Background: an optimization exercise with open tools, aiming at small area. Do not read the settings as production practice. At most, simulation tests tie the RTL to the original design; equivalence was not proved. Not every run is shown, and edits may drop behaviour that the tests do not exercise. The RTL of run 5 was laid out without a check of its function. Power is estimated from default activity; no workload was simulated.

<file path="config.mk">
export PLATFORM = sky130hd
export DESIGN_NAME = mini_audio
export DESIGN_NICKNAME = mini_audio
export VERILOG_FILES = /design/flow/design.v
export SDC_FILE = /design/flow/constraint.sdc
export NUM_CORES = 4
export LEC_CHECK = 0
export CAP_MARGIN = 20
export CORE_MARGIN = 2
export CORE_UTILIZATION = 40
export SLEW_MARGIN = 20
</file>
<file path="constraint.sdc">
create_clock -name core_clock -period 10.0 [get_ports {clk}]
set_input_delay 2.0000 -clock core_clock [delete_from_list [all_inputs] [get_ports {clk}]]
set_output_delay 2.0000 -clock core_clock [all_outputs]
set_load 0.01 [all_outputs]
</file>
<file path="design.v">
module fifo
  #(
    parameter WIDTH = 32,
    parameter DEPTH_IN_BITS = 3,
    parameter MAX_ITEMS = 5  
    )
  (
   input              clk,
   input              reset,
   input              req_r,
   input              we,
   input [WIDTH-1:0]  data_w,
   output [WIDTH-1:0] data_r,
   output             valid_r, 
   output             full,
   output             empty
   );
  localparam DEPTH = (1 << DEPTH_IN_BITS);
  localparam TRUE = 1'b1;
  localparam FALSE = 1'b0;
  localparam ONE = 1'd1;
  localparam ZERO = 1'd0;
  reg [WIDTH-1:0]     buffer [0:DEPTH-1];
  reg [DEPTH_IN_BITS-1:0] addr_r;
  reg [DEPTH_IN_BITS-1:0] addr_w;
  reg [DEPTH_IN_BITS-1:0] addr_r_next;
  reg [DEPTH_IN_BITS-1:0] addr_w_next;
  wire [DEPTH_IN_BITS-1:0] item_count;
  assign empty = (addr_r == addr_w) ? TRUE : FALSE;
  assign data_r = buffer[addr_r];
  assign item_count = addr_w - addr_r;
  assign full = (item_count > MAX_ITEMS) ? TRUE : FALSE;
  assign valid_r = ((req_r == TRUE) && (empty == FALSE)) ? TRUE : FALSE;
  always @(posedge clk)
    begin
      if (reset == TRUE)
        begin
          addr_r <= ZERO;
          addr_r_next <= ONE;
        end
      else
        begin
          if ((req_r == TRUE) && (empty == FALSE))
            begin
              addr_r <= addr_r_next;
              addr_r_next <= addr_r_next + ONE;
            end
        end
    end
  always @(posedge clk)
    begin
      if (reset == TRUE)
        begin
          addr_w <= ZERO;
          addr_w_next <= ONE;
        end
      else
        begin
          if (we)
            begin
              addr_w <= addr_w_next;
              addr_w_next <= addr_w_next + ONE;
              buffer[addr_w] <= data_w;
            end
        end
    end
endmodule
module frac_clk
  #(
    parameter COUNTER_BITS = 4
    )
  (
   input                           clk,
   input                           reset,
   input signed [COUNTER_BITS-1:0] factor_mul,
   input signed [COUNTER_BITS-1:0] factor_div,
   output reg                      en
   );
  localparam TRUE = 1'b1;
  localparam FALSE = 1'b0;
  localparam ONE = 1'd1;
  localparam ZERO = 1'd0;
  localparam SZERO = 1'sd0;
  reg signed [COUNTER_BITS-1:0] counter_mul;
  reg signed [COUNTER_BITS-1:0] counter_div;
  always @(posedge clk)
    begin
      if (reset == TRUE)
        begin
          counter_mul <= ZERO;
        end
      else
        begin
          counter_mul <= counter_mul + factor_mul;
        end
    end
  always @(posedge clk)
    begin
      if (reset == TRUE)
        begin
          counter_div <= ZERO;
          en <= FALSE;
        end
      else
        begin
          if (counter_mul - counter_div > SZERO)
            begin
              counter_div <= counter_div + factor_div;
              en <= TRUE;
            end
          else
            begin
              en <= FALSE;
            end
        end
    end
endmodule
module mini_audio
  #(
    parameter COUNTER_BITS = 32
    )
  (
   input                           clk,
   input                           reset,
   input [31:0]                    data,
   input                           valid_toggle,
   input signed [COUNTER_BITS-1:0] ext_factor_mul,
   input signed [COUNTER_BITS-1:0] ext_factor_div,
   output                          full,
   output                          ext_audio_r,
   output                          ext_audio_l
   );
  localparam TRUE = 1'b1;
  localparam FALSE = 1'b0;
  localparam ONE = 1'd1;
  localparam ZERO = 1'd0;
  localparam FIFO_DEPTH_IN_BITS = 4;
  wire          we;
  reg           toggle;
  reg           toggle_prev;
  reg [31:0]    data_in;
  assign we = ((toggle_prev != toggle) && (full == FALSE)) ? TRUE : FALSE;
  always @(posedge clk)
    begin
      if (reset == TRUE)
        begin
          toggle <= FALSE;
          data_in <= ZERO;
          toggle_prev <= FALSE;
        end
      else
        begin
          toggle <= valid_toggle;
          data_in <= data;
          toggle_prev <= toggle;
        end
    end
  wire          req;
  wire          empty;
  wire          valid;
  reg [15+1:0]  sample_sum_r;
  reg [15+1:0]  sample_sum_l;
  wire [31:0]   data_out;
  reg [31:0]    data_out_reg;
  assign ext_audio_r = sample_sum_r[15+1];
  assign ext_audio_l = sample_sum_l[15+1];
  always @(posedge clk)
    begin
      if (reset == TRUE)
        begin
          data_out_reg <=  ZERO;
        end
      else
        begin
          if (valid)
            begin
              data_out_reg <= data_out;
            end
        end
    end
  always @(posedge clk)
    begin
      if (reset == TRUE)
        begin
          sample_sum_r <= ZERO;
          sample_sum_l <= ZERO;
        end
      else
        begin
          sample_sum_r <= sample_sum_r[15:0] + data_out_reg[31:16];
          sample_sum_l <= sample_sum_l[15:0] + data_out_reg[15:0];
        end
    end
  frac_clk
    #(
      .COUNTER_BITS (COUNTER_BITS)
      )
  frac_clk_0
    (
     .clk (clk),
     .reset (reset),
     .factor_mul (ext_factor_mul),
     .factor_div (ext_factor_div),
     .en (req)
   );
  fifo
    #(
      .WIDTH (32),
      .DEPTH_IN_BITS (FIFO_DEPTH_IN_BITS),
      .MAX_ITEMS ((1 << FIFO_DEPTH_IN_BITS) - 3)
      )
  fifo_0
    (
     .clk (clk),
     .reset (reset),
     .req_r (req),
     .we (we),
     .data_w (data_in),
     .data_r (data_out),
     .valid_r (valid), 
     .full (full),
     .empty (empty)
     );
endmodule
</file>
<file path="run.sh">
#!/bin/bash
# synth_recipe.tcl (not shown) runs the flow's synth.tcl, then flattens the netlist and writes it again
# the make line also repeats each setting of config.mk as NAME=value (left out here)
make -C /OpenROAD-flow-scripts/flow DESIGN_CONFIG=/design/flow/config.mk WORK_HOME=/design/flow/orfs CLKGATE_MAP_FILE= SYNTH_SCRIPT=/design/flow/synth_recipe.tcl finish
</file>
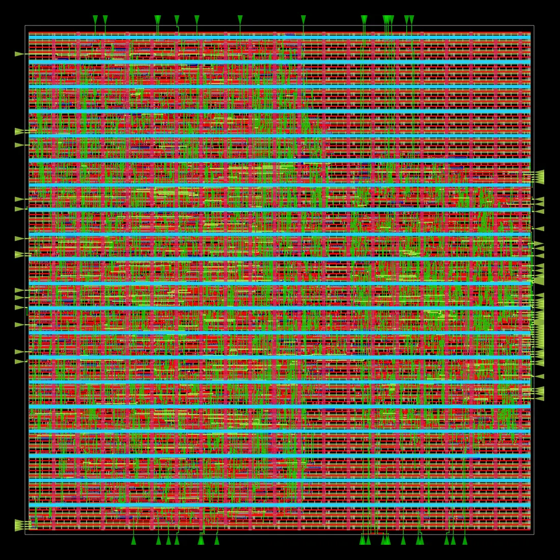
Figure 1: run 1, finished layout with every layer on.
total I/O pin count: 102
Site Rows: 101

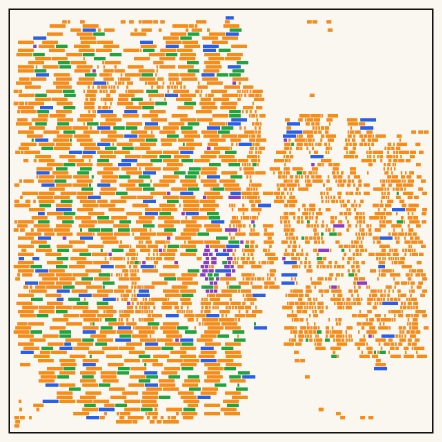
Figure 2: run 1, drive-strength map.
Drawn at 1.5 px/um.
- drive 3 to 4: purple (cells 56; share 2.4%)
- drive 1 or less: orange (cells 1983; share 85%)
- drive 6 and up: blue (cells 100; share 4.3%)
- drive 2: green (cells 199; share 8.5%)

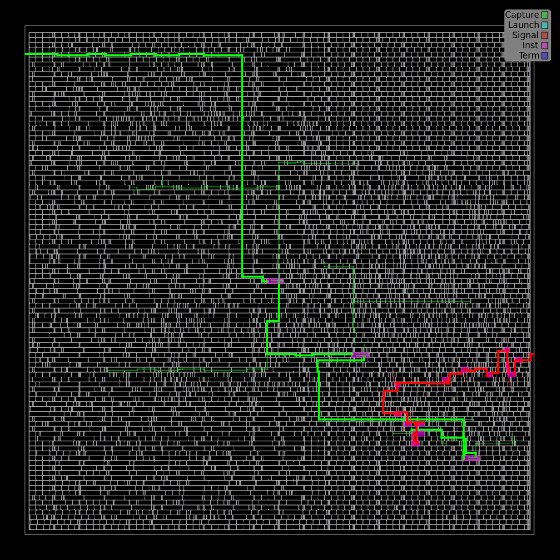
Figure 3: run 1, worst path highlighted.
Tmin final: 5.39 ns
Total Neg Setup Slack: 0 ns
fin util: 47.1%
Worst Setup Slack, final: 4.61 ns
fin cells: 3368

==> results by group, run 1 <==
Placed design
  • RePlAce Congestion: ~0.9
  • Detailed placement HPWL: between 40 and 50 mm
  • Post-Place Cells: 3226
  • DP Area: about 33000 um^2

Clock tree
  • Cts repair resizes: 0
  • Setup Buffers After CTS: 0
  • CTS tree: yes
  • Clock Sinks: around 690
  • Hold buffer count at CTS: 0
  • H-Tree Depth: 3
  • CTS root buf: clkbuf_16
  • Clk buf depth: 3

Power
  • Lkg Pwr: between 10 and 15 nW
  • Total power: slightly below 9 mW
  • VDD IR max: roughly 0.16 mV
  • Cell Pwr Density: about 250 nW/um^2

Setup path
  • Reg2Reg Depth: 12
  • Critical path startpoint: ext_factor_div[7]
  • Worst Path Required: 10.51 ns
  • Setup crit end kind: register
  • Crit Path Class: in -> reg

Outcome
  • Outcome: finished clean

Global routing
  • Initial antenna violation count: 0
  • Gr usage total: about a fifth
  • Largest net degree at the start of global routing: roughly 120

Detailed routing
  • DRC: 0
  • DR vias: 18200
  • DR pass1 iterations: 5

Finish
  • Reg area: between 15000 and 20000 um^2
  • Number of flip-flops in the largest register: ~510
  • Fin nets: between 2000 and 3000
  • Area grow syn2layout: 16.4%

Timing
  • RSZ-0062 raised after global routing: false
  • Slew Viols, Final: 0
  • Finish-stage setup viols: 0
  • Fin. Hold Viols: 0
  • Post-route clock skew: between 0.04 and 0.05 ns
  • Relative slew slack: 34.8%
  • Hold slack: ~0.46 ns

Synthesis
  • Yosys warnings: 3
  • Number of synthesized flops with an enable pin: around 510
  • Top cells by area, synth: edfxtp_1, dfxtp_1, mux4_2, ha_1, a21oi_1
  • Mapped Cells: approximately 2100
  • Post-synthesis xor/xnor area fraction: 2.51%
  • Most common cell in the synthesized netlist: edfxtp_1
  • Post-Syn Area: roughly 30000 um^2
  • Top FF cell, synth: edfxtp_1
  • Post-synth top cells: edfxtp_1, dfxtp_1, nand2_1
  • Synth Area in Compound Gates: approximately 7.5%
  • Combinational family with the most area after synthesis: multiplexers

Flow run
  • Max_cap viols: 0

Floorplan
  • Die area: 79100 um^2
  • Effective utilization at floorplan: 40.4%
  • CORE AREA: approximately 76000 um^2
[run 1: layout make-up]
cell class              instances  area share [%]
repair buffers                130            3.47
flip-flops and latches        693            53.1
clock buffers                  98            5.74
clock inverters                44            1.73
inverters                      87           0.916
multi-input cells            1286            31.4
well taps                    1030            3.60
[run 1: worst max-delay path: stages]
cell and delay, ns:
clkdlybuf4s50_1 0.42, ha_1 0.36, a21oi_1 0.14, nor2_1 0.06, a211oi_1 0.36, a21boi_0 0.25
a2111o_1 0.42, a311oi_1 0.52, o211ai_1 0.25, a21bo_2 0.26, o21ba_2 0.21, mux2i_1 0.11
o21ai_0 0.19, mux2_2 0.35
[run 1: cells by family (layout without fill, tap and decap cells)]
logic type,Yosys count,count (layout)
adder cells (fa/ha/maj),136,136
multiplexers,197,197
flip-flops,693,693
buffers and inverters,160,359
AO/OA/AOI/OAI,360,360
XOR/XNOR,88,88
AND/OR/NAND/NOR,505,505
[run 1: report_power, final]
part | internal (mW) | switching [mW]
clock network | 1.72 | 1.19
logic | 1.15 | 1.43
registers | 3.24 | 0.150
[run 1: how the worst min path moves through the flow]
stage,start,endpoint,slack [ns],depth (start not counted)
6_report,data_out_reg[15],data_out_reg[15],0.46,2
5_1_grt,data_out_reg[5],data_out_reg[5],0.48,2
4_1_cts,data_out_reg[15],data_out_reg[15],0.46,2
3_5_place_dp,data_out_reg[15],data_out_reg[15],0.45,2
3_3_place_gp,data_out_reg[23],data_out_reg[23],0.45,2
2_1_floorplan,data_out_reg[0],data_out_reg[0],0.44,2
[run 1: cells in the final DEF (no fill, tap or decap), types with 13 or more instances in the layout]
cell / n
a21boi_0: 13
a21o_1: 37
a21oi_1: 125
buf_4: 28
clkbuf_1: 16
clkbuf_16: 77
clkdlybuf4s50_1: 100
clkinv_2: 16
dfxtp_1: 178
edfxtp_1: 512
ha_1: 130
inv_1: 86
mux2i_1: 34
mux4_2: 160
nand2_1: 163
nand2b_1: 20
nand3_1: 22
nor2_1: 141
nor2_4: 13
nor2b_1: 51
nor3_1: 32
o21a_1: 16
o21ai_0: 73
xnor2_1: 51
xor2_1: 37
[run 1: metal layers]
layer / GRT usage, % / wire [um] / vias to the layer above
met5: 0 / 0 / -
met4: 5.61 / 1950 / 0
met3: 2.69 / 3900 / 116
met2: 32.6 / 36700 / 497
met1: 24.5 / 31400 / 9185
li1: - / - / 8430
Figure 4. Sequential cells grouped by signal name (run 1).
Drawn at 1.5 px/um. Other sequential cells in the stronger gray, the rest of the logic in the fainter gray.
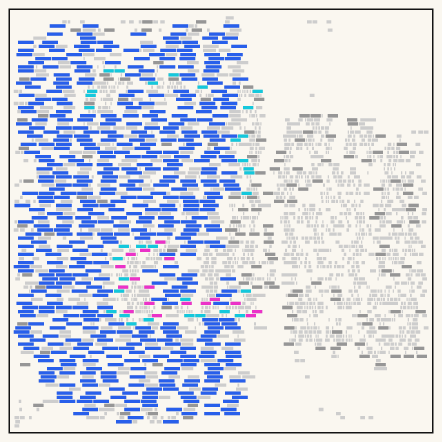

--- run 2 (diff from run 1) ---
==> design.v (replaced) <==
module fifo
  (
   input         clk,
   input         reset,
   input         req_r,
   input         toggle_diff,
   input [31:0]  data_w,
   output [31:0] data_held,
   output        full
   );
  reg [31:0] buffer [0:14];
  reg [3:0]  h;    
  reg [3:0]  w;    
  function [3:0] nxt;
    input [3:0] x;
    nxt = (x >= 4'd14) ? 4'd0 : x + 4'd1;
  endfunction
  wire [3:0] r = nxt(h);
  wire       empty = (w == r);
  assign full = (nxt(w) == r);
  wire       we = toggle_diff & ~full;
  wire       pop = req_r & ~empty;
  wire [3:0] w_next = we ? nxt(w) : w;
  wire [3:0] h_next = pop ? r : h;
  wire       wr_ok = (w_next != h_next);
  assign data_held = (h == 4'd15) ? 32'd0 : buffer[h];
  always @(posedge clk)
    begin
      if (reset)
        begin
          h <= 4'd15;
          w <= 4'd0;
        end
      else
        begin
          h <= h_next;
          w <= w_next;
        end
    end
  integer k;
  always @(posedge clk)
    for (k = 0; k < 15; k = k + 1)
      if (wr_ok && w_next == k)
        buffer[k] <= data_w;
endmodule
module frac_clk
  (
   input             clk,
   input             reset,
   input [29:0]      factor_mul,
   input [29:0]      factor_div,
   output reg        en
   );
  reg [30:0] e;
  wire       pos = ~e[30];
  always @(posedge clk)
    begin
      if (reset)
        begin
          e <= {31{1'b1}};
          en <= 1'b0;
        end
      else
        begin
          e <= e + {1'b0, factor_mul} - (pos ? {1'b0, factor_div} : 31'd0);
          en <= pos;
        end
    end
endmodule
module mini_audio
  (
   input         clk,
   input         reset,
   input [31:0]  data,
   input         valid_toggle,
   input [31:0]  ext_factor_mul,
   input [31:0]  ext_factor_div,
   output        full,
   output        ext_audio_r,
   output        ext_audio_l
   );
  reg toggle;
  reg toggle_prev;
  always @(posedge clk)
    begin
      if (reset)
        begin
          toggle <= 1'b0;
          toggle_prev <= 1'b0;
        end
      else
        begin
          toggle <= valid_toggle;
          toggle_prev <= toggle;
        end
    end
  wire        req;
  wire [31:0] sample;
  reg [16:0]  sample_sum_r;
  reg [16:0]  sample_sum_l;
  assign ext_audio_r = sample_sum_r[16];
  assign ext_audio_l = sample_sum_l[16];
  always @(posedge clk)
    begin
      if (reset)
        begin
          sample_sum_r <= 17'd0;
          sample_sum_l <= 17'd0;
        end
      else
        begin
          sample_sum_r <= sample_sum_r[15:0] + sample[31:16];
          sample_sum_l <= sample_sum_l[15:0] + sample[15:0];
        end
    end
  frac_clk frac_clk_0
    (
     .clk (clk),
     .reset (reset),
     .factor_mul (ext_factor_mul[29:0]),
     .factor_div (ext_factor_div[29:0]),
     .en (req)
     );
  fifo fifo_0
    (
     .clk (clk),
     .reset (reset),
     .req_r (req),
     .toggle_diff (toggle ^ toggle_prev),
     .data_w (data),
     .data_held (sample),
     .full (full)
     );
endmodule
--- a/config.mk
+++ b/config.mk
@@ -7,5 +7,6 @@
 export LEC_CHECK = 0
-export CAP_MARGIN = 20
+export CAP_MARGIN = 0
 export CORE_MARGIN = 2
 export CORE_UTILIZATION = 40
-export SLEW_MARGIN = 20
+export CTS_BUF_LIST = sky130_fd_sc_hd__clkbuf_4
+export SLEW_MARGIN = 0
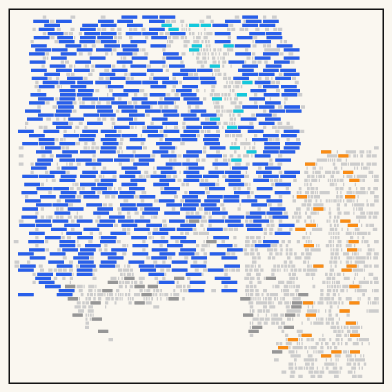
Figure 5: run 2, sequential cells grouped by signal name.
Drawn at 1.5 px/um. Other sequential cells in the stronger gray, the rest of the logic in the fainter gray.
- fifo_0.buffer: blue (sequential cells 480)
- frac_clk_0.e: orange (sequential cells 31)
- sample_sum_l: cyan (sequential cells 17; where top center)

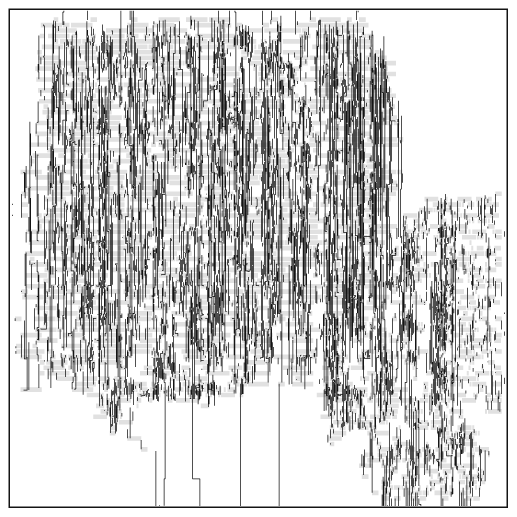
Figure 6: run 2, metal 2.
Drawn at 2 px/um. Cells faint in the background.
- longest straight run: 108 um
- main direction: vertical
- wire length on this layer: 30.7 mm
- share of all routed wire: 49%

==> run 2 against run 1 <==
  * Sequential share of layout area up 4.4 points
  * Setup slack worse by 0.096 ns
  * Largest power group unchanged
  * Largest cell class unchanged
  * Highest routed layer is now met5
  * Sequential cell count down 137
  * Global-route usage up 1.7 points
  * Final cell count down 17%
  * Die area down 22%
  * Routed wire length down 15%
  * Critical path depth down 7
  * Combinational power down 16%
  * Final area down 23%
==> results by group, run 2 <==
Outcome
  • Outcome: finished clean

Synthesis
  • Top cells by area, synth: edfxtp_1, dfxtp_1, ha_1, a221oi_1, fa_1
  • Post-synth top cells: edfxtp_1, inv_1, nand2_1
  • Yosys warnings: 4 (+1)

Timing
  • Slew Viols, Final: 0 (unchanged)
  • Finish-stage setup viols: 0 (unchanged)
  • Post-route clock skew: 0.0614 ns (+0.0203 ns)
  • RSZ-0062 raised after global routing: false
  • Tmin final: 5.49 ns (+0.0956 ns)
  • Fin. Hold Viols: 0 (unchanged)
  • Relative slew slack: 25.7% (-9.2 points)

Clock tree
  • Hold buffer count at CTS: 0 (unchanged)
  • Setup Buffers After CTS: 0 (unchanged)
  • Cts repair resizes: 0 (unchanged)
  • CTS root buf: clkbuf_4
  • CTS tree: yes
  • H-Tree Depth: 4 (+1)

Floorplan
  • CORE AREA: 59000 um^2 (-22%)

Finish
  • Number of flip-flops in the largest register: 480 (-6.3%)
  • Most frequent cells in the layout: edfxtp_1, clkbuf_4, inv_1

Power
  • Lkg Pwr: 10.2 nW (-19%)
  • Total power: 6.95 mW (-22%)

Setup path
  • Reg2Reg Depth: 11 (-1)
  • Worst Path Required: 8.00 ns (-2.51 ns)

Global routing
  • Largest net degree at the start of global routing: 51 (-56%)
  • Initial antenna violation count: 6 (+6)
  • Gr usage total: 20.5% (+1.7 points)

Detailed routing
  • DR pass1 iterations: 8 (+3)

Worst hold path
  • Hold path cells: 1 (-1)

Flow run
  • Max_cap viols: 0 (unchanged)

Placed design
  • DP Area: 25900 um^2 (-22%)
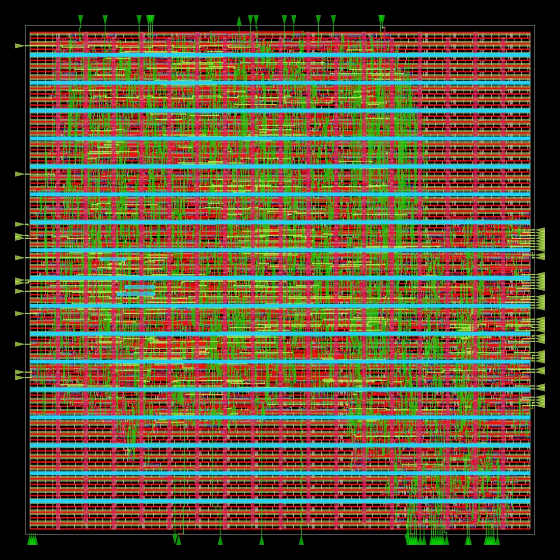
Figure 7: run 2, finished layout with every layer on.
Site Rows: 89
die area: 61600 um^2
Routed WL: 62.5 mm

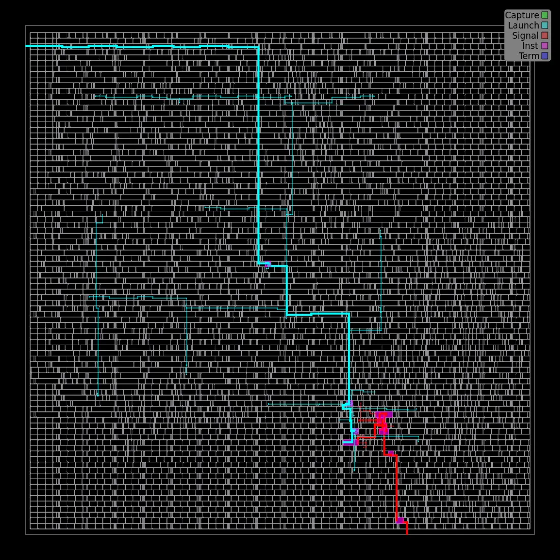
Figure 8: run 2, worst path highlighted.
fin cells: 2799
fin util: 47.0%

==> run 2: cell count changes in the layout (fill, tap and decap cells not counted), sizes merged, moves of 37 or more <==
cell | before | now
a21oi | 125 | 36
a221oi | 3 | 92
a22o | 0 | 70
a22oi | 2 | 55
clkbuf | 98 | 216
dfxtp | 181 | 76
ha | 130 | 69
inv | 87 | 158
mux4 | 160 | 0
nand2 | 163 | 109
nor2 | 154 | 72
o21ai | 75 | 38
==> run 2: path summary, 6_finish.rpt <==
kind | startpoint | end | slack, ns
worst min register to register | toggle | toggle_prev | 0.52
worst max register to register | fifo_0.w[0] | fifo_0.buffer[12][26] | 5.03
worst min-delay path | toggle | toggle_prev | 0.52
worst max-delay path | fifo_0.w[0] | full | 4.51
==> run 2: layer usage <==
metal	GRT usage, %	routed length (um)
met2	34.2	30700
met4	7.14	1250
met1	26.0	25700
met5	0	40
met3	5.09	4870
==> run 2: worst max-delay path, cell delays in order, from the launching register on <==
cell,delay [ns]
dfxtp_1,0.56
inv_1,0.20
ha_1,0.37
nor4b_1,0.24
a31oi_1,0.08
o32ai_2,0.33
and3_1,0.24
clkdlybuf4s50_1,0.54
==> run 2: report_power, final <==
| part | total (mW) | internal [mW] | switching, mW |
|---|---|---|---|
| Sequential | 2.80 | 2.73 | 0.0709 |
| Combinational | 2.17 | 0.879 | 1.29 |
| Clock | 1.97 | 1.05 | 0.927 |
| Total | 6.95 | 4.66 | 2.29 |
==> run 2: cell families after synthesis <==
| kind of cell | after synthesis | synth area share [%] |
|---|---|---|
| mux | 10 | 0.425 |
| flops | 556 | 66.8 |
| compound gates | 423 | 14.0 |
| xor+xnor | 51 | 1.87 |
| buf+inv | 235 | 3.74 |
| simple gates | 339 | 6.90 |
| fa+ha+maj | 101 | 6.30 |
==> run 2: layout make-up <==
class	count	share of cell area (%)
Antenna cell	3	0.0271
Clock buffer	216	5.85
Clock inverter	40	0.916
Inverter	154	2.08
Multi-Input combinational cell	924	25.7
Sequential cell	556	57.5
Tap cell	773	3.49
Timing Repair Buffer	133	4.46
Figure 9. Drive-strength map (run 2).
Drawn at 2 px/um.
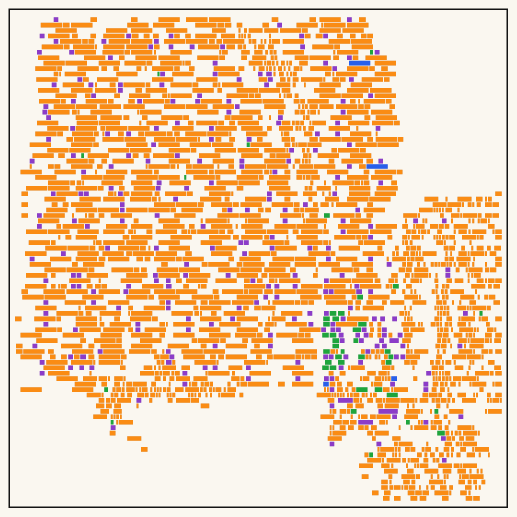

--- run 3 (diff from run 2) ---
--- a/config.mk
+++ b/config.mk
@@ -7,6 +7,5 @@
 export LEC_CHECK = 0
-export CAP_MARGIN = 0
+export CAP_MARGIN = 20
 export CORE_MARGIN = 2
 export CORE_UTILIZATION = 40
-export CTS_BUF_LIST = sky130_fd_sc_hd__clkbuf_4
-export SLEW_MARGIN = 0
+export SLEW_MARGIN = 20
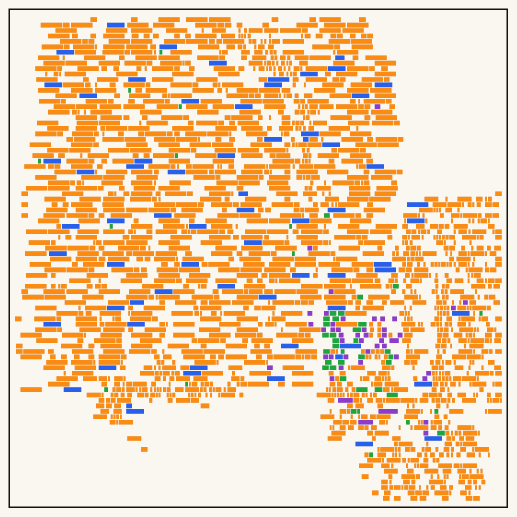
Figure 10: run 3, drive-strength map.
Drawn at 2 px/um.
- drive 1 or less: orange (cells 1713; share 92%)
- drive 3 to 4: purple (cells 45; share 2.4%)
- drive 6 and up: blue (cells 67; share 3.6%)
- drive 2: green (cells 46; share 2.5%)

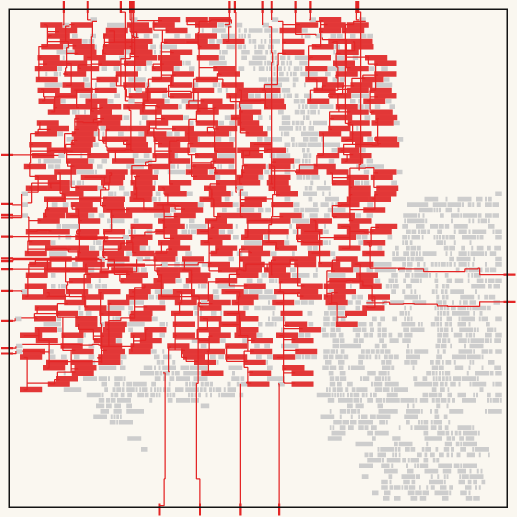
Figure 11: run 3, port wiring.
Drawn at 2 px/um.
- data: red (bits 32; direction input; end cells 480; buffers 32; wire 5270 um)

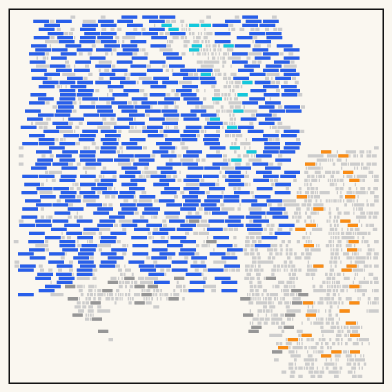
Figure 12: run 3, sequential cells grouped by signal name.
Drawn at 1.5 px/um. Other sequential cells in the stronger gray, the rest of the logic in the fainter gray.
- frac_clk_0.e: orange (sequential cells 31)
- sample_sum_l: cyan (sequential cells 17; where top center)
- fifo_0.buffer: blue (sequential cells 480)

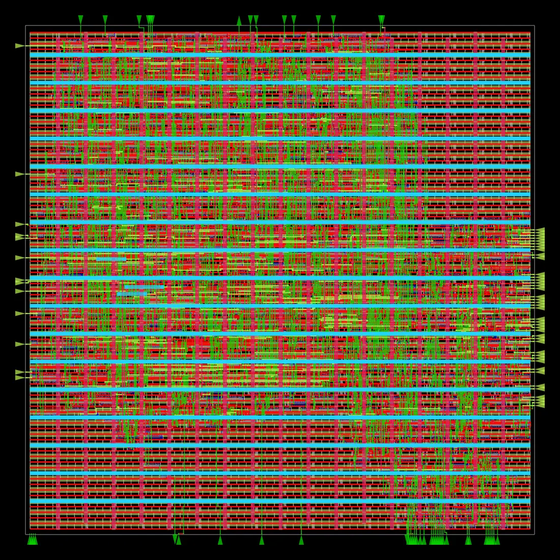
Figure 13: run 3, finished layout with every layer on.
chip height: 248 um
fin area: 27700 um^2
Routed WL: 61.7 mm
Die Width: 248 um
fin cells: 2647

==> run 3 against run 2 <==
  * Still clean on timing, DRC and antenna
  * Hold slack got worse by 0.031 ns
  * Sequential cell count stayed put
  * Count of clock-buffer cells in the layout shrank 143
  * Critical path type unchanged
  * Critical endpoint unchanged
  * Highest routed layer unchanged
==> results by group, run 3 <==
Floorplan
  • Effective utilization at floorplan: between 40% and 50%
  • Die area: 61600 um^2 (unchanged)
  • Site Rows: 89 (unchanged)
  • CORE AREA: 59000 um^2 (unchanged)

Finish
  • Number of flip-flops in the largest register: 480 (unchanged)
  • Top flop regs: fifo_0.buffer (480), frac_clk_0.e (31)
  • Most frequent cells in the layout: edfxtp_1, inv_1, nand2_1

Timing
  • Relative slew slack: 37.1% (+11 points)
  • RSZ-0062 raised after global routing: false
  • Slew Viols, Final: 0 (unchanged)
  • Post-route clock skew: 0.0212 ns (-0.0401 ns)
  • Crit share post-route: between 50% and 60%
  • Finish-stage setup viols: 0 (unchanged)
  • Tmin final: 5.20 ns (-0.289 ns)
  • Fin. Hold Viols: 0 (unchanged)

Setup path
  • Reg2Reg Launch Point: fifo_0.w[0]
  • Reg2Reg Depth: 12 (+1)
  • R2r endpoint: fifo_0.buffer[12][26]
  • Reg2reg setup slack: 5.01 ns (-0.02 ns)
  • Critical path startpoint: fifo_0.w[0]
  • Worst Path Required: 8.00 ns (about the same)

Clock tree
  • Clk buf depth: 3
  • CTS root buf: clkbuf_16
  • CTS tree: yes
  • Hold buffer count at CTS: 0 (unchanged)
  • H-Tree Depth: 2 (-2)
  • Clock Sinks: 556
  • Num CTS Buffers: between 50 and 60
  • Setup Buffers After CTS: 0 (unchanged)
  • Clock Latency Late Sink: ~0.63 ns
  • Cts repair resizes: 0 (unchanged)

Detailed routing
  • Antenna Nets Post-Route: 0
  • Drt wl/cell: ~23 um
  • DR vias: around 15000
  • DR pass1 iterations: 7 (-1)
  • Iteration-0 DRC Markers: approximately 1300

Placed design
  • Detailed placement HPWL: around 32 mm
  • RePlAce Congestion: 0.908
  • IO buf count: 97

Power
  • Total power: 7.02 mW (+1.1%)
  • Lkg Pwr: 9.94 nW (-2.3%)
  • Cell Pwr Density: around 250 nW/um^2

Synthesis
  • Yosys warnings: 4 (unchanged)
  • Synth top area share: 60.4%
  • Post-synth top cells: edfxtp_1, inv_1, nand2_1
  • Mapped Cells: roughly 1700
  • Top cells by area, synth: edfxtp_1, dfxtp_1, ha_1, a221oi_1, fa_1

Flow run
  • Max_cap viols: 0 (unchanged)

Outcome
  • Outcome: finished clean

Global routing
  • Gr usage total: 20.0% (-0.53 points)
  • Largest net degree at the start of global routing: 51 (unchanged)
  • Initial antenna violation count: 5 (-1)

Worst hold path
  • Hold path cells: 1 (unchanged)
  • Worst hold path class: reg -> reg
  • Hold Startpoint: toggle
  • Hold EP: toggle_prev
run 3: per-layer routing:
layer	GRT usage (%)	part of all wire, %	wire length (um)	vias up
li1	-	-	-	6757
met1	26.3	42	25800	7492
met2	34.1	49	30200	518
met3	3.10	7.3	4480	90
met4	5.78	2.0	1250	6
met5	0	0.070	43	-
run 3: stage by stage:
| step | cell area (um^2) | utilization, % | cells | setup slack, ns | hold WS [ns] |
|---|---|---|---|---|---|
| final | 27700 | 46.9 | 2647 | 4.80 | 0.489 |
| after global routing | 27700 | 46.9 | 2646 | 4.52 | 0.519 |
| after CTS | 27600 | 46.8 | 2643 | 4.80 | 0.492 |
| after detailed placement | 25900 | 43.8 | 2540 | 4.26 | 0.488 |
| after global placement | 25900 | 43.8 | 2540 | 4.27 | 0.471 |
| after floorplan | 23900 | - | 1715 | 4.58 | 0.459 |
run 3: cells by family (layout without fill, tap and decap cells):
| family | Yosys count | after routing | share of synthesized area, % |
|---|---|---|---|
| compound gates | 423 | 423 | 14.0 |
| simple gates | 339 | 339 | 6.90 |
| other cells | 0 | 3 | 0 |
| flops | 556 | 556 | 66.8 |
| buf+inv | 235 | 391 | 3.74 |
| xor+xnor | 51 | 51 | 1.87 |
| mux | 10 | 10 | 0.425 |
| fa+ha+maj | 101 | 101 | 6.30 |
run 3: worst max-delay path by stage:
stage | endpoint | slack [ns]
after floorplan | fifo_0.buffer[5][0] | 4.58
after global placement | frac_clk_0.e[25] | 4.27
after detailed placement | frac_clk_0.e[25] | 4.26
after CTS | full | 4.80
after global routing | full | 4.52
final | full | 4.80
run 3: final cells by class:
cell class	instances	area, um^2	share of cell area (%)
antenna	3	7.51	0.0271
clock buffer	73	1510	5.45
clock inverter	30	278	1.00
inverter	154	578	2.09
multi-input combinational	924	7140	25.8
sequential	556	15900	57.6
tap	773	967	3.50
timing repair buffer	134	1250	4.51
run 3: power breakdown:
| group | total [mW] | switching [mW] | internal [mW] |
|---|---|---|---|
| combinational | 2.18 | 1.30 | 0.879 |
| sequential | 2.80 | 0.0714 | 2.73 |
| clock | 2.04 | 0.897 | 1.15 |
run 3: critical path, stage by stage, from the launching register on:
cell,delay [ns]
dfxtp_1,0.56
inv_1,0.20
ha_1,0.38
nor4b_1,0.26
a31oi_1,0.09
o32ai_2,0.33
and3_1,0.24
clkdlybuf4s50_1,0.54
Figure 14. Worst path highlighted (run 3).
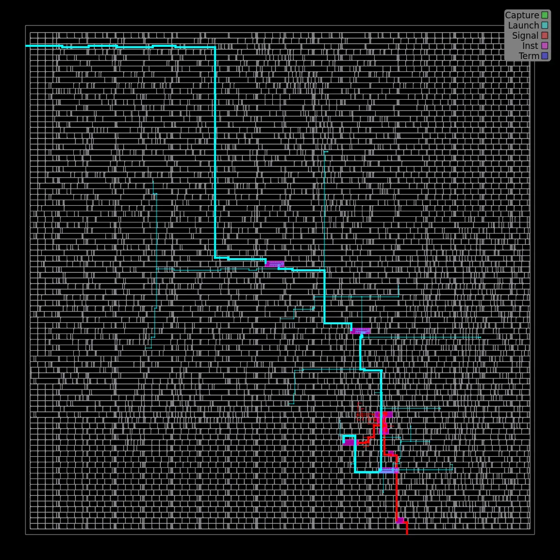

--- run 4 (diff from run 3) ---
--- a/config.mk
+++ b/config.mk
@@ -9,3 +9,5 @@
 export CORE_MARGIN = 2
-export CORE_UTILIZATION = 40
+export CORE_UTILIZATION = 60
+export CTS_BUF_LIST = sky130_fd_sc_hd__clkbuf_2 sky130_fd_sc_hd__clkbuf_4 sky130_fd_sc_hd__clkbuf_8
+export CTS_CLUSTER_SIZE = 30
 export SLEW_MARGIN = 20
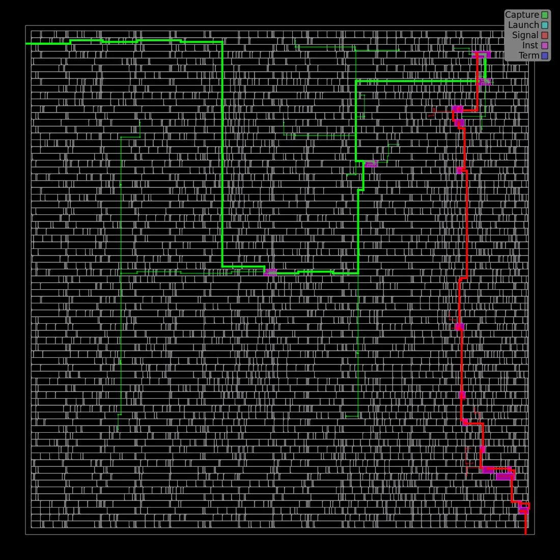
Figure 15: run 4, worst path highlighted.
fin cells: 2451
Tmin final: 5.29 ns
fin util: 69.1%
Worst Setup Slack, final: 4.71 ns

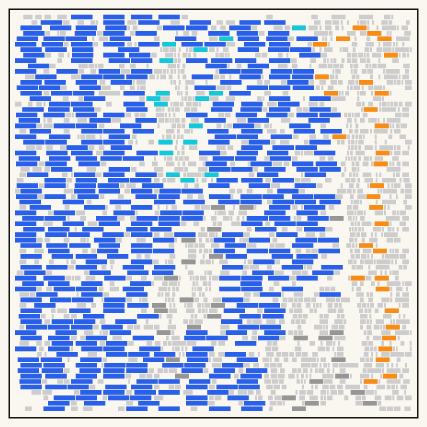
Figure 16: run 4, sequential cells grouped by signal name.
Drawn at 2 px/um. Other sequential cells in the stronger gray, the rest of the logic in the fainter gray.
- sample_sum_l: cyan (sequential cells 17; where top center)
- frac_clk_0.e: orange (sequential cells 31; where a column on the right)
- fifo_0.buffer: blue (sequential cells 480; where widely spread)
- not colored: 28

==> run 4 against run 3 <==
  * Still clean on timing, DRC and antenna
  * Sequential power barely moved
  * Count of clock-buffer cells in the layout rose by 49
  * Non-clock buffer count rose by 2
  * Maximum frequency fell by 1.7%
  * Die area fell by 33%
  * Clock power fell by 9%
  * Routed wire length fell by 4.0%
  * Utilization rose by 22 points
  * Sequential cell count did not move
  * Largest power group unchanged
==> results by group, run 4 <==
Timing
  • Fin. Hold Viols: 0 (unchanged)
  • Relative slew slack: 40.8% (+3.7 points)
  • Finish-stage setup viols: 0 (unchanged)

Setup path
  • Crit path buf inv count: 3 (+1)
  • Critical path startpoint: ext_factor_mul[2]
  • Reg2Reg Depth: 15 (+3)
  • Critical path depth: 13 (+6)
  • Capture point of the worst path: frac_clk_0.e[25]
  • Worst Path Required: 10.57 ns (+2.57 ns)

Floorplan
  • Effective utilization at floorplan: 60.5% (+20 points)

Synthesis
  • Top cells by area, synth: edfxtp_1, dfxtp_1, ha_1, a221oi_1, fa_1
  • Post-synth top cells: edfxtp_1, inv_1, nand2_1
  • Synth top area share: 60.4% (unchanged)
  • Yosys warnings: 4 (unchanged)

Global routing
  • Gr usage total: 29.3% (+9.3 points)

Worst hold path
  • Worst hold path class: reg -> reg

Clock tree
  • H-Tree Depth: 3 (+1)
  • Clk buf depth: 3 (unchanged)
  • Cts repair resizes: 0 (unchanged)
  • Setup Buffers After CTS: 0 (unchanged)
  • Num CTS Buffers: 88 (+54%)
  • CTS tree: yes

Power
  • Cell Pwr Density: 250 nW/um^2 (-1.7%)

Finish
  • Most frequent cells in the layout: edfxtp_1, inv_1, nand2_1

Placed design
  • RePlAce Congestion: 0.877 (-3.4%)
  • IO buf count: 97 (unchanged)
  • DP Area: 25600 um^2 (-1.1%)

Outcome
  • Outcome: finished clean

Detailed routing
  • DR pass1 iterations: 7 (unchanged)
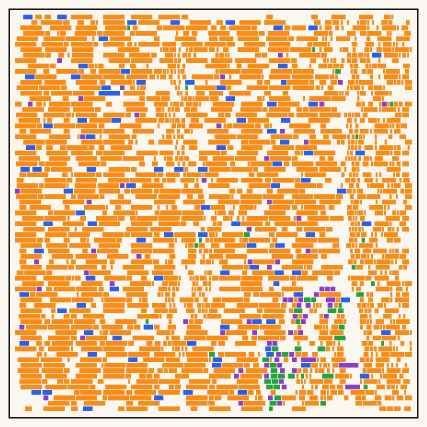
Figure 17: run 4, drive-strength map.
Drawn at 2 px/um.
- drive 2: green (cells 46; share 2.4%)
- drive 6 and up: blue (cells 96; share 5.0%)
- drive 3 to 4: purple (cells 77; share 4.0%)
- drive 1 or less: orange (cells 1706; share 89%)

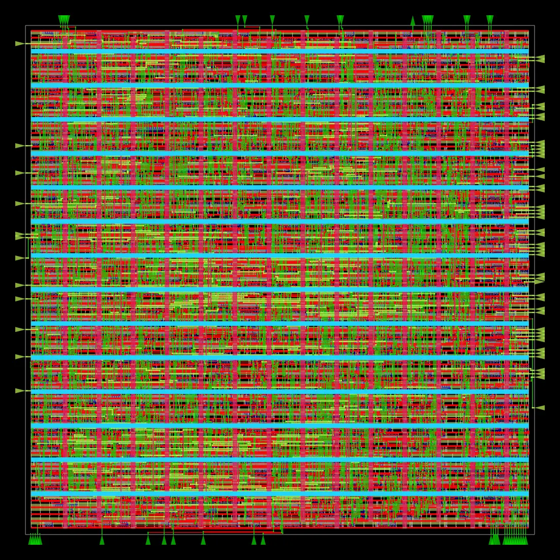
Figure 18: run 4, finished layout with every layer on.
Die Width: 203 um
Site Rows: 73
die area: 41400 um^2
fin area: 27200 um^2
Routed WL: 59.3 mm

[run 4: cell count changes in the layout (fill, tap and decap cells not counted), sizes merged]
cell	before	now
clkbuf	73	122
clkinvlp	3	4
clkinv	21	25
buf	38	40
diode	3	1
bufinv	3	1
[run 4: worst reg2reg max path: cells and delay by family, from the launching register on]
family,cells,cell delay [ns]
AO/OA/AOI/OAI,8,2.03
adder cells (fa/ha/maj),1,0.34
buffers and inverters,1,0.56
flip-flops,1,0.62
AND/OR/NAND/NOR,5,1.30
[run 4: power by group through the flow]
stage	combinational, mW	sequential, mW	clock [mW]
6_report	2.16	2.80	1.85
4_1_cts	2.15	2.80	1.88
3_5_place_dp	2.13	2.84	0
5_1_grt	2.43	2.81	1.98
3_3_place_gp	2.09	2.84	0
2_1_floorplan	1.62	2.83	0
[run 4: final cells by class]
type / instances / area [um^2]
diodes: 1 / 2.50
clock buffers: 122 / 1490
clock inverters: 33 / 193
fillers: 2832 / 12200
inverters: 154 / 578
multi-input cells: 924 / 7140
flip-flops and latches: 556 / 15900
well taps: 525 / 657
repair buffers: 136 / 1260
[run 4: metal layers]
metal / up-vias / wire length [um] / GRT usage (%)
met5: - / 0 / 0
met4: 0 / 1340 / 9.31
met3: 102 / 5800 / 5.26
met2: 710 / 28600 / 48.4
met1: 7277 / 23500 / 39.9
li1: 6827 / - / -
[run 4: worst min path at each step]
stage                       from          end  cells past startpoint
final                     toggle  toggle_prev                      1
after global routing      toggle  toggle_prev                      1
after CTS                 toggle  toggle_prev                      1
after detailed placement  toggle  toggle_prev                      1
after global placement    toggle  toggle_prev                      1
after floorplan           toggle  toggle_prev                      1
[run 4: stage by stage]
step | utilization, % | hold WS [ns]
2_1_floorplan | - | 0.459
3_3_place_gp | 64.8 | 0.478
3_5_place_dp | 64.8 | 0.471
4_1_cts | 69.0 | 0.492
5_1_grt | 69.1 | 0.506
6_report | 69.1 | 0.490
[run 4: kinds of logic (layout without fill, tap and decap cells)]
| logic type | after synthesis | after routing | share of synthesized area [%] |
|---|---|---|---|
| buffers and inverters | 235 | 445 | 3.74 |
| AND/OR/NAND/NOR | 339 | 339 | 6.90 |
| XOR/XNOR | 51 | 51 | 1.87 |
| adder cells (fa/ha/maj) | 101 | 101 | 6.30 |
| multiplexers | 10 | 10 | 0.425 |
| flip-flops | 556 | 556 | 66.8 |
| other | 0 | 1 | 0 |
| AO/OA/AOI/OAI | 423 | 423 | 14.0 |
Figure 19. Metal 2 (run 4).
Drawn at 3 px/um. Cells faint in the background.
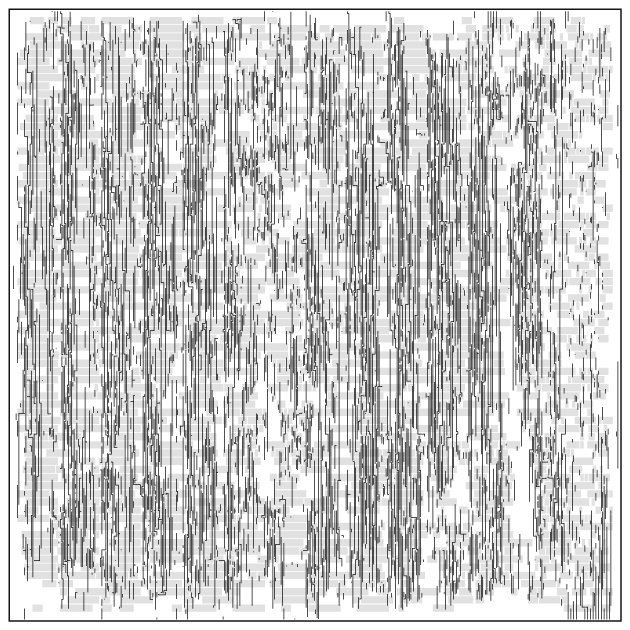

--- run 5 (diff from run 4) ---
--- a/design.v
+++ b/design.v
@@ -55,2 +55,18 @@
   wire       pos = ~e[30];
+  wire [30:0] a = e;
+  wire [30:0] b = {1'b0, factor_mul};
+  wire [30:0] c = {pos, ~factor_div & {30{pos}}};
+  wire [30:0] s = a ^ b ^ c;
+  wire [30:0] k = (a & b) | (a & c) | (b & c);
+  wire [30:0] y = {k[29:0], pos};
+  wire [31:0] cy;
+  assign cy[0] = 1'b0;
+  genvar i;
+  generate
+    for (i = 0; i < 31; i = i + 1)
+      begin : rc
+        assign cy[i+1] = (s[i] & y[i]) | (s[i] & cy[i]) | (y[i] & cy[i]);
+      end
+  endgenerate
+  wire [30:0] e_next = s ^ y ^ cy[30:0];
   always @(posedge clk)
@@ -64,3 +80,3 @@
         begin
-          e <= e + {1'b0, factor_mul} - (pos ? {1'b0, factor_div} : 31'd0);
+          e <= e_next;
           en <= pos;
@@ -102,2 +118,13 @@
   assign ext_audio_l = sample_sum_l[16];
+  wire [16:0] cr, cl;
+  assign cr[0] = 1'b0;
+  assign cl[0] = 1'b0;
+  genvar i;
+  generate
+    for (i = 0; i < 16; i = i + 1)
+      begin : rc
+        assign cr[i+1] = (sample_sum_r[i] & sample[16+i]) | (sample_sum_r[i] & cr[i]) | (sample[16+i] & cr[i]);
+        assign cl[i+1] = (sample_sum_l[i] & sample[i]) | (sample_sum_l[i] & cl[i]) | (sample[i] & cl[i]);
+      end
+  endgenerate
   always @(posedge clk)
@@ -111,4 +138,4 @@
         begin
-          sample_sum_r <= sample_sum_r[15:0] + sample[31:16];
-          sample_sum_l <= sample_sum_l[15:0] + sample[15:0];
+          sample_sum_r <= {cr[16], sample_sum_r[15:0] ^ sample[31:16] ^ cr[15:0]};
+          sample_sum_l <= {cl[16], sample_sum_l[15:0] ^ sample[15:0] ^ cl[15:0]};
         end
--- a/config.mk
+++ b/config.mk
@@ -9,5 +9,3 @@
 export CORE_MARGIN = 2
-export CORE_UTILIZATION = 60
-export CTS_BUF_LIST = sky130_fd_sc_hd__clkbuf_2 sky130_fd_sc_hd__clkbuf_4 sky130_fd_sc_hd__clkbuf_8
-export CTS_CLUSTER_SIZE = 30
+export CORE_UTILIZATION = 40
 export SLEW_MARGIN = 20
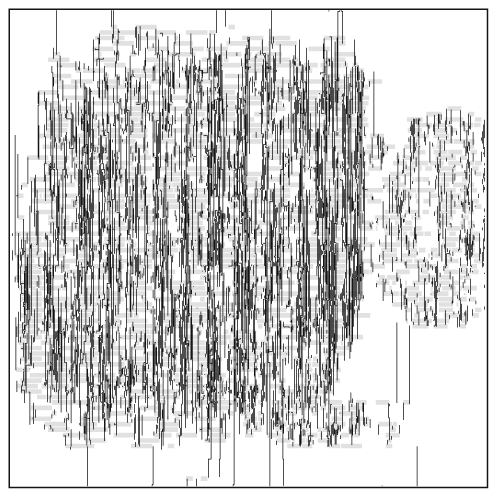
Figure 20: run 5, metal 2.
Drawn at 2 px/um. Cells faint in the background.
- longest straight run: 95.4 um
- nets with wire on the layer: 1293
- share of all routed wire: 47%

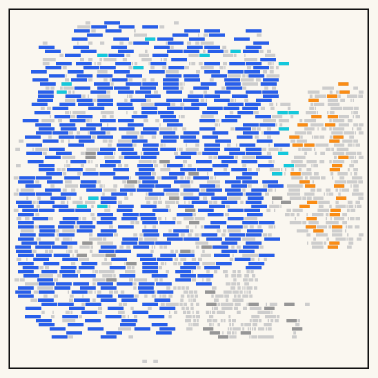
Figure 21: run 5, sequential cells grouped by signal name.
Drawn at 1.5 px/um. Other sequential cells in the stronger gray, the rest of the logic in the fainter gray.
- fifo_0.buffer: blue (sequential cells 480)
- frac_clk_0.e: orange (sequential cells 31; where middle right)
- sample_sum_l: cyan (sequential cells 17)
- not colored: 28

==> run 5 against run 4 <==
  * Highest routed layer is now met5
  * Synthesized cell count decreased by 26%
  * Utilization decreased by 21 points
  * Clock skew increased by 0.026 ns
  * Largest cell class unchanged
  * Non-clock buffer count increased by 9
  * Setup slack got worse by 7.4 ns
  * Die area increased by 37%
  * Combinational power decreased by 44%
  * Now fails the layout checks on setup timing
  * Synthesized area decreased by 7.9%
==> results by group, run 5 <==
Timing
  • Fin. Hold Viols: 0 (unchanged)
  • Worst Setup Slack, final: -2.70 ns (-7.41 ns)
  • Relative slew slack: 23.7% (-17 points)
  • Tmin final: 12.70 ns (+7.41 ns)
  • Finish-stage setup viols: 9 (+9)

Floorplan
  • CORE AREA: about 54000 um^2
  • Die area: 56800 um^2 (+37%)
  • Site Rows: 85 (+16%)
  • Effective utilization at floorplan: 40.7% (-20 points)

Clock tree
  • Clk buf depth: 3 (unchanged)
  • CTS tree: yes
  • Setup Buffers After CTS: 0 (unchanged)
  • H-Tree Depth: 2 (-1)
  • Num CTS Buffers: 56 (-36%)

Setup path
  • Worst Path Required: 10.49 ns (-0.08 ns)

Power
  • Int Pwr: 4.50 mW
  • Sequential Power Share: approximately 46%
  • Cell Pwr Density: 237 nW/um^2 (-5.3%)

Worst hold path
  • Worst hold path class: reg -> reg

Global routing
  • Gr usage total: 20.3% (-9.0 points)
  • GR Util met3: 3.52% (-1.7 points)
  • Global routing usage on met2: 32.8% (-16 points)
  • GR Util met1: 28.4% (-11 points)

Outcome
  • Layout violations: setup timing
  • Outcome: finished with violations

Finish
  • Fin nets: around 1600
  • Most frequent cells in the layout: edfxtp_1, a221oi_1, clkdlybuf4s50_1
  • Reg area: 15900 um^2 (unchanged)
  • Multi-input logic area: 5850 um^2 (-18%)
  • # fillers: 4575 (+62%)

Synthesis
  • Top cells by area, synth: edfxtp_1, fa_1, dfxtp_1, a221oi_1, a22o_1
  • Synth top area share: 65.6% (+5.2 points)
  • Yosys warnings: 4 (unchanged)
  • Post-synth top cells: edfxtp_1, a221oi_1, fa_1

Detailed routing
  • Antenna Nets Post-Route: 0
  • DR pass1 iterations: 5 (-2)

Placed design
  • Place WS: -3.79 ns
  • RePlAce Congestion: 0.756 (-14%)
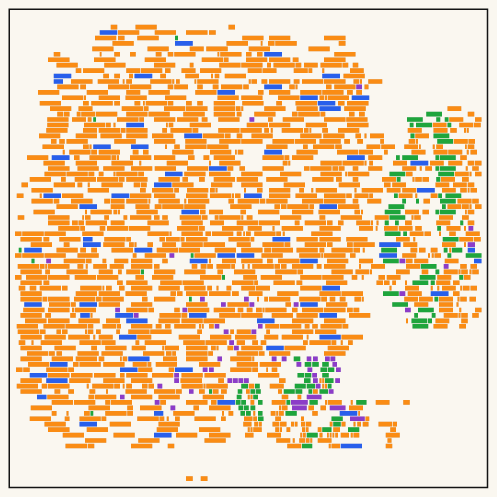
Figure 22: run 5, drive-strength map.
Drawn at 2 px/um.
- drive 1 or less: orange (cells 1197; share 83%)
- drive 3 to 4: purple (cells 58; share 4.0%)
- drive 2: green (cells 115; share 8.0%)
- drive 6 and up: blue (cells 71; share 4.9%)

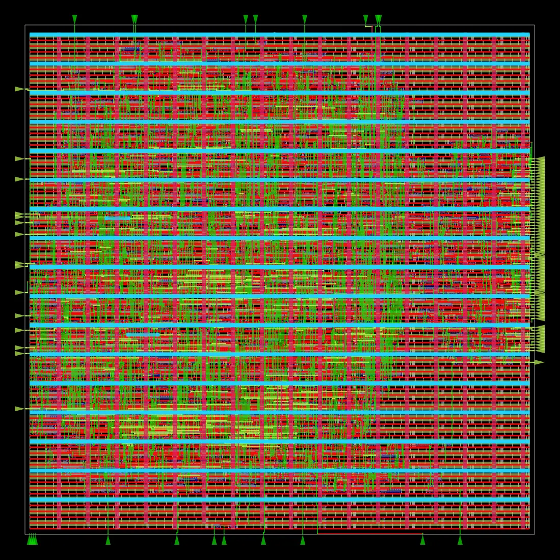
Figure 23: run 5, finished layout with every layer on.
fin util: 47.9%
Routed WL: 56.4 mm
Die Width: 238 um

-- run 5: what timing repair did --
action / 4_1_cts / 5_1_grt
resized for setup: 15 / 0
pin swaps: 4 / 2
setup endpoints to repair: 11 / 10
-- run 5: final timing paths --
check        cells past startpoint  slack (ns)              start          endpoint
max                             34       -2.70  ext_factor_div[0]  frac_clk_0.e[29]
min                              1        0.48             toggle       toggle_prev
max reg2reg                     33       -1.67   frac_clk_0.e[30]  frac_clk_0.e[29]
min reg2reg                      1        0.48             toggle       toggle_prev
-- run 5: cells by family (layout without fill, tap and decap cells) --
group / after synthesis / after routing / synth area share [%]
AO/OA/AOI/OAI: 279 / 279 / 10.8
XOR/XNOR: 11 / 11 / 0.609
adder cells (fa/ha/maj): 98 / 98 / 8.62
buffers and inverters: 96 / 262 / 1.73
flip-flops: 556 / 556 / 72.5
multiplexers: 4 / 4 / 0.256
other: 0 / 1 / 0
AND/OR/NAND/NOR: 231 / 231 / 5.44
-- run 5: power groups by stage --
stage | combinational (mW) | clock [mW] | sequential (mW)
floorplan | 0.823 | 0 | 2.85
global placement | 1.19 | 0 | 2.87
detailed placement | 1.20 | 0 | 2.87
CTS | 1.23 | 2.12 | 2.82
global route | 1.40 | 2.21 | 2.84
finish | 1.21 | 2.09 | 2.82
-- run 5: critical path, delay by kind of cell --
kind | cells | cell delay, ns
fa+ha+maj | 31 | 10.79
simple gates | 2 | 0.29
buf+inv | 1 | 0.09
-- run 5: final cells by class --
type / instances / share of cell area [%]
Multi-Input combinational cell: 623 / 22.6
Tap cell: 696 / 3.36
Clock buffer: 77 / 5.99
Timing Repair Buffer: 145 / 5.11
Sequential cell: 556 / 61.6
Clock inverter: 23 / 1.11
Inverter: 17 / 0.246
Antenna cell: 1 / 0.00967
-- run 5: metal layers --
layer,vias up,part of all wire [%]
met5,-,0.041
li1,5257,-
met4,4,2.1
met3,83,7.4
met1,6334,43
met2,519,47
-- run 5: stage by stage --
step | cell area, um^2 | hold WS, ns | instances | power, mW | setup TNS [ns]
after CTS | 25900 | 0.487 | 2137 | 6.18 | -15.14
after floorplan | 22100 | 0.429 | 1275 | 3.68 | -17.15
after global placement | 24000 | 0.474 | 2037 | 4.06 | -25.39
after global routing | 25900 | 0.516 | 2138 | 6.46 | -16.72
final | 25900 | 0.485 | 2138 | 6.12 | -14.79
after detailed placement | 24000 | 0.477 | 2037 | 4.07 | -26.56
Figure 24. Port wiring (run 5).
Drawn at 2 px/um.
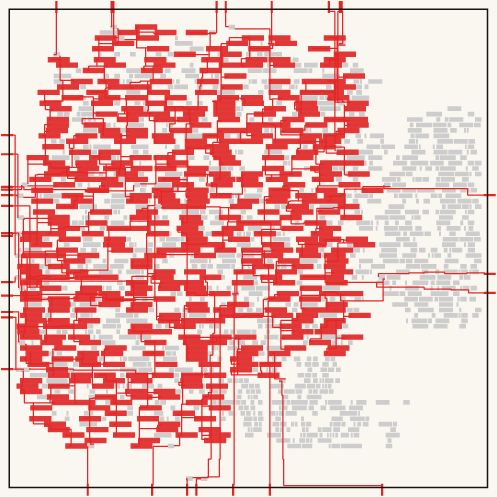

--- run 6 (diff from run 5) ---
--- a/design.v
+++ b/design.v
@@ -53,5 +53,8 @@
    );
-  reg [30:0] e;
-  wire       pos = ~e[30];
-  wire [30:0] a = e;
+  reg [14:0] eh;
+  reg [15:0] el;
+  reg        cp;
+  wire       neg = eh[14] ^ (cp & (&eh[13:0]));
+  wire       pos = ~neg;
+  wire [30:0] a = {eh, el};
   wire [30:0] b = {1'b0, factor_mul};
@@ -67,6 +70,8 @@
       begin : rc
-        assign cy[i+1] = (s[i] & y[i]) | (s[i] & cy[i]) | (y[i] & cy[i]);
+        wire ci = (i == 16) ? cp : cy[i];
+        assign cy[i+1] = (s[i] & y[i]) | (s[i] & ci) | (y[i] & ci);
       end
   endgenerate
-  wire [30:0] e_next = s ^ y ^ cy[30:0];
+  wire [30:0] ci_all = {cy[30:17], cp, cy[15:0]};
+  wire [30:0] e_next = s ^ y ^ ci_all;
   always @(posedge clk)
@@ -75,3 +80,5 @@
         begin
-          e <= {31{1'b1}};
+          eh <= {15{1'b1}};
+          el <= {16{1'b1}};
+          cp <= 1'b0;
           en <= 1'b0;
@@ -80,3 +87,5 @@
         begin
-          e <= e_next;
+          eh <= e_next[30:16];
+          el <= e_next[15:0];
+          cp <= cy[16];
           en <= pos;
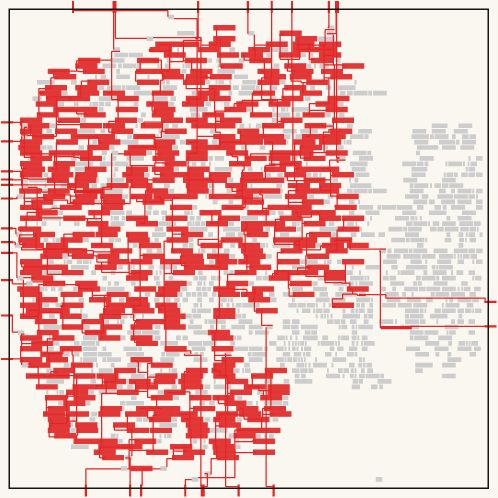
Figure 25: run 6, port wiring.
Drawn at 2 px/um.
- data: red (bits 32; direction input; end cells 480; buffers 32; wire 5350 um)

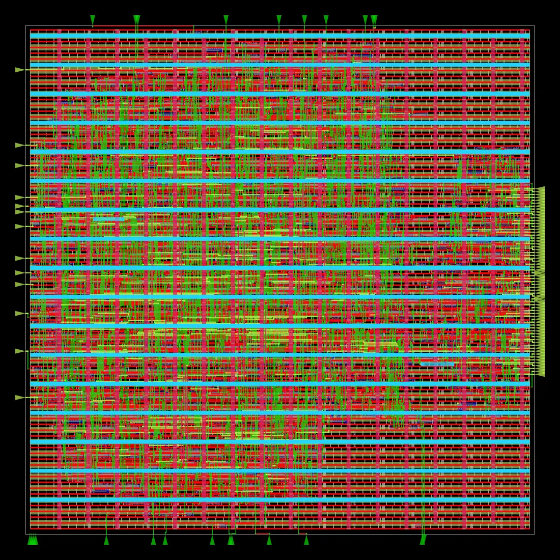
Figure 26: run 6, finished layout with every layer on.
fin cells: 2191
chip height: 239 um

==> run 6 against run 5 <==
  * Now clean on timing, DRC and antenna
  * Utilization decreased by 0.53 points
  * First-iteration DRC count is 1.2% lower
  * Clock skew shrank 0.029 ns
  * Via count grew 1.6%
  * Final area is 0.25% higher
  * Hold slack better by 0.034 ns
  * Sequential cell count up 1
  * Critical path depth is 14 lower
  * Critical path type unchanged
  * Critical endpoint is now frac_clk_0.el[15]
  * Largest power group unchanged
  * Highest routed layer unchanged
==> results by group, run 6 <==
Finish
  • # fillers: 4624 (+1.1%)
  • Fin area: 26000 um^2 (+0.25%)
  • Multi-input logic area: 5900 um^2 (+0.75%)
  • Fin nets: 1636 (+2.5%)
  • Most frequent cells in the layout: edfxtp_1, a221oi_1, clkdlybuf4s50_1

Synthesis
  • Multiplexer area fraction after synthesis: 0.182% (-0.075 points)
  • Post-synth top cells: edfxtp_1, a221oi_1, nand2_1
  • Simple-gate area share of the yosys netlist: 5.74% (+0.31 points)
  • Top cells by area, synth: edfxtp_1, fa_1, dfxtp_1, a221oi_1, a22o_1
  • Post-synthesis xor/xnor area fraction: 0.630% (+0.021 points)
  • Post-Synth Adder-Cell Area: 8.59% (-0.028 points)
  • Synth Area in Compound Gates: 10.9% (+0.032 points)
  • Synth top area share: 65.4% (-0.22 points)

Clock tree
  • Num CTS Buffers: 56 (unchanged)
  • H-Tree Depth: 2 (unchanged)
  • Setup Buffers After CTS: 0 (unchanged)

Detailed routing
  • DR pass1 iterations: 5 (unchanged)

Outcome
  • Outcome: finished clean

Floorplan
  • CORE AREA: 54800 um^2 (+1.4%)
  • Effective utilization at floorplan: 40.2% (-0.42 points)
  • Die area: 57000 um^2 (+0.32%)

Worst hold path
  • Worst hold path class: reg -> reg

Placed design
  • RePlAce Congestion: 0.792 (+4.7%)
  • DP Area: 24100 um^2 (+0.27%)

Setup path
  • Worst Path Required: 10.50 ns (about the same)
  • Cell family with most CP delay: adder cells

Timing
  • Finish-stage setup viols: 0 (-9)
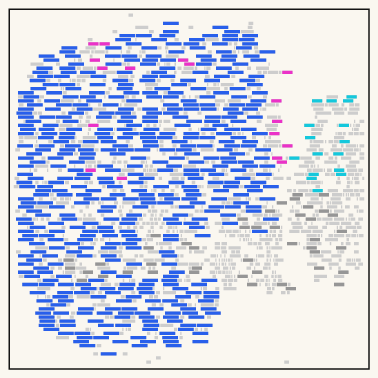
Figure 27: run 6, sequential cells grouped by signal name.
Drawn at 1.5 px/um. Other sequential cells in the stronger gray, the rest of the logic in the fainter gray.
- sample_sum_l: magenta (sequential cells 17)
- frac_clk_0.el: cyan (sequential cells 16; where middle right)
- fifo_0.buffer: blue (sequential cells 480)
- not colored: 44

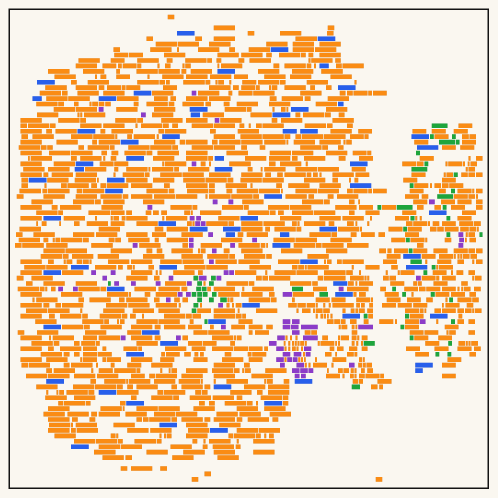
Figure 28: run 6, drive-strength map.
Drawn at 2 px/um.
- drive 1 or less: orange (cells 1282; share 86%)
- drive 2: green (cells 58; share 3.9%)
- drive 6 and up: blue (cells 71; share 4.8%)
- drive 3 to 4: purple (cells 75; share 5.0%)

-- run 6: metal layers --
layer | GRT usage (%) | part of all wire [%] | vias up
met5 | 0 | 0.046 | -
met1 | 27.4 | 42 | 6382
met4 | 6.63 | 2.8 | 4
met2 | 33.2 | 48 | 508
met3 | 3.75 | 7.5 | 98
li1 | - | - | 5395
-- run 6: kinds of logic after synthesis --
kind of cell | after synthesis
muxes | 4
xor gates and xnor gates | 15
and+or+nand+nor | 260
DFF | 557
buffers and inverters | 94
adders and majority gates | 98
AOI/OAI and AO/OA | 285
-- run 6: cell type report --
cell class | count | area share [%]
multi-input combinational | 662 | 22.7
antenna | 1 | 0.00964
inverter | 16 | 0.231
tap | 704 | 3.39
sequential | 557 | 61.5
clock buffer | 83 | 6.14
timing repair buffer | 146 | 5.14
clock inverter | 22 | 0.887
-- run 6: what timing repair did --
item / in CTS / in global routing
setup endpoints to repair: 0 / 2
resized for setup: 0 / 5
endpoints found under the hold margin: 0 / 0
-- run 6: final timing paths --
path	start	to	slack [ns]	depth (start not counted)
hold / removal	toggle	toggle_prev	0.52	1
setup reg to reg	fifo_0.h[0]	sample_sum_l[15]	0.60	26
hold reg to reg	toggle	toggle_prev	0.52	1
setup / recovery	ext_factor_div[0]	frac_clk_0.el[15]	0.37	20
-- run 6: metrics by stage --
stage	setup TNS (ns)	util [%]	power [mW]	std cells	setup WS, ns
3_5_place_dp	-1.38	44.0	4.10	2085	-0.669
6_report	0	47.4	6.13	2191	0.374
4_1_cts	0	47.4	6.19	2190	0.0349
5_1_grt	0	47.4	6.47	2191	0.0511
2_1_floorplan	0	-	3.68	1313	0.0680
3_3_place_gp	-1.16	44.0	4.08	2085	-0.604
-- run 6: power breakdown --
part           switching, mW  internal [mW]  leakage [nW]
clock network          0.892           1.19         0.877
registers              0.102           2.74          5.00
logic                  0.672          0.537          2.86
Figure 29. Metal 2 (run 6).
Drawn at 2 px/um. Cells faint in the background.
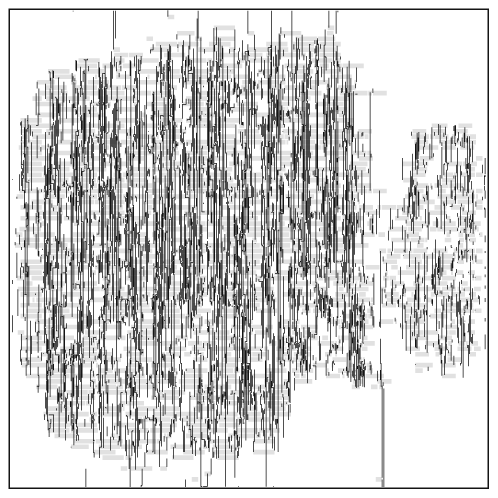

--- run 7 (diff from run 6) ---
==> flow/run.sh (new file) <==
#!/bin/bash
# Standard ORFS layout, with smaller port buffers and a clock tree without
# dummy loads. Each make step's output goes to flow.log here.
set -euo pipefail
export BUFFER_PORTS_ARGS="-buffer_cell sky130_fd_sc_hd__buf_1"
export CTS_ARGS="-sink_clustering_enable -repair_clock_nets -dont_use_dummy_load -buf_list sky130_fd_sc_hd__clkbuf_4 -sink_clustering_size 12 -sink_clustering_max_diameter 40"
bash standard.sh > flow.log 2>&1
==> standard.sh (new file) <==
#!/bin/bash
# synth_recipe.tcl (not shown) runs the flow's synth.tcl, then flattens the netlist and writes it again
# the make line also repeats each setting of config.mk as NAME=value (left out here)
make -C /OpenROAD-flow-scripts/flow DESIGN_CONFIG=/design/flow/config.mk WORK_HOME=/design/flow/orfs CLKGATE_MAP_FILE= SYNTH_SCRIPT=/design/flow/synth_recipe.tcl "${@:-finish}"
--- a/config.mk
+++ b/config.mk
@@ -7,5 +7,5 @@
 export LEC_CHECK = 0
-export CAP_MARGIN = 20
+export CAP_MARGIN = 0
 export CORE_MARGIN = 2
 export CORE_UTILIZATION = 40
-export SLEW_MARGIN = 20
+export SLEW_MARGIN = 0
removed: run.sh
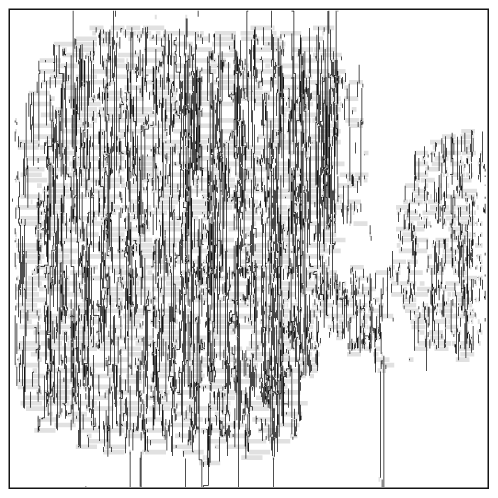
Figure 30: run 7, metal 2.
Drawn at 2 px/um. Cells faint in the background.
- main direction: vertical
- longest straight run: 82.6 um
- nets with wire on the layer: 1356
- wire length on this layer: 26.3 mm
- share of all routed wire: 47%

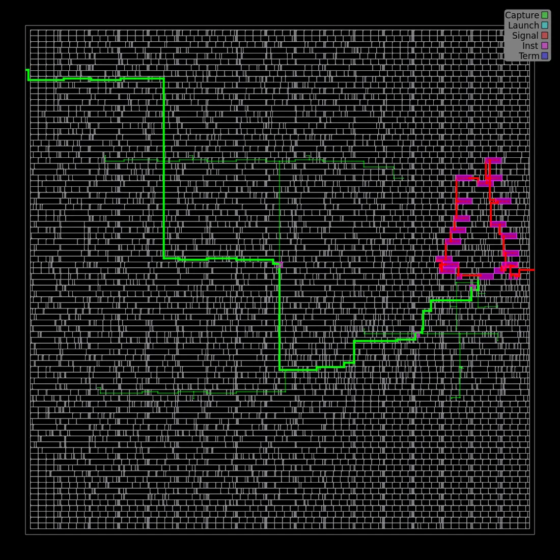
Figure 31: run 7, worst path highlighted.
Tmin final: 9.46 ns
fin util: 44.0%

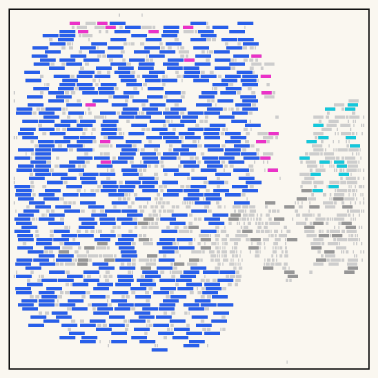
Figure 32: run 7, sequential cells grouped by signal name.
Drawn at 1.5 px/um. Other sequential cells in the stronger gray, the rest of the logic in the fainter gray.
- sample_sum_l: magenta (sequential cells 17)
- fifo_0.buffer: blue (sequential cells 480)
- frac_clk_0.el: cyan (sequential cells 16; where middle right)
- not colored: 44

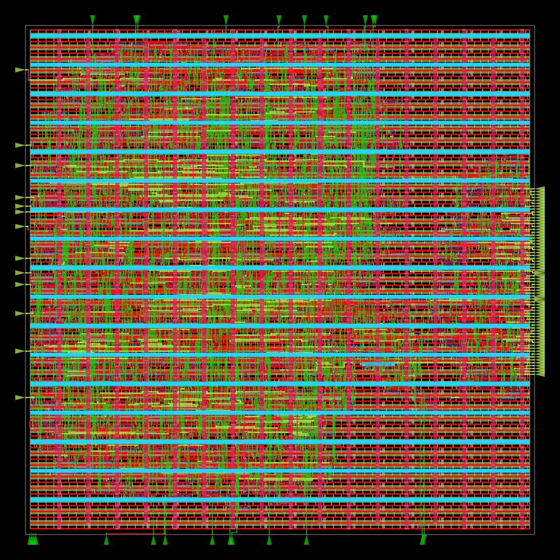
Figure 33: run 7, finished layout with every layer on.
Die Width: 239 um
fin cells: 2167
die area: 57000 um^2

==> run 7 against run 6 <==
  * Still clean on timing, DRC and antenna
  * Final area is 7.1% lower
  * Utilization is 3.3 points lower
  * First-iteration DRC count is 14% higher
  * Synthesized cell count stayed put
==> results by group, run 7 <==
Outcome
  • Outcome: finished clean

Floorplan
  • CORE AREA: 54800 um^2 (unchanged)
  • Effective utilization at floorplan: 40.2% (unchanged)

Setup path
  • R2r endpoint: sample_sum_l[15]
  • Reg2reg setup slack: 0.64 ns (+0.04 ns)
  • Worst Path Required: 10.62 ns (+0.12 ns)
  • Reg2Reg Depth: 25 (-3.8%)

Synthesis
  • Post-Synth Adder-Cell Area: 8.59% (unchanged)
  • Post-synth top cells: edfxtp_1, a221oi_1, nand2_1
  • Multiplexer area fraction after synthesis: 0.182% (unchanged)
  • Synth Area in Compound Gates: 10.9% (unchanged)
  • Post-synthesis xor/xnor area fraction: 0.630% (unchanged)
  • Post-Syn Area: 22000 um^2
  • Top cells by area, synth: edfxtp_1, fa_1, dfxtp_1, a221oi_1, a22o_1
  • Simple-gate area share of the yosys netlist: 5.74% (unchanged)
  • Synth top area share: 65.4% (unchanged)

Power
  • Switch share: 29.0% (+1.9 points)
  • Int Pwr: 3.61 mW (-19%)
  • Switching power total: 1.48 mW (-11%)
  • P_comb: 1.17 mW (-3%)
  • Clk pwr share: 21.2% (-13 points)
  • P_seq: 2.84 mW (about the same)
  • Sequential Power Share: 55.8% (+9.4 points)
  • VDD IR max: 0.0978 mV
  • Pwr top: sequential cells
  • Clock-net power: 1.08 mW (-48%)
  • Total power: 5.08 mW (-17%)

Worst hold path
  • Hold path cells: 1 (unchanged)
  • Hold Startpoint: toggle
  • Hold EP: toggle_prev
  • Worst hold path class: reg -> reg

Clock tree
  • Num CTS Buffers: 80 (+43%)
  • Cts repair resizes: 0 (unchanged)

Finish
  • Fin nets: 1660 (+1.5%)
  • Most frequent cells in the layout: edfxtp_1, a221oi_1, buf_1
  • Biggest register: fifo_0.buffer

Timing
  • Finish-stage setup viols: 0 (unchanged)
  • Total Neg Setup Slack: 0 ns (unchanged)

Detailed routing
  • DR pass1 iterations: 6 (+1)

Placed design
  • RePlAce Congestion: 0.746 (-5.8%)
## run 7: changes by cell type in the layout (fill, tap and decap cells not counted), sizes merged
| cell | change |
|---|---|
| clkbuf | -2 |
| clkinv | -12 |
| inv | -4 |
| bufinv | -3 |
| clkinvlp | -3 |
| buf | +95 |
| clkdlybuf4s50 | -96 |
| diode | +1 |
## run 7: cell type report
class	count	area (um^2)
antenna	2	5.00
clock buffer	80	601
fill	4785	30700
inverter	16	60.1
multi-input combinational	662	5880
sequential	557	16000
tap	704	881
timing repair buffer	146	733
## run 7: critical path, cell delays in order
cell and delay (ns):
buf_1 0.07, nor2_1 0.12, fa_1 0.43, ha_1 0.23
fa_1 0.45, fa_1 0.46, fa_1 0.47, fa_1 0.48
fa_1 0.47, fa_1 0.46, fa_1 0.46, fa_1 0.47
fa_1 0.46, fa_1 0.46, fa_1 0.46, fa_1 0.46
fa_1 0.46, fa_1 0.46, fa_1 0.47, or2_2 0.28
## run 7: how the worst max path moves through the flow
stage                            from                 to  slack (ns)  cells after the start
floorplan           ext_factor_div[0]  frac_clk_0.el[15]        0.07                     19
global placement    ext_factor_div[0]  frac_clk_0.el[15]       -0.20                     20
detailed placement  ext_factor_div[0]  frac_clk_0.el[15]       -0.32                     20
CTS                 ext_factor_div[0]  frac_clk_0.el[15]        0.52                     20
global route        ext_factor_div[0]  frac_clk_0.el[15]        0.28                     20
finish              ext_factor_div[0]  frac_clk_0.el[15]        0.54                     20
## run 7: cell families (layout without fill, tap and decap cells)
kind of cell	count (synthesis)	in the layout
flip-flops	557	557
AO/OA/AOI/OAI	285	285
AND/OR/NAND/NOR	260	260
adder cells (fa/ha/maj)	98	98
buffers and inverters	94	242
XOR/XNOR	15	15
multiplexers	4	4
other	0	2
## run 7: stage by stage
step | worst slack [ns] | cells | hold slack (ns) | utilization, % | instance area, um^2
after floorplan | 0.0680 | 1313 | 0.485 | - | 22000
after global routing | 0.275 | 2167 | 0.530 | 44.0 | 24100
after detailed placement | -0.317 | 2085 | 0.509 | 42.9 | 23500
after CTS | 0.524 | 2165 | 0.514 | 44.0 | 24100
final | 0.538 | 2167 | 0.513 | 44.0 | 24100
after global placement | -0.201 | 2085 | 0.494 | 42.9 | 23500
## run 7: per-layer routing
layer  vias up  wire (um)  GRT usage (%)
li1       5396          -              -
met1      6386      23900           28.0
met2       571      26300           32.3
met3        96       4710           4.18
met4         2       1170           5.30
met5         -         13              0
Figure 34. Port wiring (run 7).
Drawn at 2 px/um.
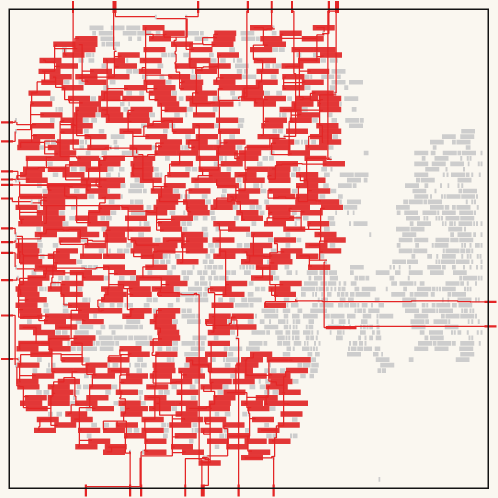

--- run 8 (diff from run 7) ---
==> flow/run.sh (replaced) <==
#!/bin/bash
# Standard ORFS layout, with smaller port buffers and a clock tree without
# dummy loads. Each make step's output goes to flow.log here.
set -euo pipefail
export BUFFER_PORTS_ARGS="-buffer_cell sky130_fd_sc_hd__buf_1"
export CTS_ARGS="-sink_clustering_enable -repair_clock_nets -dont_use_dummy_load -buf_list sky130_fd_sc_hd__clkbuf_8 -sink_clustering_size 20 -sink_clustering_max_diameter 50"
bash standard.sh > flow.log 2>&1
--- a/config.mk
+++ b/config.mk
@@ -7,5 +7,5 @@
 export LEC_CHECK = 0
-export CAP_MARGIN = 0
+export CAP_MARGIN = 20
 export CORE_MARGIN = 2
-export CORE_UTILIZATION = 40
-export SLEW_MARGIN = 0
+export CORE_UTILIZATION = 60
+export SLEW_MARGIN = 20
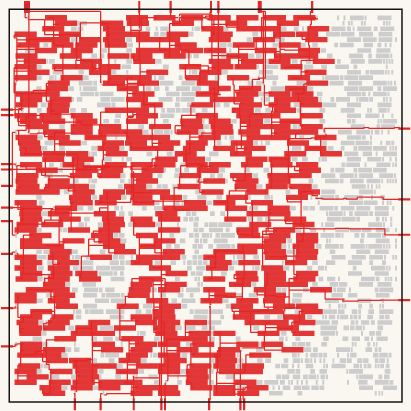
Figure 35: run 8, port wiring.
Drawn at 2 px/um.
- data: red (bits 32; direction input; end cells 480; buffers 32; wire 4610 um)

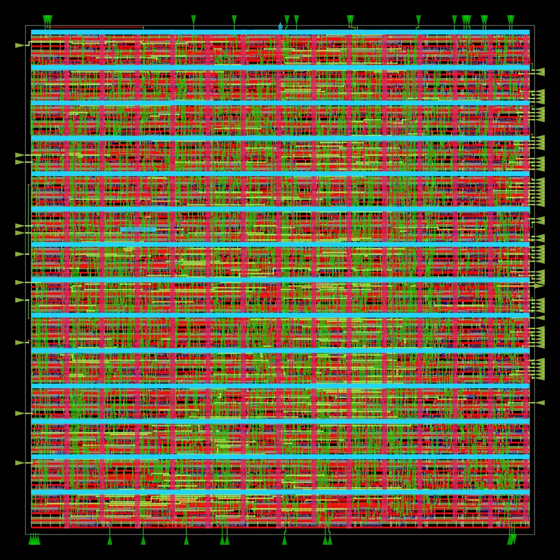
Figure 36: run 8, finished layout with every layer on.
Routed WL: 53.7 mm
Site Rows: 70
fin area: 23900 um^2

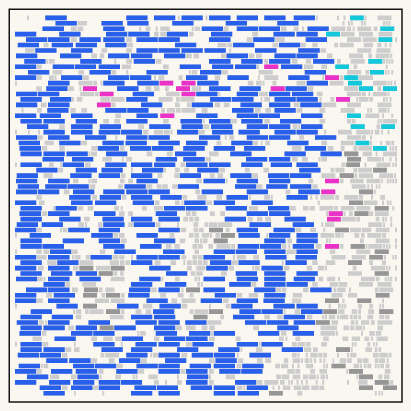
Figure 37: run 8, sequential cells grouped by signal name.
Drawn at 2 px/um. Other sequential cells in the stronger gray, the rest of the logic in the fainter gray.
- sample_sum_l: magenta (sequential cells 17)
- frac_clk_0.el: cyan (sequential cells 16; where upper right)
- fifo_0.buffer: blue (sequential cells 480; where widely spread)
- not colored: 44

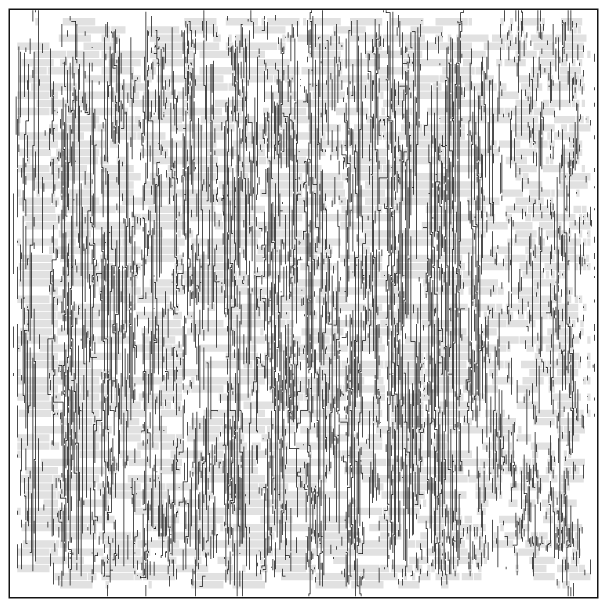
Figure 38: run 8, metal 2.
Drawn at 3 px/um. Cells faint in the background.
- main direction: vertical
- wire length on this layer: 25.9 mm
- longest straight run: 78.5 um
- share of all routed wire: 48%

==> run 8 against run 7 <==
  * Clock power is essentially flat
  * Die area shrank 33%
  * Sequential share of layout area grew 0.59 points
  * Count of clock-buffer cells in the layout shrank 34
  * Via count shrank 1.7%
  * Clock skew shrank 0.067 ns
==> results by group, run 8 <==
Finish
  • Number of flip-flops in the largest register: 480
  • Biggest register: fifo_0.buffer
  • Fin nets: 1633 (-1.6%)
  • Most frequent cells in the layout: edfxtp_1, a221oi_1, buf_1
  • # fillers: 2566 (-46%)

Clock tree
  • CTS root buf: clkbuf_8
  • Num CTS Buffers: 46 (-43%)
  • Cts repair resizes: 0 (unchanged)

Timing
  • Tmin final: 9.61 ns (+0.144 ns)
  • Finish-stage setup viols: 0 (unchanged)
  • Worst Setup Slack, final: 0.394 ns (-0.144 ns)
  • Fin. Hold Viols: 0

Power
  • Cell Pwr Density: approximately 210 nW/um^2
  • Total power: 5.10 mW (+0.23%)
  • VDD IR max: 0.198 mV (+100%)

Synthesis
  • Post-synthesis xor/xnor area fraction: 0.630% (unchanged)
  • Post-Syn Area: 22000 um^2 (unchanged)
  • Post-Synth Adder-Cell Area: 8.59% (unchanged)
  • Synth Area in Compound Gates: 10.9% (unchanged)
  • Synth top area share: 65.4% (unchanged)
  • Simple-gate area share of the yosys netlist: 5.74% (unchanged)
  • Multiplexer area fraction after synthesis: 0.182% (unchanged)
  • Top cells by area, synth: edfxtp_1, fa_1, dfxtp_1, a221oi_1, a22o_1
  • Post-synth top cells: edfxtp_1, a221oi_1, nand2_1
  • Most common cell in the synthesized netlist: edfxtp_1
  • Combinational family with the most area after synthesis: compound AO/OA/AOI/OAI gates

Placed design
  • IO buf count: 97
  • RePlAce Congestion: 0.788 (+5.6%)
  • Place WS: -0.281 ns (+0.0367 ns)
  • DP Area: 23300 um^2 (-1.0%)

Setup path
  • Worst Path Required: 10.48 ns (-0.14 ns)

Detailed routing
  • DR pass1 iterations: 5 (-1)
  • Drt wl/cell: 28.2 um

Global routing
  • Initial antenna violation count: 1

Outcome
  • Outcome: finished clean

Floorplan
  • Die Width: 196 um (-18%)
  • Die area: 38300 um^2 (-33%)
  • Effective utilization at floorplan: 60.5% (+20 points)
  • CORE AREA: 36400 um^2 (-33%)

Worst hold path
  • Worst hold path class: reg -> reg
[run 8: cell counts after synthesis]
Identical to the previous run, type by type.
[run 8: layout make-up]
| class | instances | area, um^2 | share of cell area [%] |
|---|---|---|---|
| multi-input combinational | 662 | 5880 | 24.6 |
| antenna | 1 | 2.50 | 0.0105 |
| sequential | 557 | 16000 | 66.7 |
| timing repair buffer | 153 | 786 | 3.29 |
| tap | 468 | 586 | 2.45 |
| clock buffer | 46 | 633 | 2.65 |
| inverter | 16 | 60.1 | 0.251 |
[run 8: final timing paths]
kind                                   startpoint                end  slack (ns)  cells after the start
worst max register to register   frac_clk_0.eh[0]  frac_clk_0.el[15]        0.69                     24
worst min register to register             toggle        toggle_prev        0.50                      1
worst min-delay path                       toggle        toggle_prev        0.50                      1
worst max-delay path            ext_factor_div[0]  frac_clk_0.el[15]        0.39                     20
[run 8: critical path, stage by stage]
cell and delay (ns):
buf_1 0.07, nor2_1 0.13, fa_1 0.44, ha_1 0.23
fa_1 0.45, fa_1 0.48, fa_1 0.47, fa_1 0.46
fa_1 0.46, fa_1 0.47, fa_1 0.46, fa_1 0.46
fa_1 0.46, fa_1 0.47, fa_1 0.46, fa_1 0.47
fa_1 0.46, fa_1 0.46, fa_1 0.46, or2_2 0.28
[run 8: metal layers]
layer | vias up | wire length, um | global-route usage, %
met5 | - | 11 | 0
met1 | 6298 | 22000 | 41.1
met4 | 2 | 1300 | 9.12
li1 | 5307 | - | -
met2 | 545 | 25900 | 47.3
met3 | 86 | 4480 | 4.44
[run 8: per-stage QoR]
stage	hold WS [ns]	std cells	TNS [ns]	util [%]
floorplan	0.485	1313	0	-
global placement	0.496	1856	-0.335	63.9
detailed placement	0.495	1856	-0.387	63.9
CTS	0.506	1902	0	65.6
global route	0.518	1902	0	65.6
finish	0.501	1903	0	65.6
[run 8: power breakdown]
| part | internal, mW | switching (mW) | total, mW | leakage, nW |
|---|---|---|---|---|
| Sequential | 2.74 | 0.0998 | 2.84 | 5.00 |
| Combinational | 0.506 | 0.662 | 1.17 | 2.65 |
| Clock | 0.411 | 0.678 | 1.09 | 0.331 |
| Total | 3.66 | 1.44 | 5.10 | 7.97 |
Figure 39. Drive-strength map (run 8).
Drawn at 2 px/um.
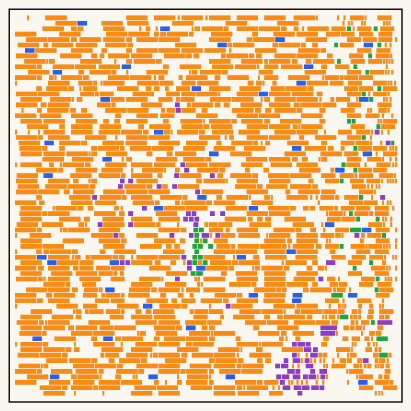

--- run 9 (diff from run 8) ---
--- a/config.mk
+++ b/config.mk
@@ -9,3 +9,3 @@
 export CORE_MARGIN = 2
-export CORE_UTILIZATION = 60
+export CORE_UTILIZATION = 40
 export SLEW_MARGIN = 20
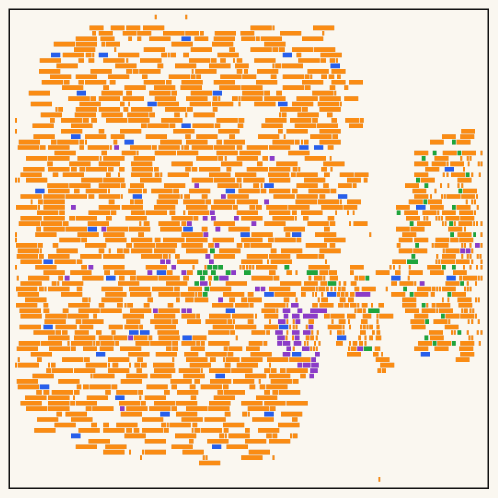
Figure 40: run 9, drive-strength map.
Drawn at 2 px/um.
- drive 2: green (cells 51; share 3.6%)
- drive 3 to 4: purple (cells 70; share 4.9%)
- drive 6 and up: blue (cells 49; share 3.4%)
- drive 1 or less: orange (cells 1260; share 88%)

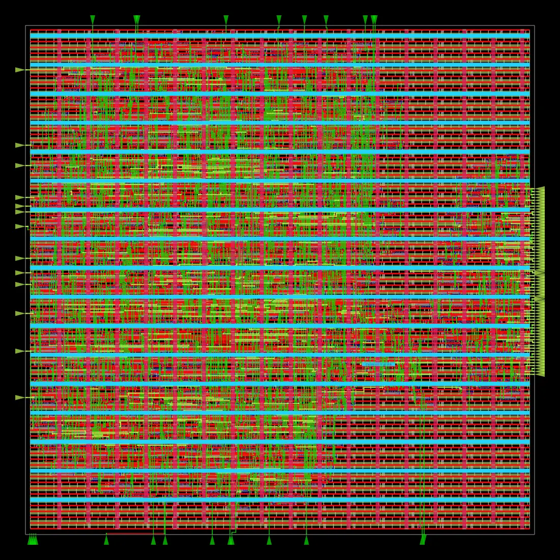
Figure 41: run 9, finished layout with every layer on.
fin util: 44.2%
fin area: 24200 um^2
Site Rows: 86

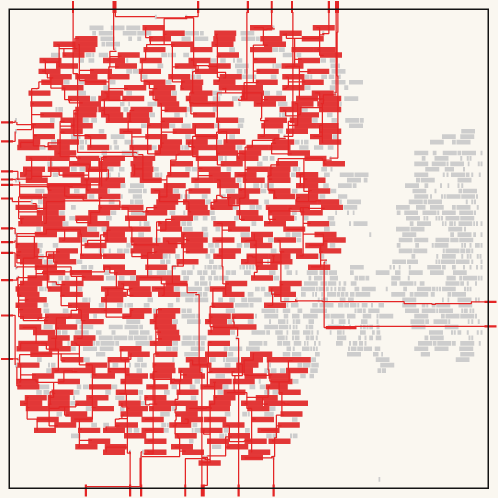
Figure 42: run 9, port wiring.
Drawn at 2 px/um.
- data: red (bits 32; direction input; end cells 480; buffers 32; wire 5250 um)

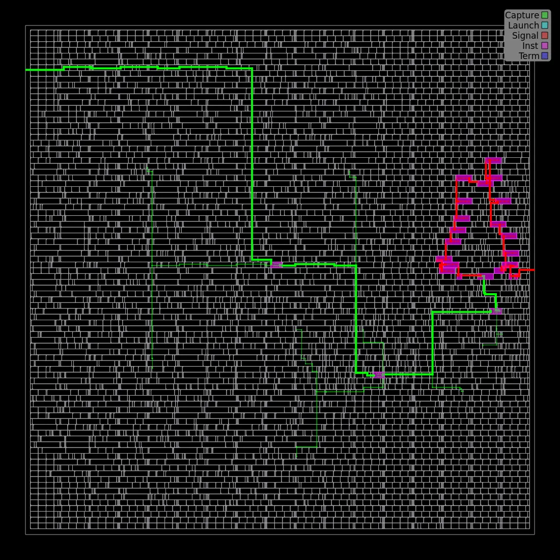
Figure 43: run 9, worst path highlighted.
Worst Setup Slack, final: 0.374 ns
fin cells: 2134
Tmin final: 9.63 ns

==> run 9 against run 8 <==
  * Still clean on timing, DRC and antenna
  * Clock skew is 0.069 ns higher
  * Total power up 0.95%
  * Global-route usage fell by 9.1 points
  * Critical path type unchanged
  * Critical endpoint unchanged
  * Largest cell class unchanged
  * Largest power group unchanged
==> results by group, run 9 <==
Setup path
  • Crit path buf inv count: 1 (unchanged)
  • Crit-path max cell delay: 0.48 ns (about the same)
  • Slowest CP cell: fa_1
  • Critical Path, Cell by Cell: buf_1, nor2_1, fa_1, ha_1, fa_1, fa_1, fa_1, fa_1, fa_1, fa_1, fa_1, fa_1, fa_1, fa_1, fa_1, fa_1, fa_1, fa_1, fa_1, or2_2

Timing
  • Total Neg Setup Slack: 0 ns (unchanged)
  • Finish-stage setup viols: 0 (unchanged)

Finish
  • Reg area: 16000 um^2 (unchanged)
  • Fin nets: 1629 (-0.24%)
  • Multi-input logic area: 5880 um^2 (unchanged)
  • ANT cells: 0 (-1)
  • Biggest register: fifo_0.buffer
  • Most frequent cells in the layout: edfxtp_1, a221oi_1, buf_1
  • Number of flip-flops in the largest register: 480 (unchanged)

Detailed routing
  • WL met2: 26.5 mm (+2.2%)
  • Routed WL: 56.0 mm (+4.2%)
  • DR pass1 iterations: 5 (unchanged)
  • Met1 Routed Length: 24.1 mm (+9.6%)
  • Drt wl/cell: 26.2 um (-7.1%)
  • Met3 wire length: 4.36 mm (-2.6%)

Synthesis
  • Synth top area share: 65.4% (unchanged)
  • Post-synthesis xor/xnor area fraction: 0.630% (unchanged)
  • Combinational family with the most area after synthesis: compound AO/OA/AOI/OAI gates
  • Post-Synth Adder-Cell Area: 8.59% (unchanged)
  • Multiplexer area fraction after synthesis: 0.182% (unchanged)
  • Synth Area in Compound Gates: 10.9% (unchanged)
  • Most common cell in the synthesized netlist: edfxtp_1
  • Simple-gate area share of the yosys netlist: 5.74% (unchanged)

Clock tree
  • Num CTS Buffers: 49 (+6.5%)
  • Cts repair resizes: 0 (unchanged)
  • CTS root buf: clkbuf_8

Floorplan
  • Die area: 57000 um^2 (+49%)
  • Die Width: 239 um (+22%)
  • Effective utilization at floorplan: 40.2% (-20 points)

Power
  • VDD IR max: 0.130 mV (-34%)

Placed design
  • Place WS: -0.317 ns (-0.0367 ns)

Outcome
  • Outcome: finished clean

Worst hold path
  • Worst hold path class: reg -> reg
==> run 9: cell counts after synthesis <==
No cell type changed its count.
==> run 9: kinds of logic after synthesis <==
kind of cell             count (synthesis)
AO/OA/AOI/OAI                          285
XOR/XNOR                                15
adder cells (fa/ha/maj)                 98
buffers and inverters                   94
flip-flops                             557
multiplexers                             4
AND/OR/NAND/NOR                        260
==> run 9: layout make-up <==
cell class / instances / share of cell area [%]
Tap cell: 704 / 3.64
Sequential cell: 557 / 66.0
Timing Repair Buffer: 146 / 3.03
Inverter: 16 / 0.248
Clock buffer: 49 / 2.79
Multi-Input combinational cell: 662 / 24.3
==> run 9: power by group <==
part | leakage [nW] | internal [mW] | switching (mW)
Sequential | 5.00 | 2.74 | 0.0985
Clock | 0.352 | 0.436 | 0.703
Combinational | 2.61 | 0.502 | 0.665
==> run 9: path summary, 6_finish.rpt <==
path,start,to,slack (ns),cells past startpoint
setup reg to reg,fifo_0.h[0],sample_sum_l[15],0.61,25
hold / removal,toggle,toggle_prev,0.51,1
setup / recovery,ext_factor_div[0],frac_clk_0.el[15],0.37,20
hold reg to reg,toggle,toggle_prev,0.51,1
==> run 9: per-stage QoR <==
step                      std cells  area, um^2  total power [mW]
after floorplan                1313       22000              3.68
after global placement         2085       23500              4.04
after detailed placement       2085       23500              4.07
after CTS                      2134       24200              5.21
after global routing           2134       24200              5.46
final                          2134       24200              5.14
==> run 9: per-layer routing <==
| metal | track usage, % | vias to the layer above |
|---|---|---|
| li1 | - | 5296 |
| met1 | 28.0 | 6406 |
| met2 | 32.3 | 521 |
| met3 | 3.38 | 80 |
| met4 | 4.87 | 2 |
| met5 | 0 | - |
Figure 44. Metal 2 (run 9).
Drawn at 2 px/um. Cells faint in the background.
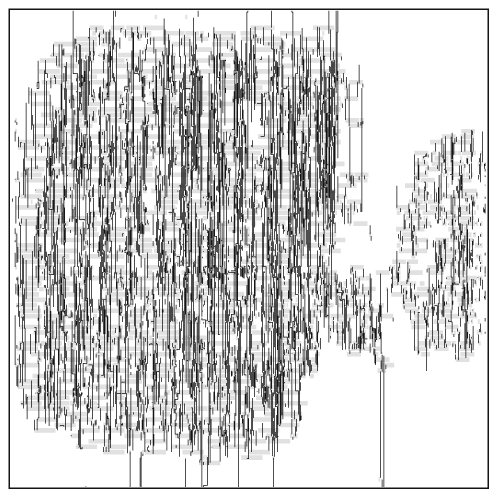

--- run 10 (diff from run 9) ---
==> flow/run.sh (replaced) <==
#!/bin/bash
# Standard ORFS layout, with smaller port buffers and a clock tree without
# dummy loads. Each make step's output goes to flow.log here.
set -euo pipefail
export BUFFER_PORTS_ARGS="-buffer_cell sky130_fd_sc_hd__buf_1"
export CTS_ARGS="-sink_clustering_enable -repair_clock_nets -dont_use_dummy_load -buf_list sky130_fd_sc_hd__clkbuf_4 -sink_clustering_size 10 -sink_clustering_max_diameter 40"
bash standard.sh > flow.log 2>&1
--- a/config.mk
+++ b/config.mk
@@ -9,3 +9,4 @@
 export CORE_MARGIN = 2
-export CORE_UTILIZATION = 40
+export CORE_UTILIZATION = 65
+export GPL_TIMING_DRIVEN = 0
 export SLEW_MARGIN = 20
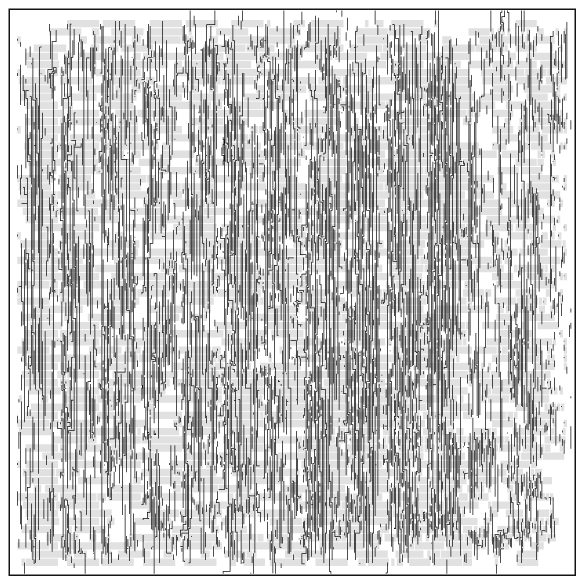
Figure 45: run 10, metal 2.
Drawn at 3 px/um. Cells faint in the background.
- share of all routed wire: 46%
- wire length on this layer: 28.1 mm

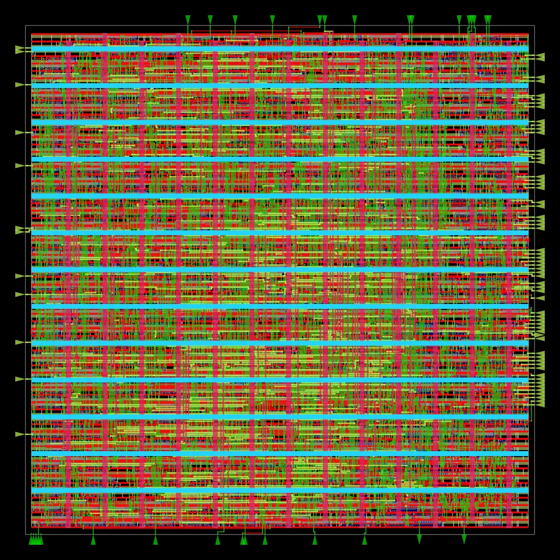
Figure 46: run 10, finished layout with every layer on.
fin area: 24400 um^2
die area: 35400 um^2

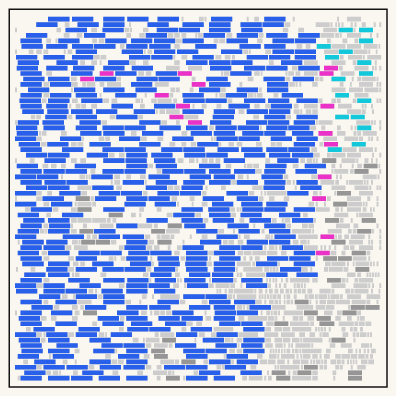
Figure 47: run 10, sequential cells grouped by signal name.
Drawn at 2 px/um. Other sequential cells in the stronger gray, the rest of the logic in the fainter gray.
- sample_sum_l: magenta (sequential cells 17)
- fifo_0.buffer: blue (sequential cells 480; where widely spread)
- frac_clk_0.el: cyan (sequential cells 16; where upper right)

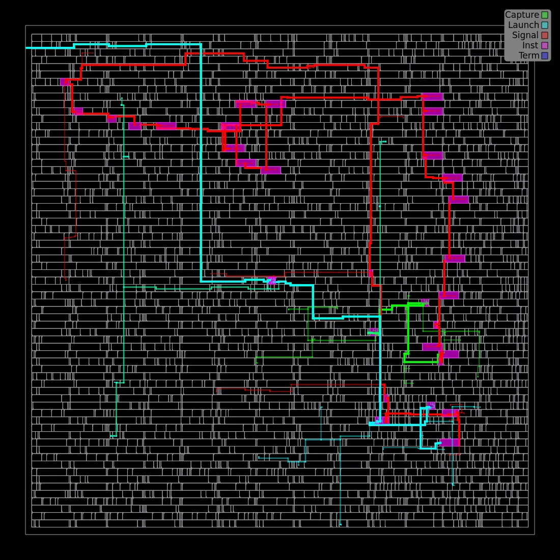
Figure 48: run 10, worst path highlighted.
fin util: 72.9%
Worst Setup Slack, final: 0.225 ns
fin cells: 1962
Tmin final: 9.77 ns

==> run 10 against run 9 <==
  * Final cell count decreased by 8.1%
  * Non-clock buffer count increased by 58
  * Clock power decreased by 9%
  * Register-to-register slack got worse by 0.38 ns
  * Sequential power about the same
  * Routed wire length increased by 8.1%
  * Sequential share of layout area decreased by 0.52 points
  * Combinational power increased by 7%
  * Final area increased by 0.80%
  * Count of clock-buffer cells in the layout increased by 25
  * Sequential cell count unchanged
  * Clock skew decreased by 0.081 ns
==> results by group, run 10 <==
Global routing
  • First-pass GRT wire length: ~88 mm
  • Largest net degree at the start of global routing: 20

Finish
  • Number of flip-flops in the largest register: 480 (unchanged)
  • Top flop regs: fifo_0.buffer (480), sample_sum_l (17), sample_sum_r (17)
  • Most common cell after layout, fill and taps aside: edfxtp_1
  • Most frequent cells in the layout: edfxtp_1, a221oi_1, buf_1
  • Fin nets: 1712 (+5.1%)
  • Biggest register: fifo_0.buffer

Timing
  • Finish-stage setup viols: 0 (unchanged)
  • Hold slack: between 0.5 and 0.6 ns
  • Worst slew pin tran: 1.27 ns
  • Relative slew slack: 15.3%
  • Fin. Hold Viols: 0
  • F_max: around 0.10 GHz

Synthesis
  • Post-synth top cells: edfxtp_1, a221oi_1, nand2_1
  • Mean Syn Cell Area: between 15 and 20 um^2
  • Post-Syn Area: roughly 22000 um^2
  • Most common cell in the synthesized netlist: edfxtp_1
  • Top cells by area, synth: edfxtp_1, fa_1, dfxtp_1, a221oi_1, a22o_1
  • Synth top area share: 65.4% (unchanged)
  • Ys async rst share: 0%
  • Register area share after synthesis: between 70% and 80%
  • Distinct cells, synth: 53
  • Post-Syn Nets: about 1500

Clock tree
  • Worst-path clk slew: 0.10 ns
  • CTS tree: yes
  • Clock Sinks: 557
  • Hold buffer count at CTS: 0
  • H-Tree Depth: 3
  • Clock Latency Late Sink: 0.78 ns
  • Num CTS Buffers: 74 (+51%)
  • CTS root buf: clkbuf_4

Power
  • VDD IR max: 0.130 mV (-0.47%)
  • Total power: 5.13 mW (-0.32%)

Detailed routing
  • DR pass1 iterations: 5 (unchanged)
  • Drt wl/cell: 30.8 um (+18%)
  • Routed WL: 60.5 mm (+8.1%)
  • Iteration-0 DRC Markers: ~1600

Setup path
  • Setup crit end kind: register
  • Crit-path most repeated cell: fa_1
  • Crit Path Class: reg -> reg
  • Reg2Reg Depth: 26 (+4.0%)
  • Worst-path maximum fanout: 10
  • Slowest CP cell: fa_1
  • Crit-path max cell delay: 0.53 ns (+0.05 ns)

Placed design
  • RePlAce Congestion: approximately 0.83
  • Detailed placement HPWL: about 39 mm
  • Place WS: -0.334 ns (-0.0169 ns)
  • Post-Place Cells: 1886 (-9.5%)

Worst hold path
  • Worst hold path class: reg -> reg
  • Hold path cells: 1 (unchanged)

Floorplan
  • Site Rows: 67 (-22%)
  • Effective utilization at floorplan: 65.9% (+26 points)
  • Die Width: 188 um (-21%)
  • CORE AREA: between 30000 and 40000 um^2

Outcome
  • Outcome: finished clean
[run 10: path summary, 6_finish.rpt]
path	start	slack [ns]	endpoint
hold / removal	toggle	0.55	toggle_prev
setup / recovery	fifo_0.h[1]	0.23	sample_sum_l[15]
hold reg to reg	toggle	0.55	toggle_prev
setup reg to reg	fifo_0.h[1]	0.23	sample_sum_l[15]
[run 10: critical path, delay by kind of cell (launching register included)]
kind,cells,cell delay (ns)
buf+inv,4,0.94
compound gates,3,0.81
simple gates,2,0.30
flops,1,0.49
fa+ha+maj,17,7.18
[run 10: per-stage QoR]
stage	utilization [%]	area [um^2]	TNS (ns)
floorplan	-	22000	0
global placement	68.7	23000	-0.819
detailed placement	71.1	23800	-1.02
CTS	72.8	24400	0
global route	72.9	24400	-0.0891
finish	72.9	24400	0
[run 10: metal layers]
layer  up-vias  global-route usage [%]  share of wire [%]
met5         -                       0                  0
met4         0                    17.6                5.1
met3       184                    8.70                 12
met2       952                    54.2                 46
met1      6564                    48.4                 36
li1       5504                       -                  -
[run 10: power by group]
part           switching (mW)  total [mW]  leakage [nW]  internal, mW
Clock                   0.701        1.04         0.340         0.341
Combinational           0.718        1.25          2.80         0.532
Sequential             0.0985        2.84          5.00          2.74
[run 10: what timing repair did]
action	4_1_cts	5_1_grt
resized for setup	7	17
endpoints found under the setup margin	6	6
pin swaps	1	0
setup buffers	2	0
[run 10: cell families after synthesis]
kind of cell / count (synthesis) / synth area share, %
flops: 557 / 72.4
fa+ha+maj: 98 / 8.59
simple gates: 260 / 5.74
buf+inv: 94 / 1.62
mux: 4 / 0.182
compound gates: 285 / 10.9
xor+xnor: 15 / 0.630
[run 10: cell type report]
class	instances	area [um^2]
antenna	1	2.50
buffer	77	314
clock buffer	74	556
fill	2097	9070
inverter	16	60.1
multi-input combinational	662	5850
sequential	557	16000
tap	448	561
timing repair buffer	127	1080
Figure 49. Drive-strength map (run 10).
Drawn at 2 px/um.
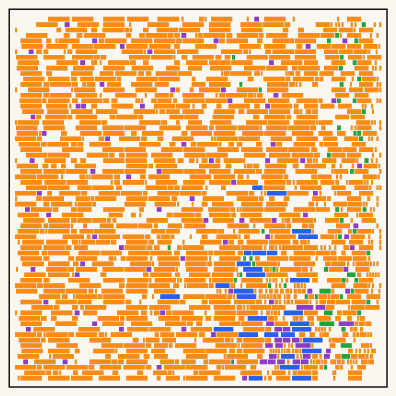

--- run 11 (changed files replaced; the others as in run 10) ---
==> design.v <==
module ao222n
  (
   input  a0, b0, a1, b1, a2, b2,
   output y
   );
  assign y = ~((a0 & b0) | (a1 & b1) | (a2 & b2));
endmodule
module mini_audio
  (
   input         clk,
   input         reset,
   input [31:0]  data,
   input         valid_toggle,
   input [31:0]  ext_factor_mul,
   input [31:0]  ext_factor_div,
   output        full,
   output        ext_audio_r,
   output        ext_audio_l
   );
  genvar i, j;
  reg toggle;
  reg toggle_prev;
  always @(posedge clk)
    begin
      if (reset)
        begin
          toggle <= 1'b0;
          toggle_prev <= 1'b0;
        end
      else
        begin
          toggle <= valid_toggle;
          toggle_prev <= toggle;
        end
    end
  reg [14:0] eh;
  reg [15:0] el;
  reg        cp;
  reg        en;
  wire       neg = eh[14] ^ (cp & (&eh[13:0]));
  wire       pos = ~neg;
  wire [30:0] fa = {eh, el};
  wire [30:0] fb = {1'b0, ext_factor_mul[29:0]};
  wire [30:0] fc = {pos, ~ext_factor_div[29:0] & {30{pos}}};
  wire [30:0] fs = fa ^ fb ^ fc;
  wire [30:0] fk = (fa & fb) | (fa & fc) | (fb & fc);
  wire [30:0] fy = {fk[29:0], pos};
  wire [31:0] fcy;
  assign fcy[0] = 1'b0;
  generate
    for (i = 0; i < 31; i = i + 1)
      begin : frc
        wire ci = (i == 16) ? cp : fcy[i];
        assign fcy[i+1] = (fs[i] & fy[i]) | (fs[i] & ci) | (fy[i] & ci);
      end
  endgenerate
  wire [30:0] fci = {fcy[30:17], cp, fcy[15:0]};
  wire [30:0] e_next = fs ^ fy ^ fci;
  always @(posedge clk)
    begin
      if (reset)
        begin
          eh <= {15{1'b1}};
          el <= {16{1'b1}};
          cp <= 1'b0;
          en <= 1'b0;
        end
      else
        begin
          eh <= e_next[30:16];
          el <= e_next[15:0];
          cp <= fcy[16];
          en <= pos;
        end
    end
  reg [31:0] buffer [0:14];
  reg [3:0]  h;    
  reg [3:0]  w;    
  function [3:0] nxt;
    input [3:0] x;
    nxt = (x >= 4'd14) ? 4'd0 : x + 4'd1;
  endfunction
  wire [3:0] r = nxt(h);
  wire       empty = (w == r);
  assign full = (nxt(w) == r);
  wire       we = (toggle ^ toggle_prev) & ~full;
  wire       pop = en & ~empty;
  wire [3:0] w_next = we ? nxt(w) : w;
  wire [3:0] h_next = pop ? r : h;
  wire       wr_ok = (w_next != h_next);
  always @(posedge clk)
    begin
      if (reset)
        begin
          h <= 4'd15;
          w <= 4'd0;
        end
      else
        begin
          h <= h_next;
          w <= w_next;
        end
    end
  integer k;
  always @(posedge clk)
    for (k = 0; k < 15; k = k + 1)
      if (wr_ok && w_next == k)
        buffer[k] <= data;
  wire [14:0] sel;
  wire [31:0] sample;
  generate
    for (j = 0; j < 15; j = j + 1)
      begin : dec
        assign sel[j] = (h == j);
      end
    for (i = 0; i < 32; i = i + 1)
      begin : rd
        wire [4:0] g;
        for (j = 0; j < 5; j = j + 1)
          begin : grp
            ao222n u (.a0(sel[3*j]), .b0(buffer[3*j][i]),
                      .a1(sel[3*j+1]), .b1(buffer[3*j+1][i]),
                      .a2(sel[3*j+2]), .b2(buffer[3*j+2][i]),
                      .y(g[j]));
          end
        assign sample[i] = ~&g;
      end
  endgenerate
  reg [16:0]  sample_sum_r;
  reg [16:0]  sample_sum_l;
  assign ext_audio_r = sample_sum_r[16];
  assign ext_audio_l = sample_sum_l[16];
  wire [16:0] cr, cl;
  assign cr[0] = 1'b0;
  assign cl[0] = 1'b0;
  generate
    for (i = 0; i < 16; i = i + 1)
      begin : dsc
        assign cr[i+1] = (sample_sum_r[i] & sample[16+i]) | (sample_sum_r[i] & cr[i]) | (sample[16+i] & cr[i]);
        assign cl[i+1] = (sample_sum_l[i] & sample[i]) | (sample_sum_l[i] & cl[i]) | (sample[i] & cl[i]);
      end
  endgenerate
  always @(posedge clk)
    begin
      if (reset)
        begin
          sample_sum_r <= 17'd0;
          sample_sum_l <= 17'd0;
        end
      else
        begin
          sample_sum_r <= {cr[16], sample_sum_r[15:0] ^ sample[31:16] ^ cr[15:0]};
          sample_sum_l <= {cl[16], sample_sum_l[15:0] ^ sample[15:0] ^ cl[15:0]};
        end
    end
endmodule
==> flow/run.sh <==
#!/bin/bash
# Standard ORFS layout, with smaller port buffers and a clock tree without
# dummy loads. Each make step's output goes to flow.log here.
set -euo pipefail
export BUFFER_PORTS_ARGS="-buffer_cell sky130_fd_sc_hd__buf_1"
export CTS_ARGS="-sink_clustering_enable -repair_clock_nets -dont_use_dummy_load -buf_list sky130_fd_sc_hd__clkbuf_4 -sink_clustering_size 10 -sink_clustering_max_diameter 35"
bash standard.sh > flow.log 2>&1
==> config.mk <==
export PLATFORM = sky130hd
export DESIGN_NAME = mini_audio
export DESIGN_NICKNAME = mini_audio
export VERILOG_FILES = /design/flow/design.v
export SDC_FILE = /design/flow/constraint.sdc
export NUM_CORES = 4
export LEC_CHECK = 0
export CAP_MARGIN = 20
export CORE_MARGIN = 2
export CORE_UTILIZATION = 40
export SLEW_MARGIN = 20
export SYNTH_HIERARCHICAL = 1
export SYNTH_MINIMUM_KEEP_SIZE = 0
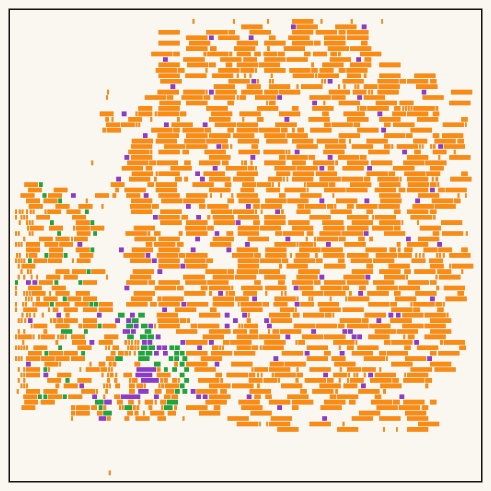
Figure 50: run 11, drive-strength map.
Drawn at 2 px/um.
- drive 3 to 4: purple (cells 139; share 9.9%)
- drive 2: green (cells 69; share 4.9%)
- drive 1 or less: orange (cells 1193; share 85%)

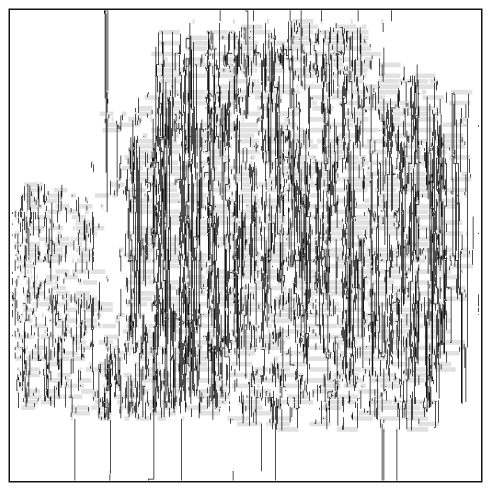
Figure 51: run 11, metal 2.
Drawn at 2 px/um. Cells faint in the background.
- wire length on this layer: 25.3 mm
- main direction: vertical
- share of all routed wire: 48%
- nets with wire on the layer: 1352

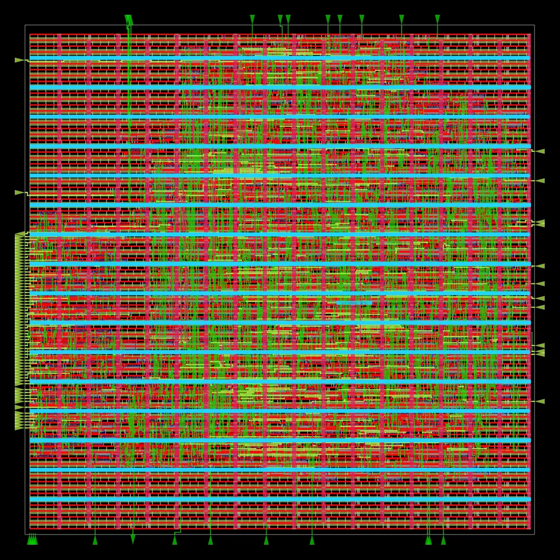
Figure 52: run 11, finished layout with every layer on.
Routed WL: 52.6 mm
die area: 55500 um^2

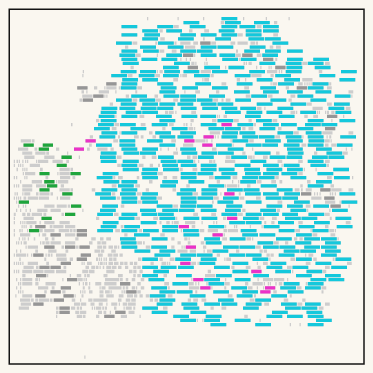
Figure 53: run 11, sequential cells grouped by signal name.
Drawn at 1.5 px/um. Other sequential cells in the stronger gray, the rest of the logic in the fainter gray.
- sample_sum_l: magenta (sequential cells 17)
- el: green (sequential cells 16; where middle left)
- buffer: cyan (sequential cells 480)
- not colored: 44

==> run 11 against run 10 <==
  * Synthesized cell count is 9.3% lower
  * Via count decreased by 8.6%
  * Non-clock buffer count fell by 67
  * Routed wire length shrank 13%
  * Sequential power is essentially flat
  * Synthesized area fell by 2.7%
  * Critical endpoint is now el[15]
  * First-iteration DRC count down 0.83%
==> results by group, run 11 <==
Outcome
  • Outcome: finished clean

Global routing
  • Gr busiest metal: met2
  • Global routing usage on met2: 31.6% (-23 points)
  • GR Util met3: 4.58% (-4.1 points)
  • First-pass GRT wire length: 78.5 mm (-10%)

Finish
  • Fin area: 23700 um^2 (-2.8%)
  • Most common cell after layout, fill and taps aside: edfxtp_1
  • Fin nets: 1600 (-6.5%)
  • Number of flip-flops in the largest register: 480 (unchanged)
  • Fin util: 44.9% (-28 points)
  • Most frequent cells in the layout: edfxtp_1, a222oi_1, nor2_1
  • # fillers: 4619 (+120%)

Power
  • Total power: 5.06 mW (-1.4%)
  • VDD IR max: 0.116 mV (-11%)

Synthesis
  • Distinct cells, synth: 48 (-9.4%)
  • Top cells by area, synth: edfxtp_1, fa_1, a222oi_1, dfxtp_1, nor2_1
  • Post-Syn Nets: 1388 (-8.1%)
  • Most common cell in the synthesized netlist: edfxtp_1
  • Post-Syn Area: 21400 um^2 (-2.7%)
  • Post-synth top cells: edfxtp_1, a222oi_1, nor2_1

Timing
  • Relative slew slack: 25.5% (+10 points)
  • Fin. Hold Viols: 0 (unchanged)
  • Tmin final: 8.92 ns (-0.859 ns)
  • Finish-stage setup viols: 0 (unchanged)

Setup path
  • Slowest CP cell: nor4_1
  • Worst-path maximum fanout: 21 (+11)
  • Setup crit end kind: register
  • Crit Path Class: reg -> reg

Floorplan
  • Die Width: 236 um (+25%)
  • Site Rows: 84 (+25%)
  • CORE AREA: 52800 um^2 (+58%)

Clock tree
  • CTS tree: yes
  • Hold buffer count at CTS: 0 (unchanged)
  • Cts repair resizes: 0 (-7)
  • Setup Buffers After CTS: 0 (-2)
  • Clock Latency Late Sink: 0.85 ns (+0.07 ns)
  • Clock Sinks: 557 (unchanged)
  • CTS root buf: clkbuf_4
  • Num CTS Buffers: 91 (+23%)
  • Worst-path clk slew: 0.09 ns (about the same)

Detailed routing
  • Drt wl/cell: 25.1 um (-19%)
  • DR pass1 iterations: 8 (+3)
  • Iteration-0 DRC Markers: 1556 (-0.83%)

Placed design
  • RePlAce Congestion: 0.731 (-12%)
  • DP Area: 23000 um^2 (-3.3%)
  • Detailed placement HPWL: 29.3 mm (-24%)
==> run 11: changes by cell type after synthesis, moves of 32 or more <==
cell,change
clkbuf_1,-65
a221oi_1,-96
nor2_1,+35
a22oi_1,-63
a22o_1,-62
a222oi_1,+160
nand2_1,-52
nand3_1,+32
==> run 11: path summary, 6_finish.rpt <==
path                            cells past startpoint           to  slack (ns)    from
worst max-delay path                               23       el[15]        1.08  eh[12]
worst min-delay path                                1  toggle_prev        0.49  toggle
worst max register to register                     23       el[15]        1.08  eh[12]
worst min register to register                      1  toggle_prev        0.49  toggle
==> run 11: layer usage <==
metal,vias to the layer above,wire length (um)
met3,110,4950
met2,615,25300
met4,2,1270
li1,5237,-
met5,-,14
met1,6105,21100
==> run 11: layout make-up <==
cell class              count  area, um^2  area share [%]
clock buffers              91         683            2.88
multi-input cells         575        5370            22.6
inverters                  41         154           0.649
diodes                      6        15.0          0.0634
repair buffers            137         666            2.81
well taps                 688         861            3.63
flip-flops and latches    557       16000            67.3
==> run 11: critical path, delay by kind of cell, from the launching register on <==
kind	cells	cell delay [ns]
adders and majority gates	17	6.62
buffers and inverters	1	0.30
and+or+nand+nor	4	1.07
xor gates and xnor gates	1	0.37
DFF	1	0.39
==> run 11: kinds of logic after synthesis <==
kind of cell	share of synthesized area, %
compound gates	8.30
fa+ha+maj	8.83
simple gates	6.26
buf+inv	1.16
mux	0.309
xor+xnor	0.735
flops	74.4
==> run 11: power breakdown <==
group / total (mW) / switching [mW] / internal (mW)
Clock: 1.13 / 0.715 / 0.415
Combinational: 1.08 / 0.619 / 0.465
Sequential: 2.84 / 0.0881 / 2.76
==> run 11: Yosys stat by module (local to each module, per instance) <==
| module | cells inside | times used |
|---|---|---|
| ao222n | 1 | 160 |
| mini_audio | 1031 | 1 |
==> run 11: metrics by stage <==
stage | instances | setup WS, ns
after floorplan | 1191 | 0.884
after global placement | 1998 | 0.476
after detailed placement | 1998 | 0.479
after CTS | 2089 | 1.01
after global routing | 2095 | 0.637
final | 2095 | 1.08

## Gallery

Port wiring.
(a)
Drawn at 1.5 px/um.
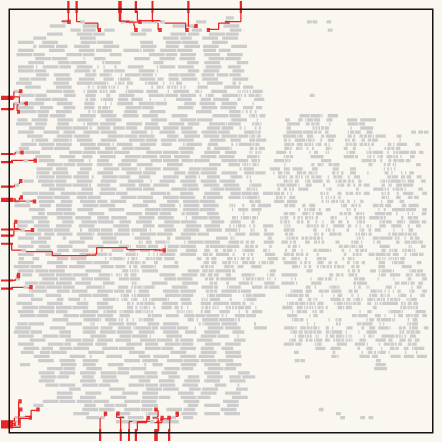
(b)
Drawn at 2 px/um.
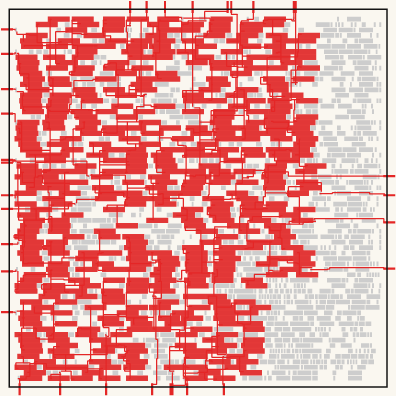
(c)
Drawn at 2 px/um.
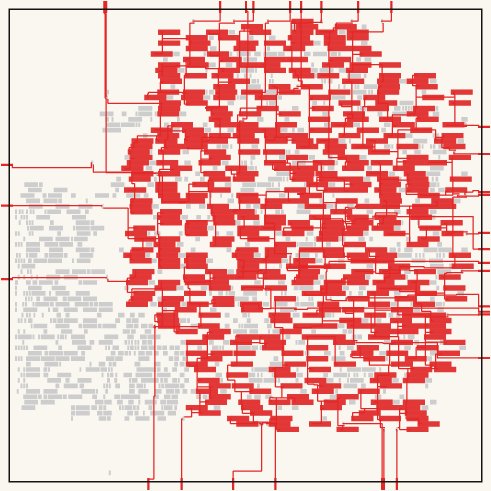
(d)
Drawn at 2 px/um.
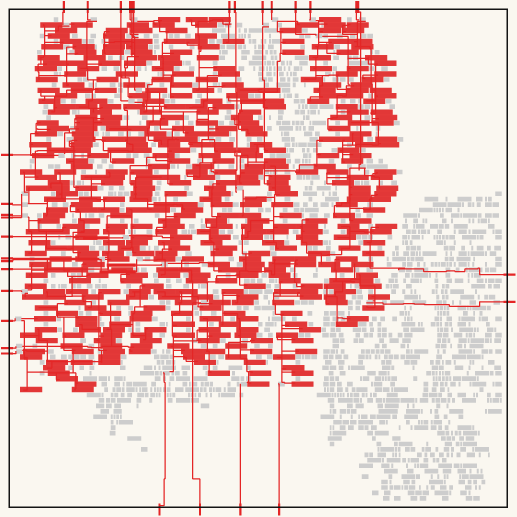
(e)
Drawn at 2 px/um.
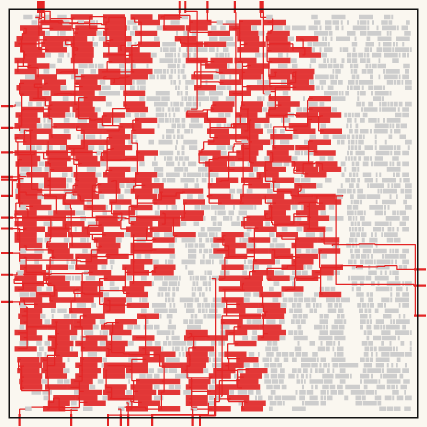
Of these, smallest die: (b)
Of these, most cells: (a)
(a) comes from run 1.
(e) comes from run 4.
(b) comes from run 10.
(d) comes from run 2.
(c) comes from run 11.

Key to (c):
- data: red (bits 32; direction input; end cells 480; buffers 32; wire 5380 um)

## afterwards: timing with drivers on the ports
The flow's constraints put no driver on any port. The routed layouts listed below were extracted and timed again, unchanged, in two steps. Step 1 sets driving cells, clkbuf_16 on the clock port and buf_2 on the other inputs (assumed; they add their load-dependent delay and slew). Step 2 adds t to the input delays and takes it off the output delays; t is the mean of the earliest and latest rising clock arrival at the registers after step 1. Input paths then give back, and output paths get back, about the clock's delay inside the block. a / b / c = ideal / step 1 / step 2; a / b = the first two.
| run | t, ns | slack for setup (ns) | worst setup path at the end | worst data-port slew with drivers (ns) | pins driven straight from the clock port |
|---|---|---|---|---|---|
| run 1 | 0.676 | 4.607 / 4.613 / 3.967 | input to register | 0.08 | 1 |
| run 2 | 0.990 | 4.511 / 4.449 / 4.252 | input to register | 0.09 | 1 |
| run 3 | 0.677 | 4.800 / 4.737 / 4.229 | input to register | 0.09 | 1 |
| run 4 | 0.678 | 4.709 / 4.734 / 4.055 | input to register | 0.07 | 1 |
| run 5 | 0.678 | -2.699 / -2.677 / -3.355 | input to register | 0.11 | 1 |
| run 6 | 0.669 | 0.374 / 0.404 / -0.265 | input to register | 0.09 | 1 |
| run 7 | 0.829 | 0.538 / 0.566 / -0.262 | input to register | 0.10 | 1 |
| run 8 | 0.676 | 0.394 / 0.419 / -0.257 | input to register | 0.08 | 1 |
| run 9 | 0.689 | 0.374 / 0.401 / -0.287 | input to register | 0.10 | 1 |
| run 10 | 0.801 | 0.225 / 0.225 / -0.232 | input to register | 0.08 | 1 |
| run 11 | 0.849 | 1.084 / 1.084 / 0.520 | input to register | 0.10 | 1 |
With both steps, setup timing fails in 5 of these runs, where it was met with ideal ports. For run 7, which loses most, drivers alone change the setup slack by +0.028 ns; drivers and shift together by -0.800 ns.
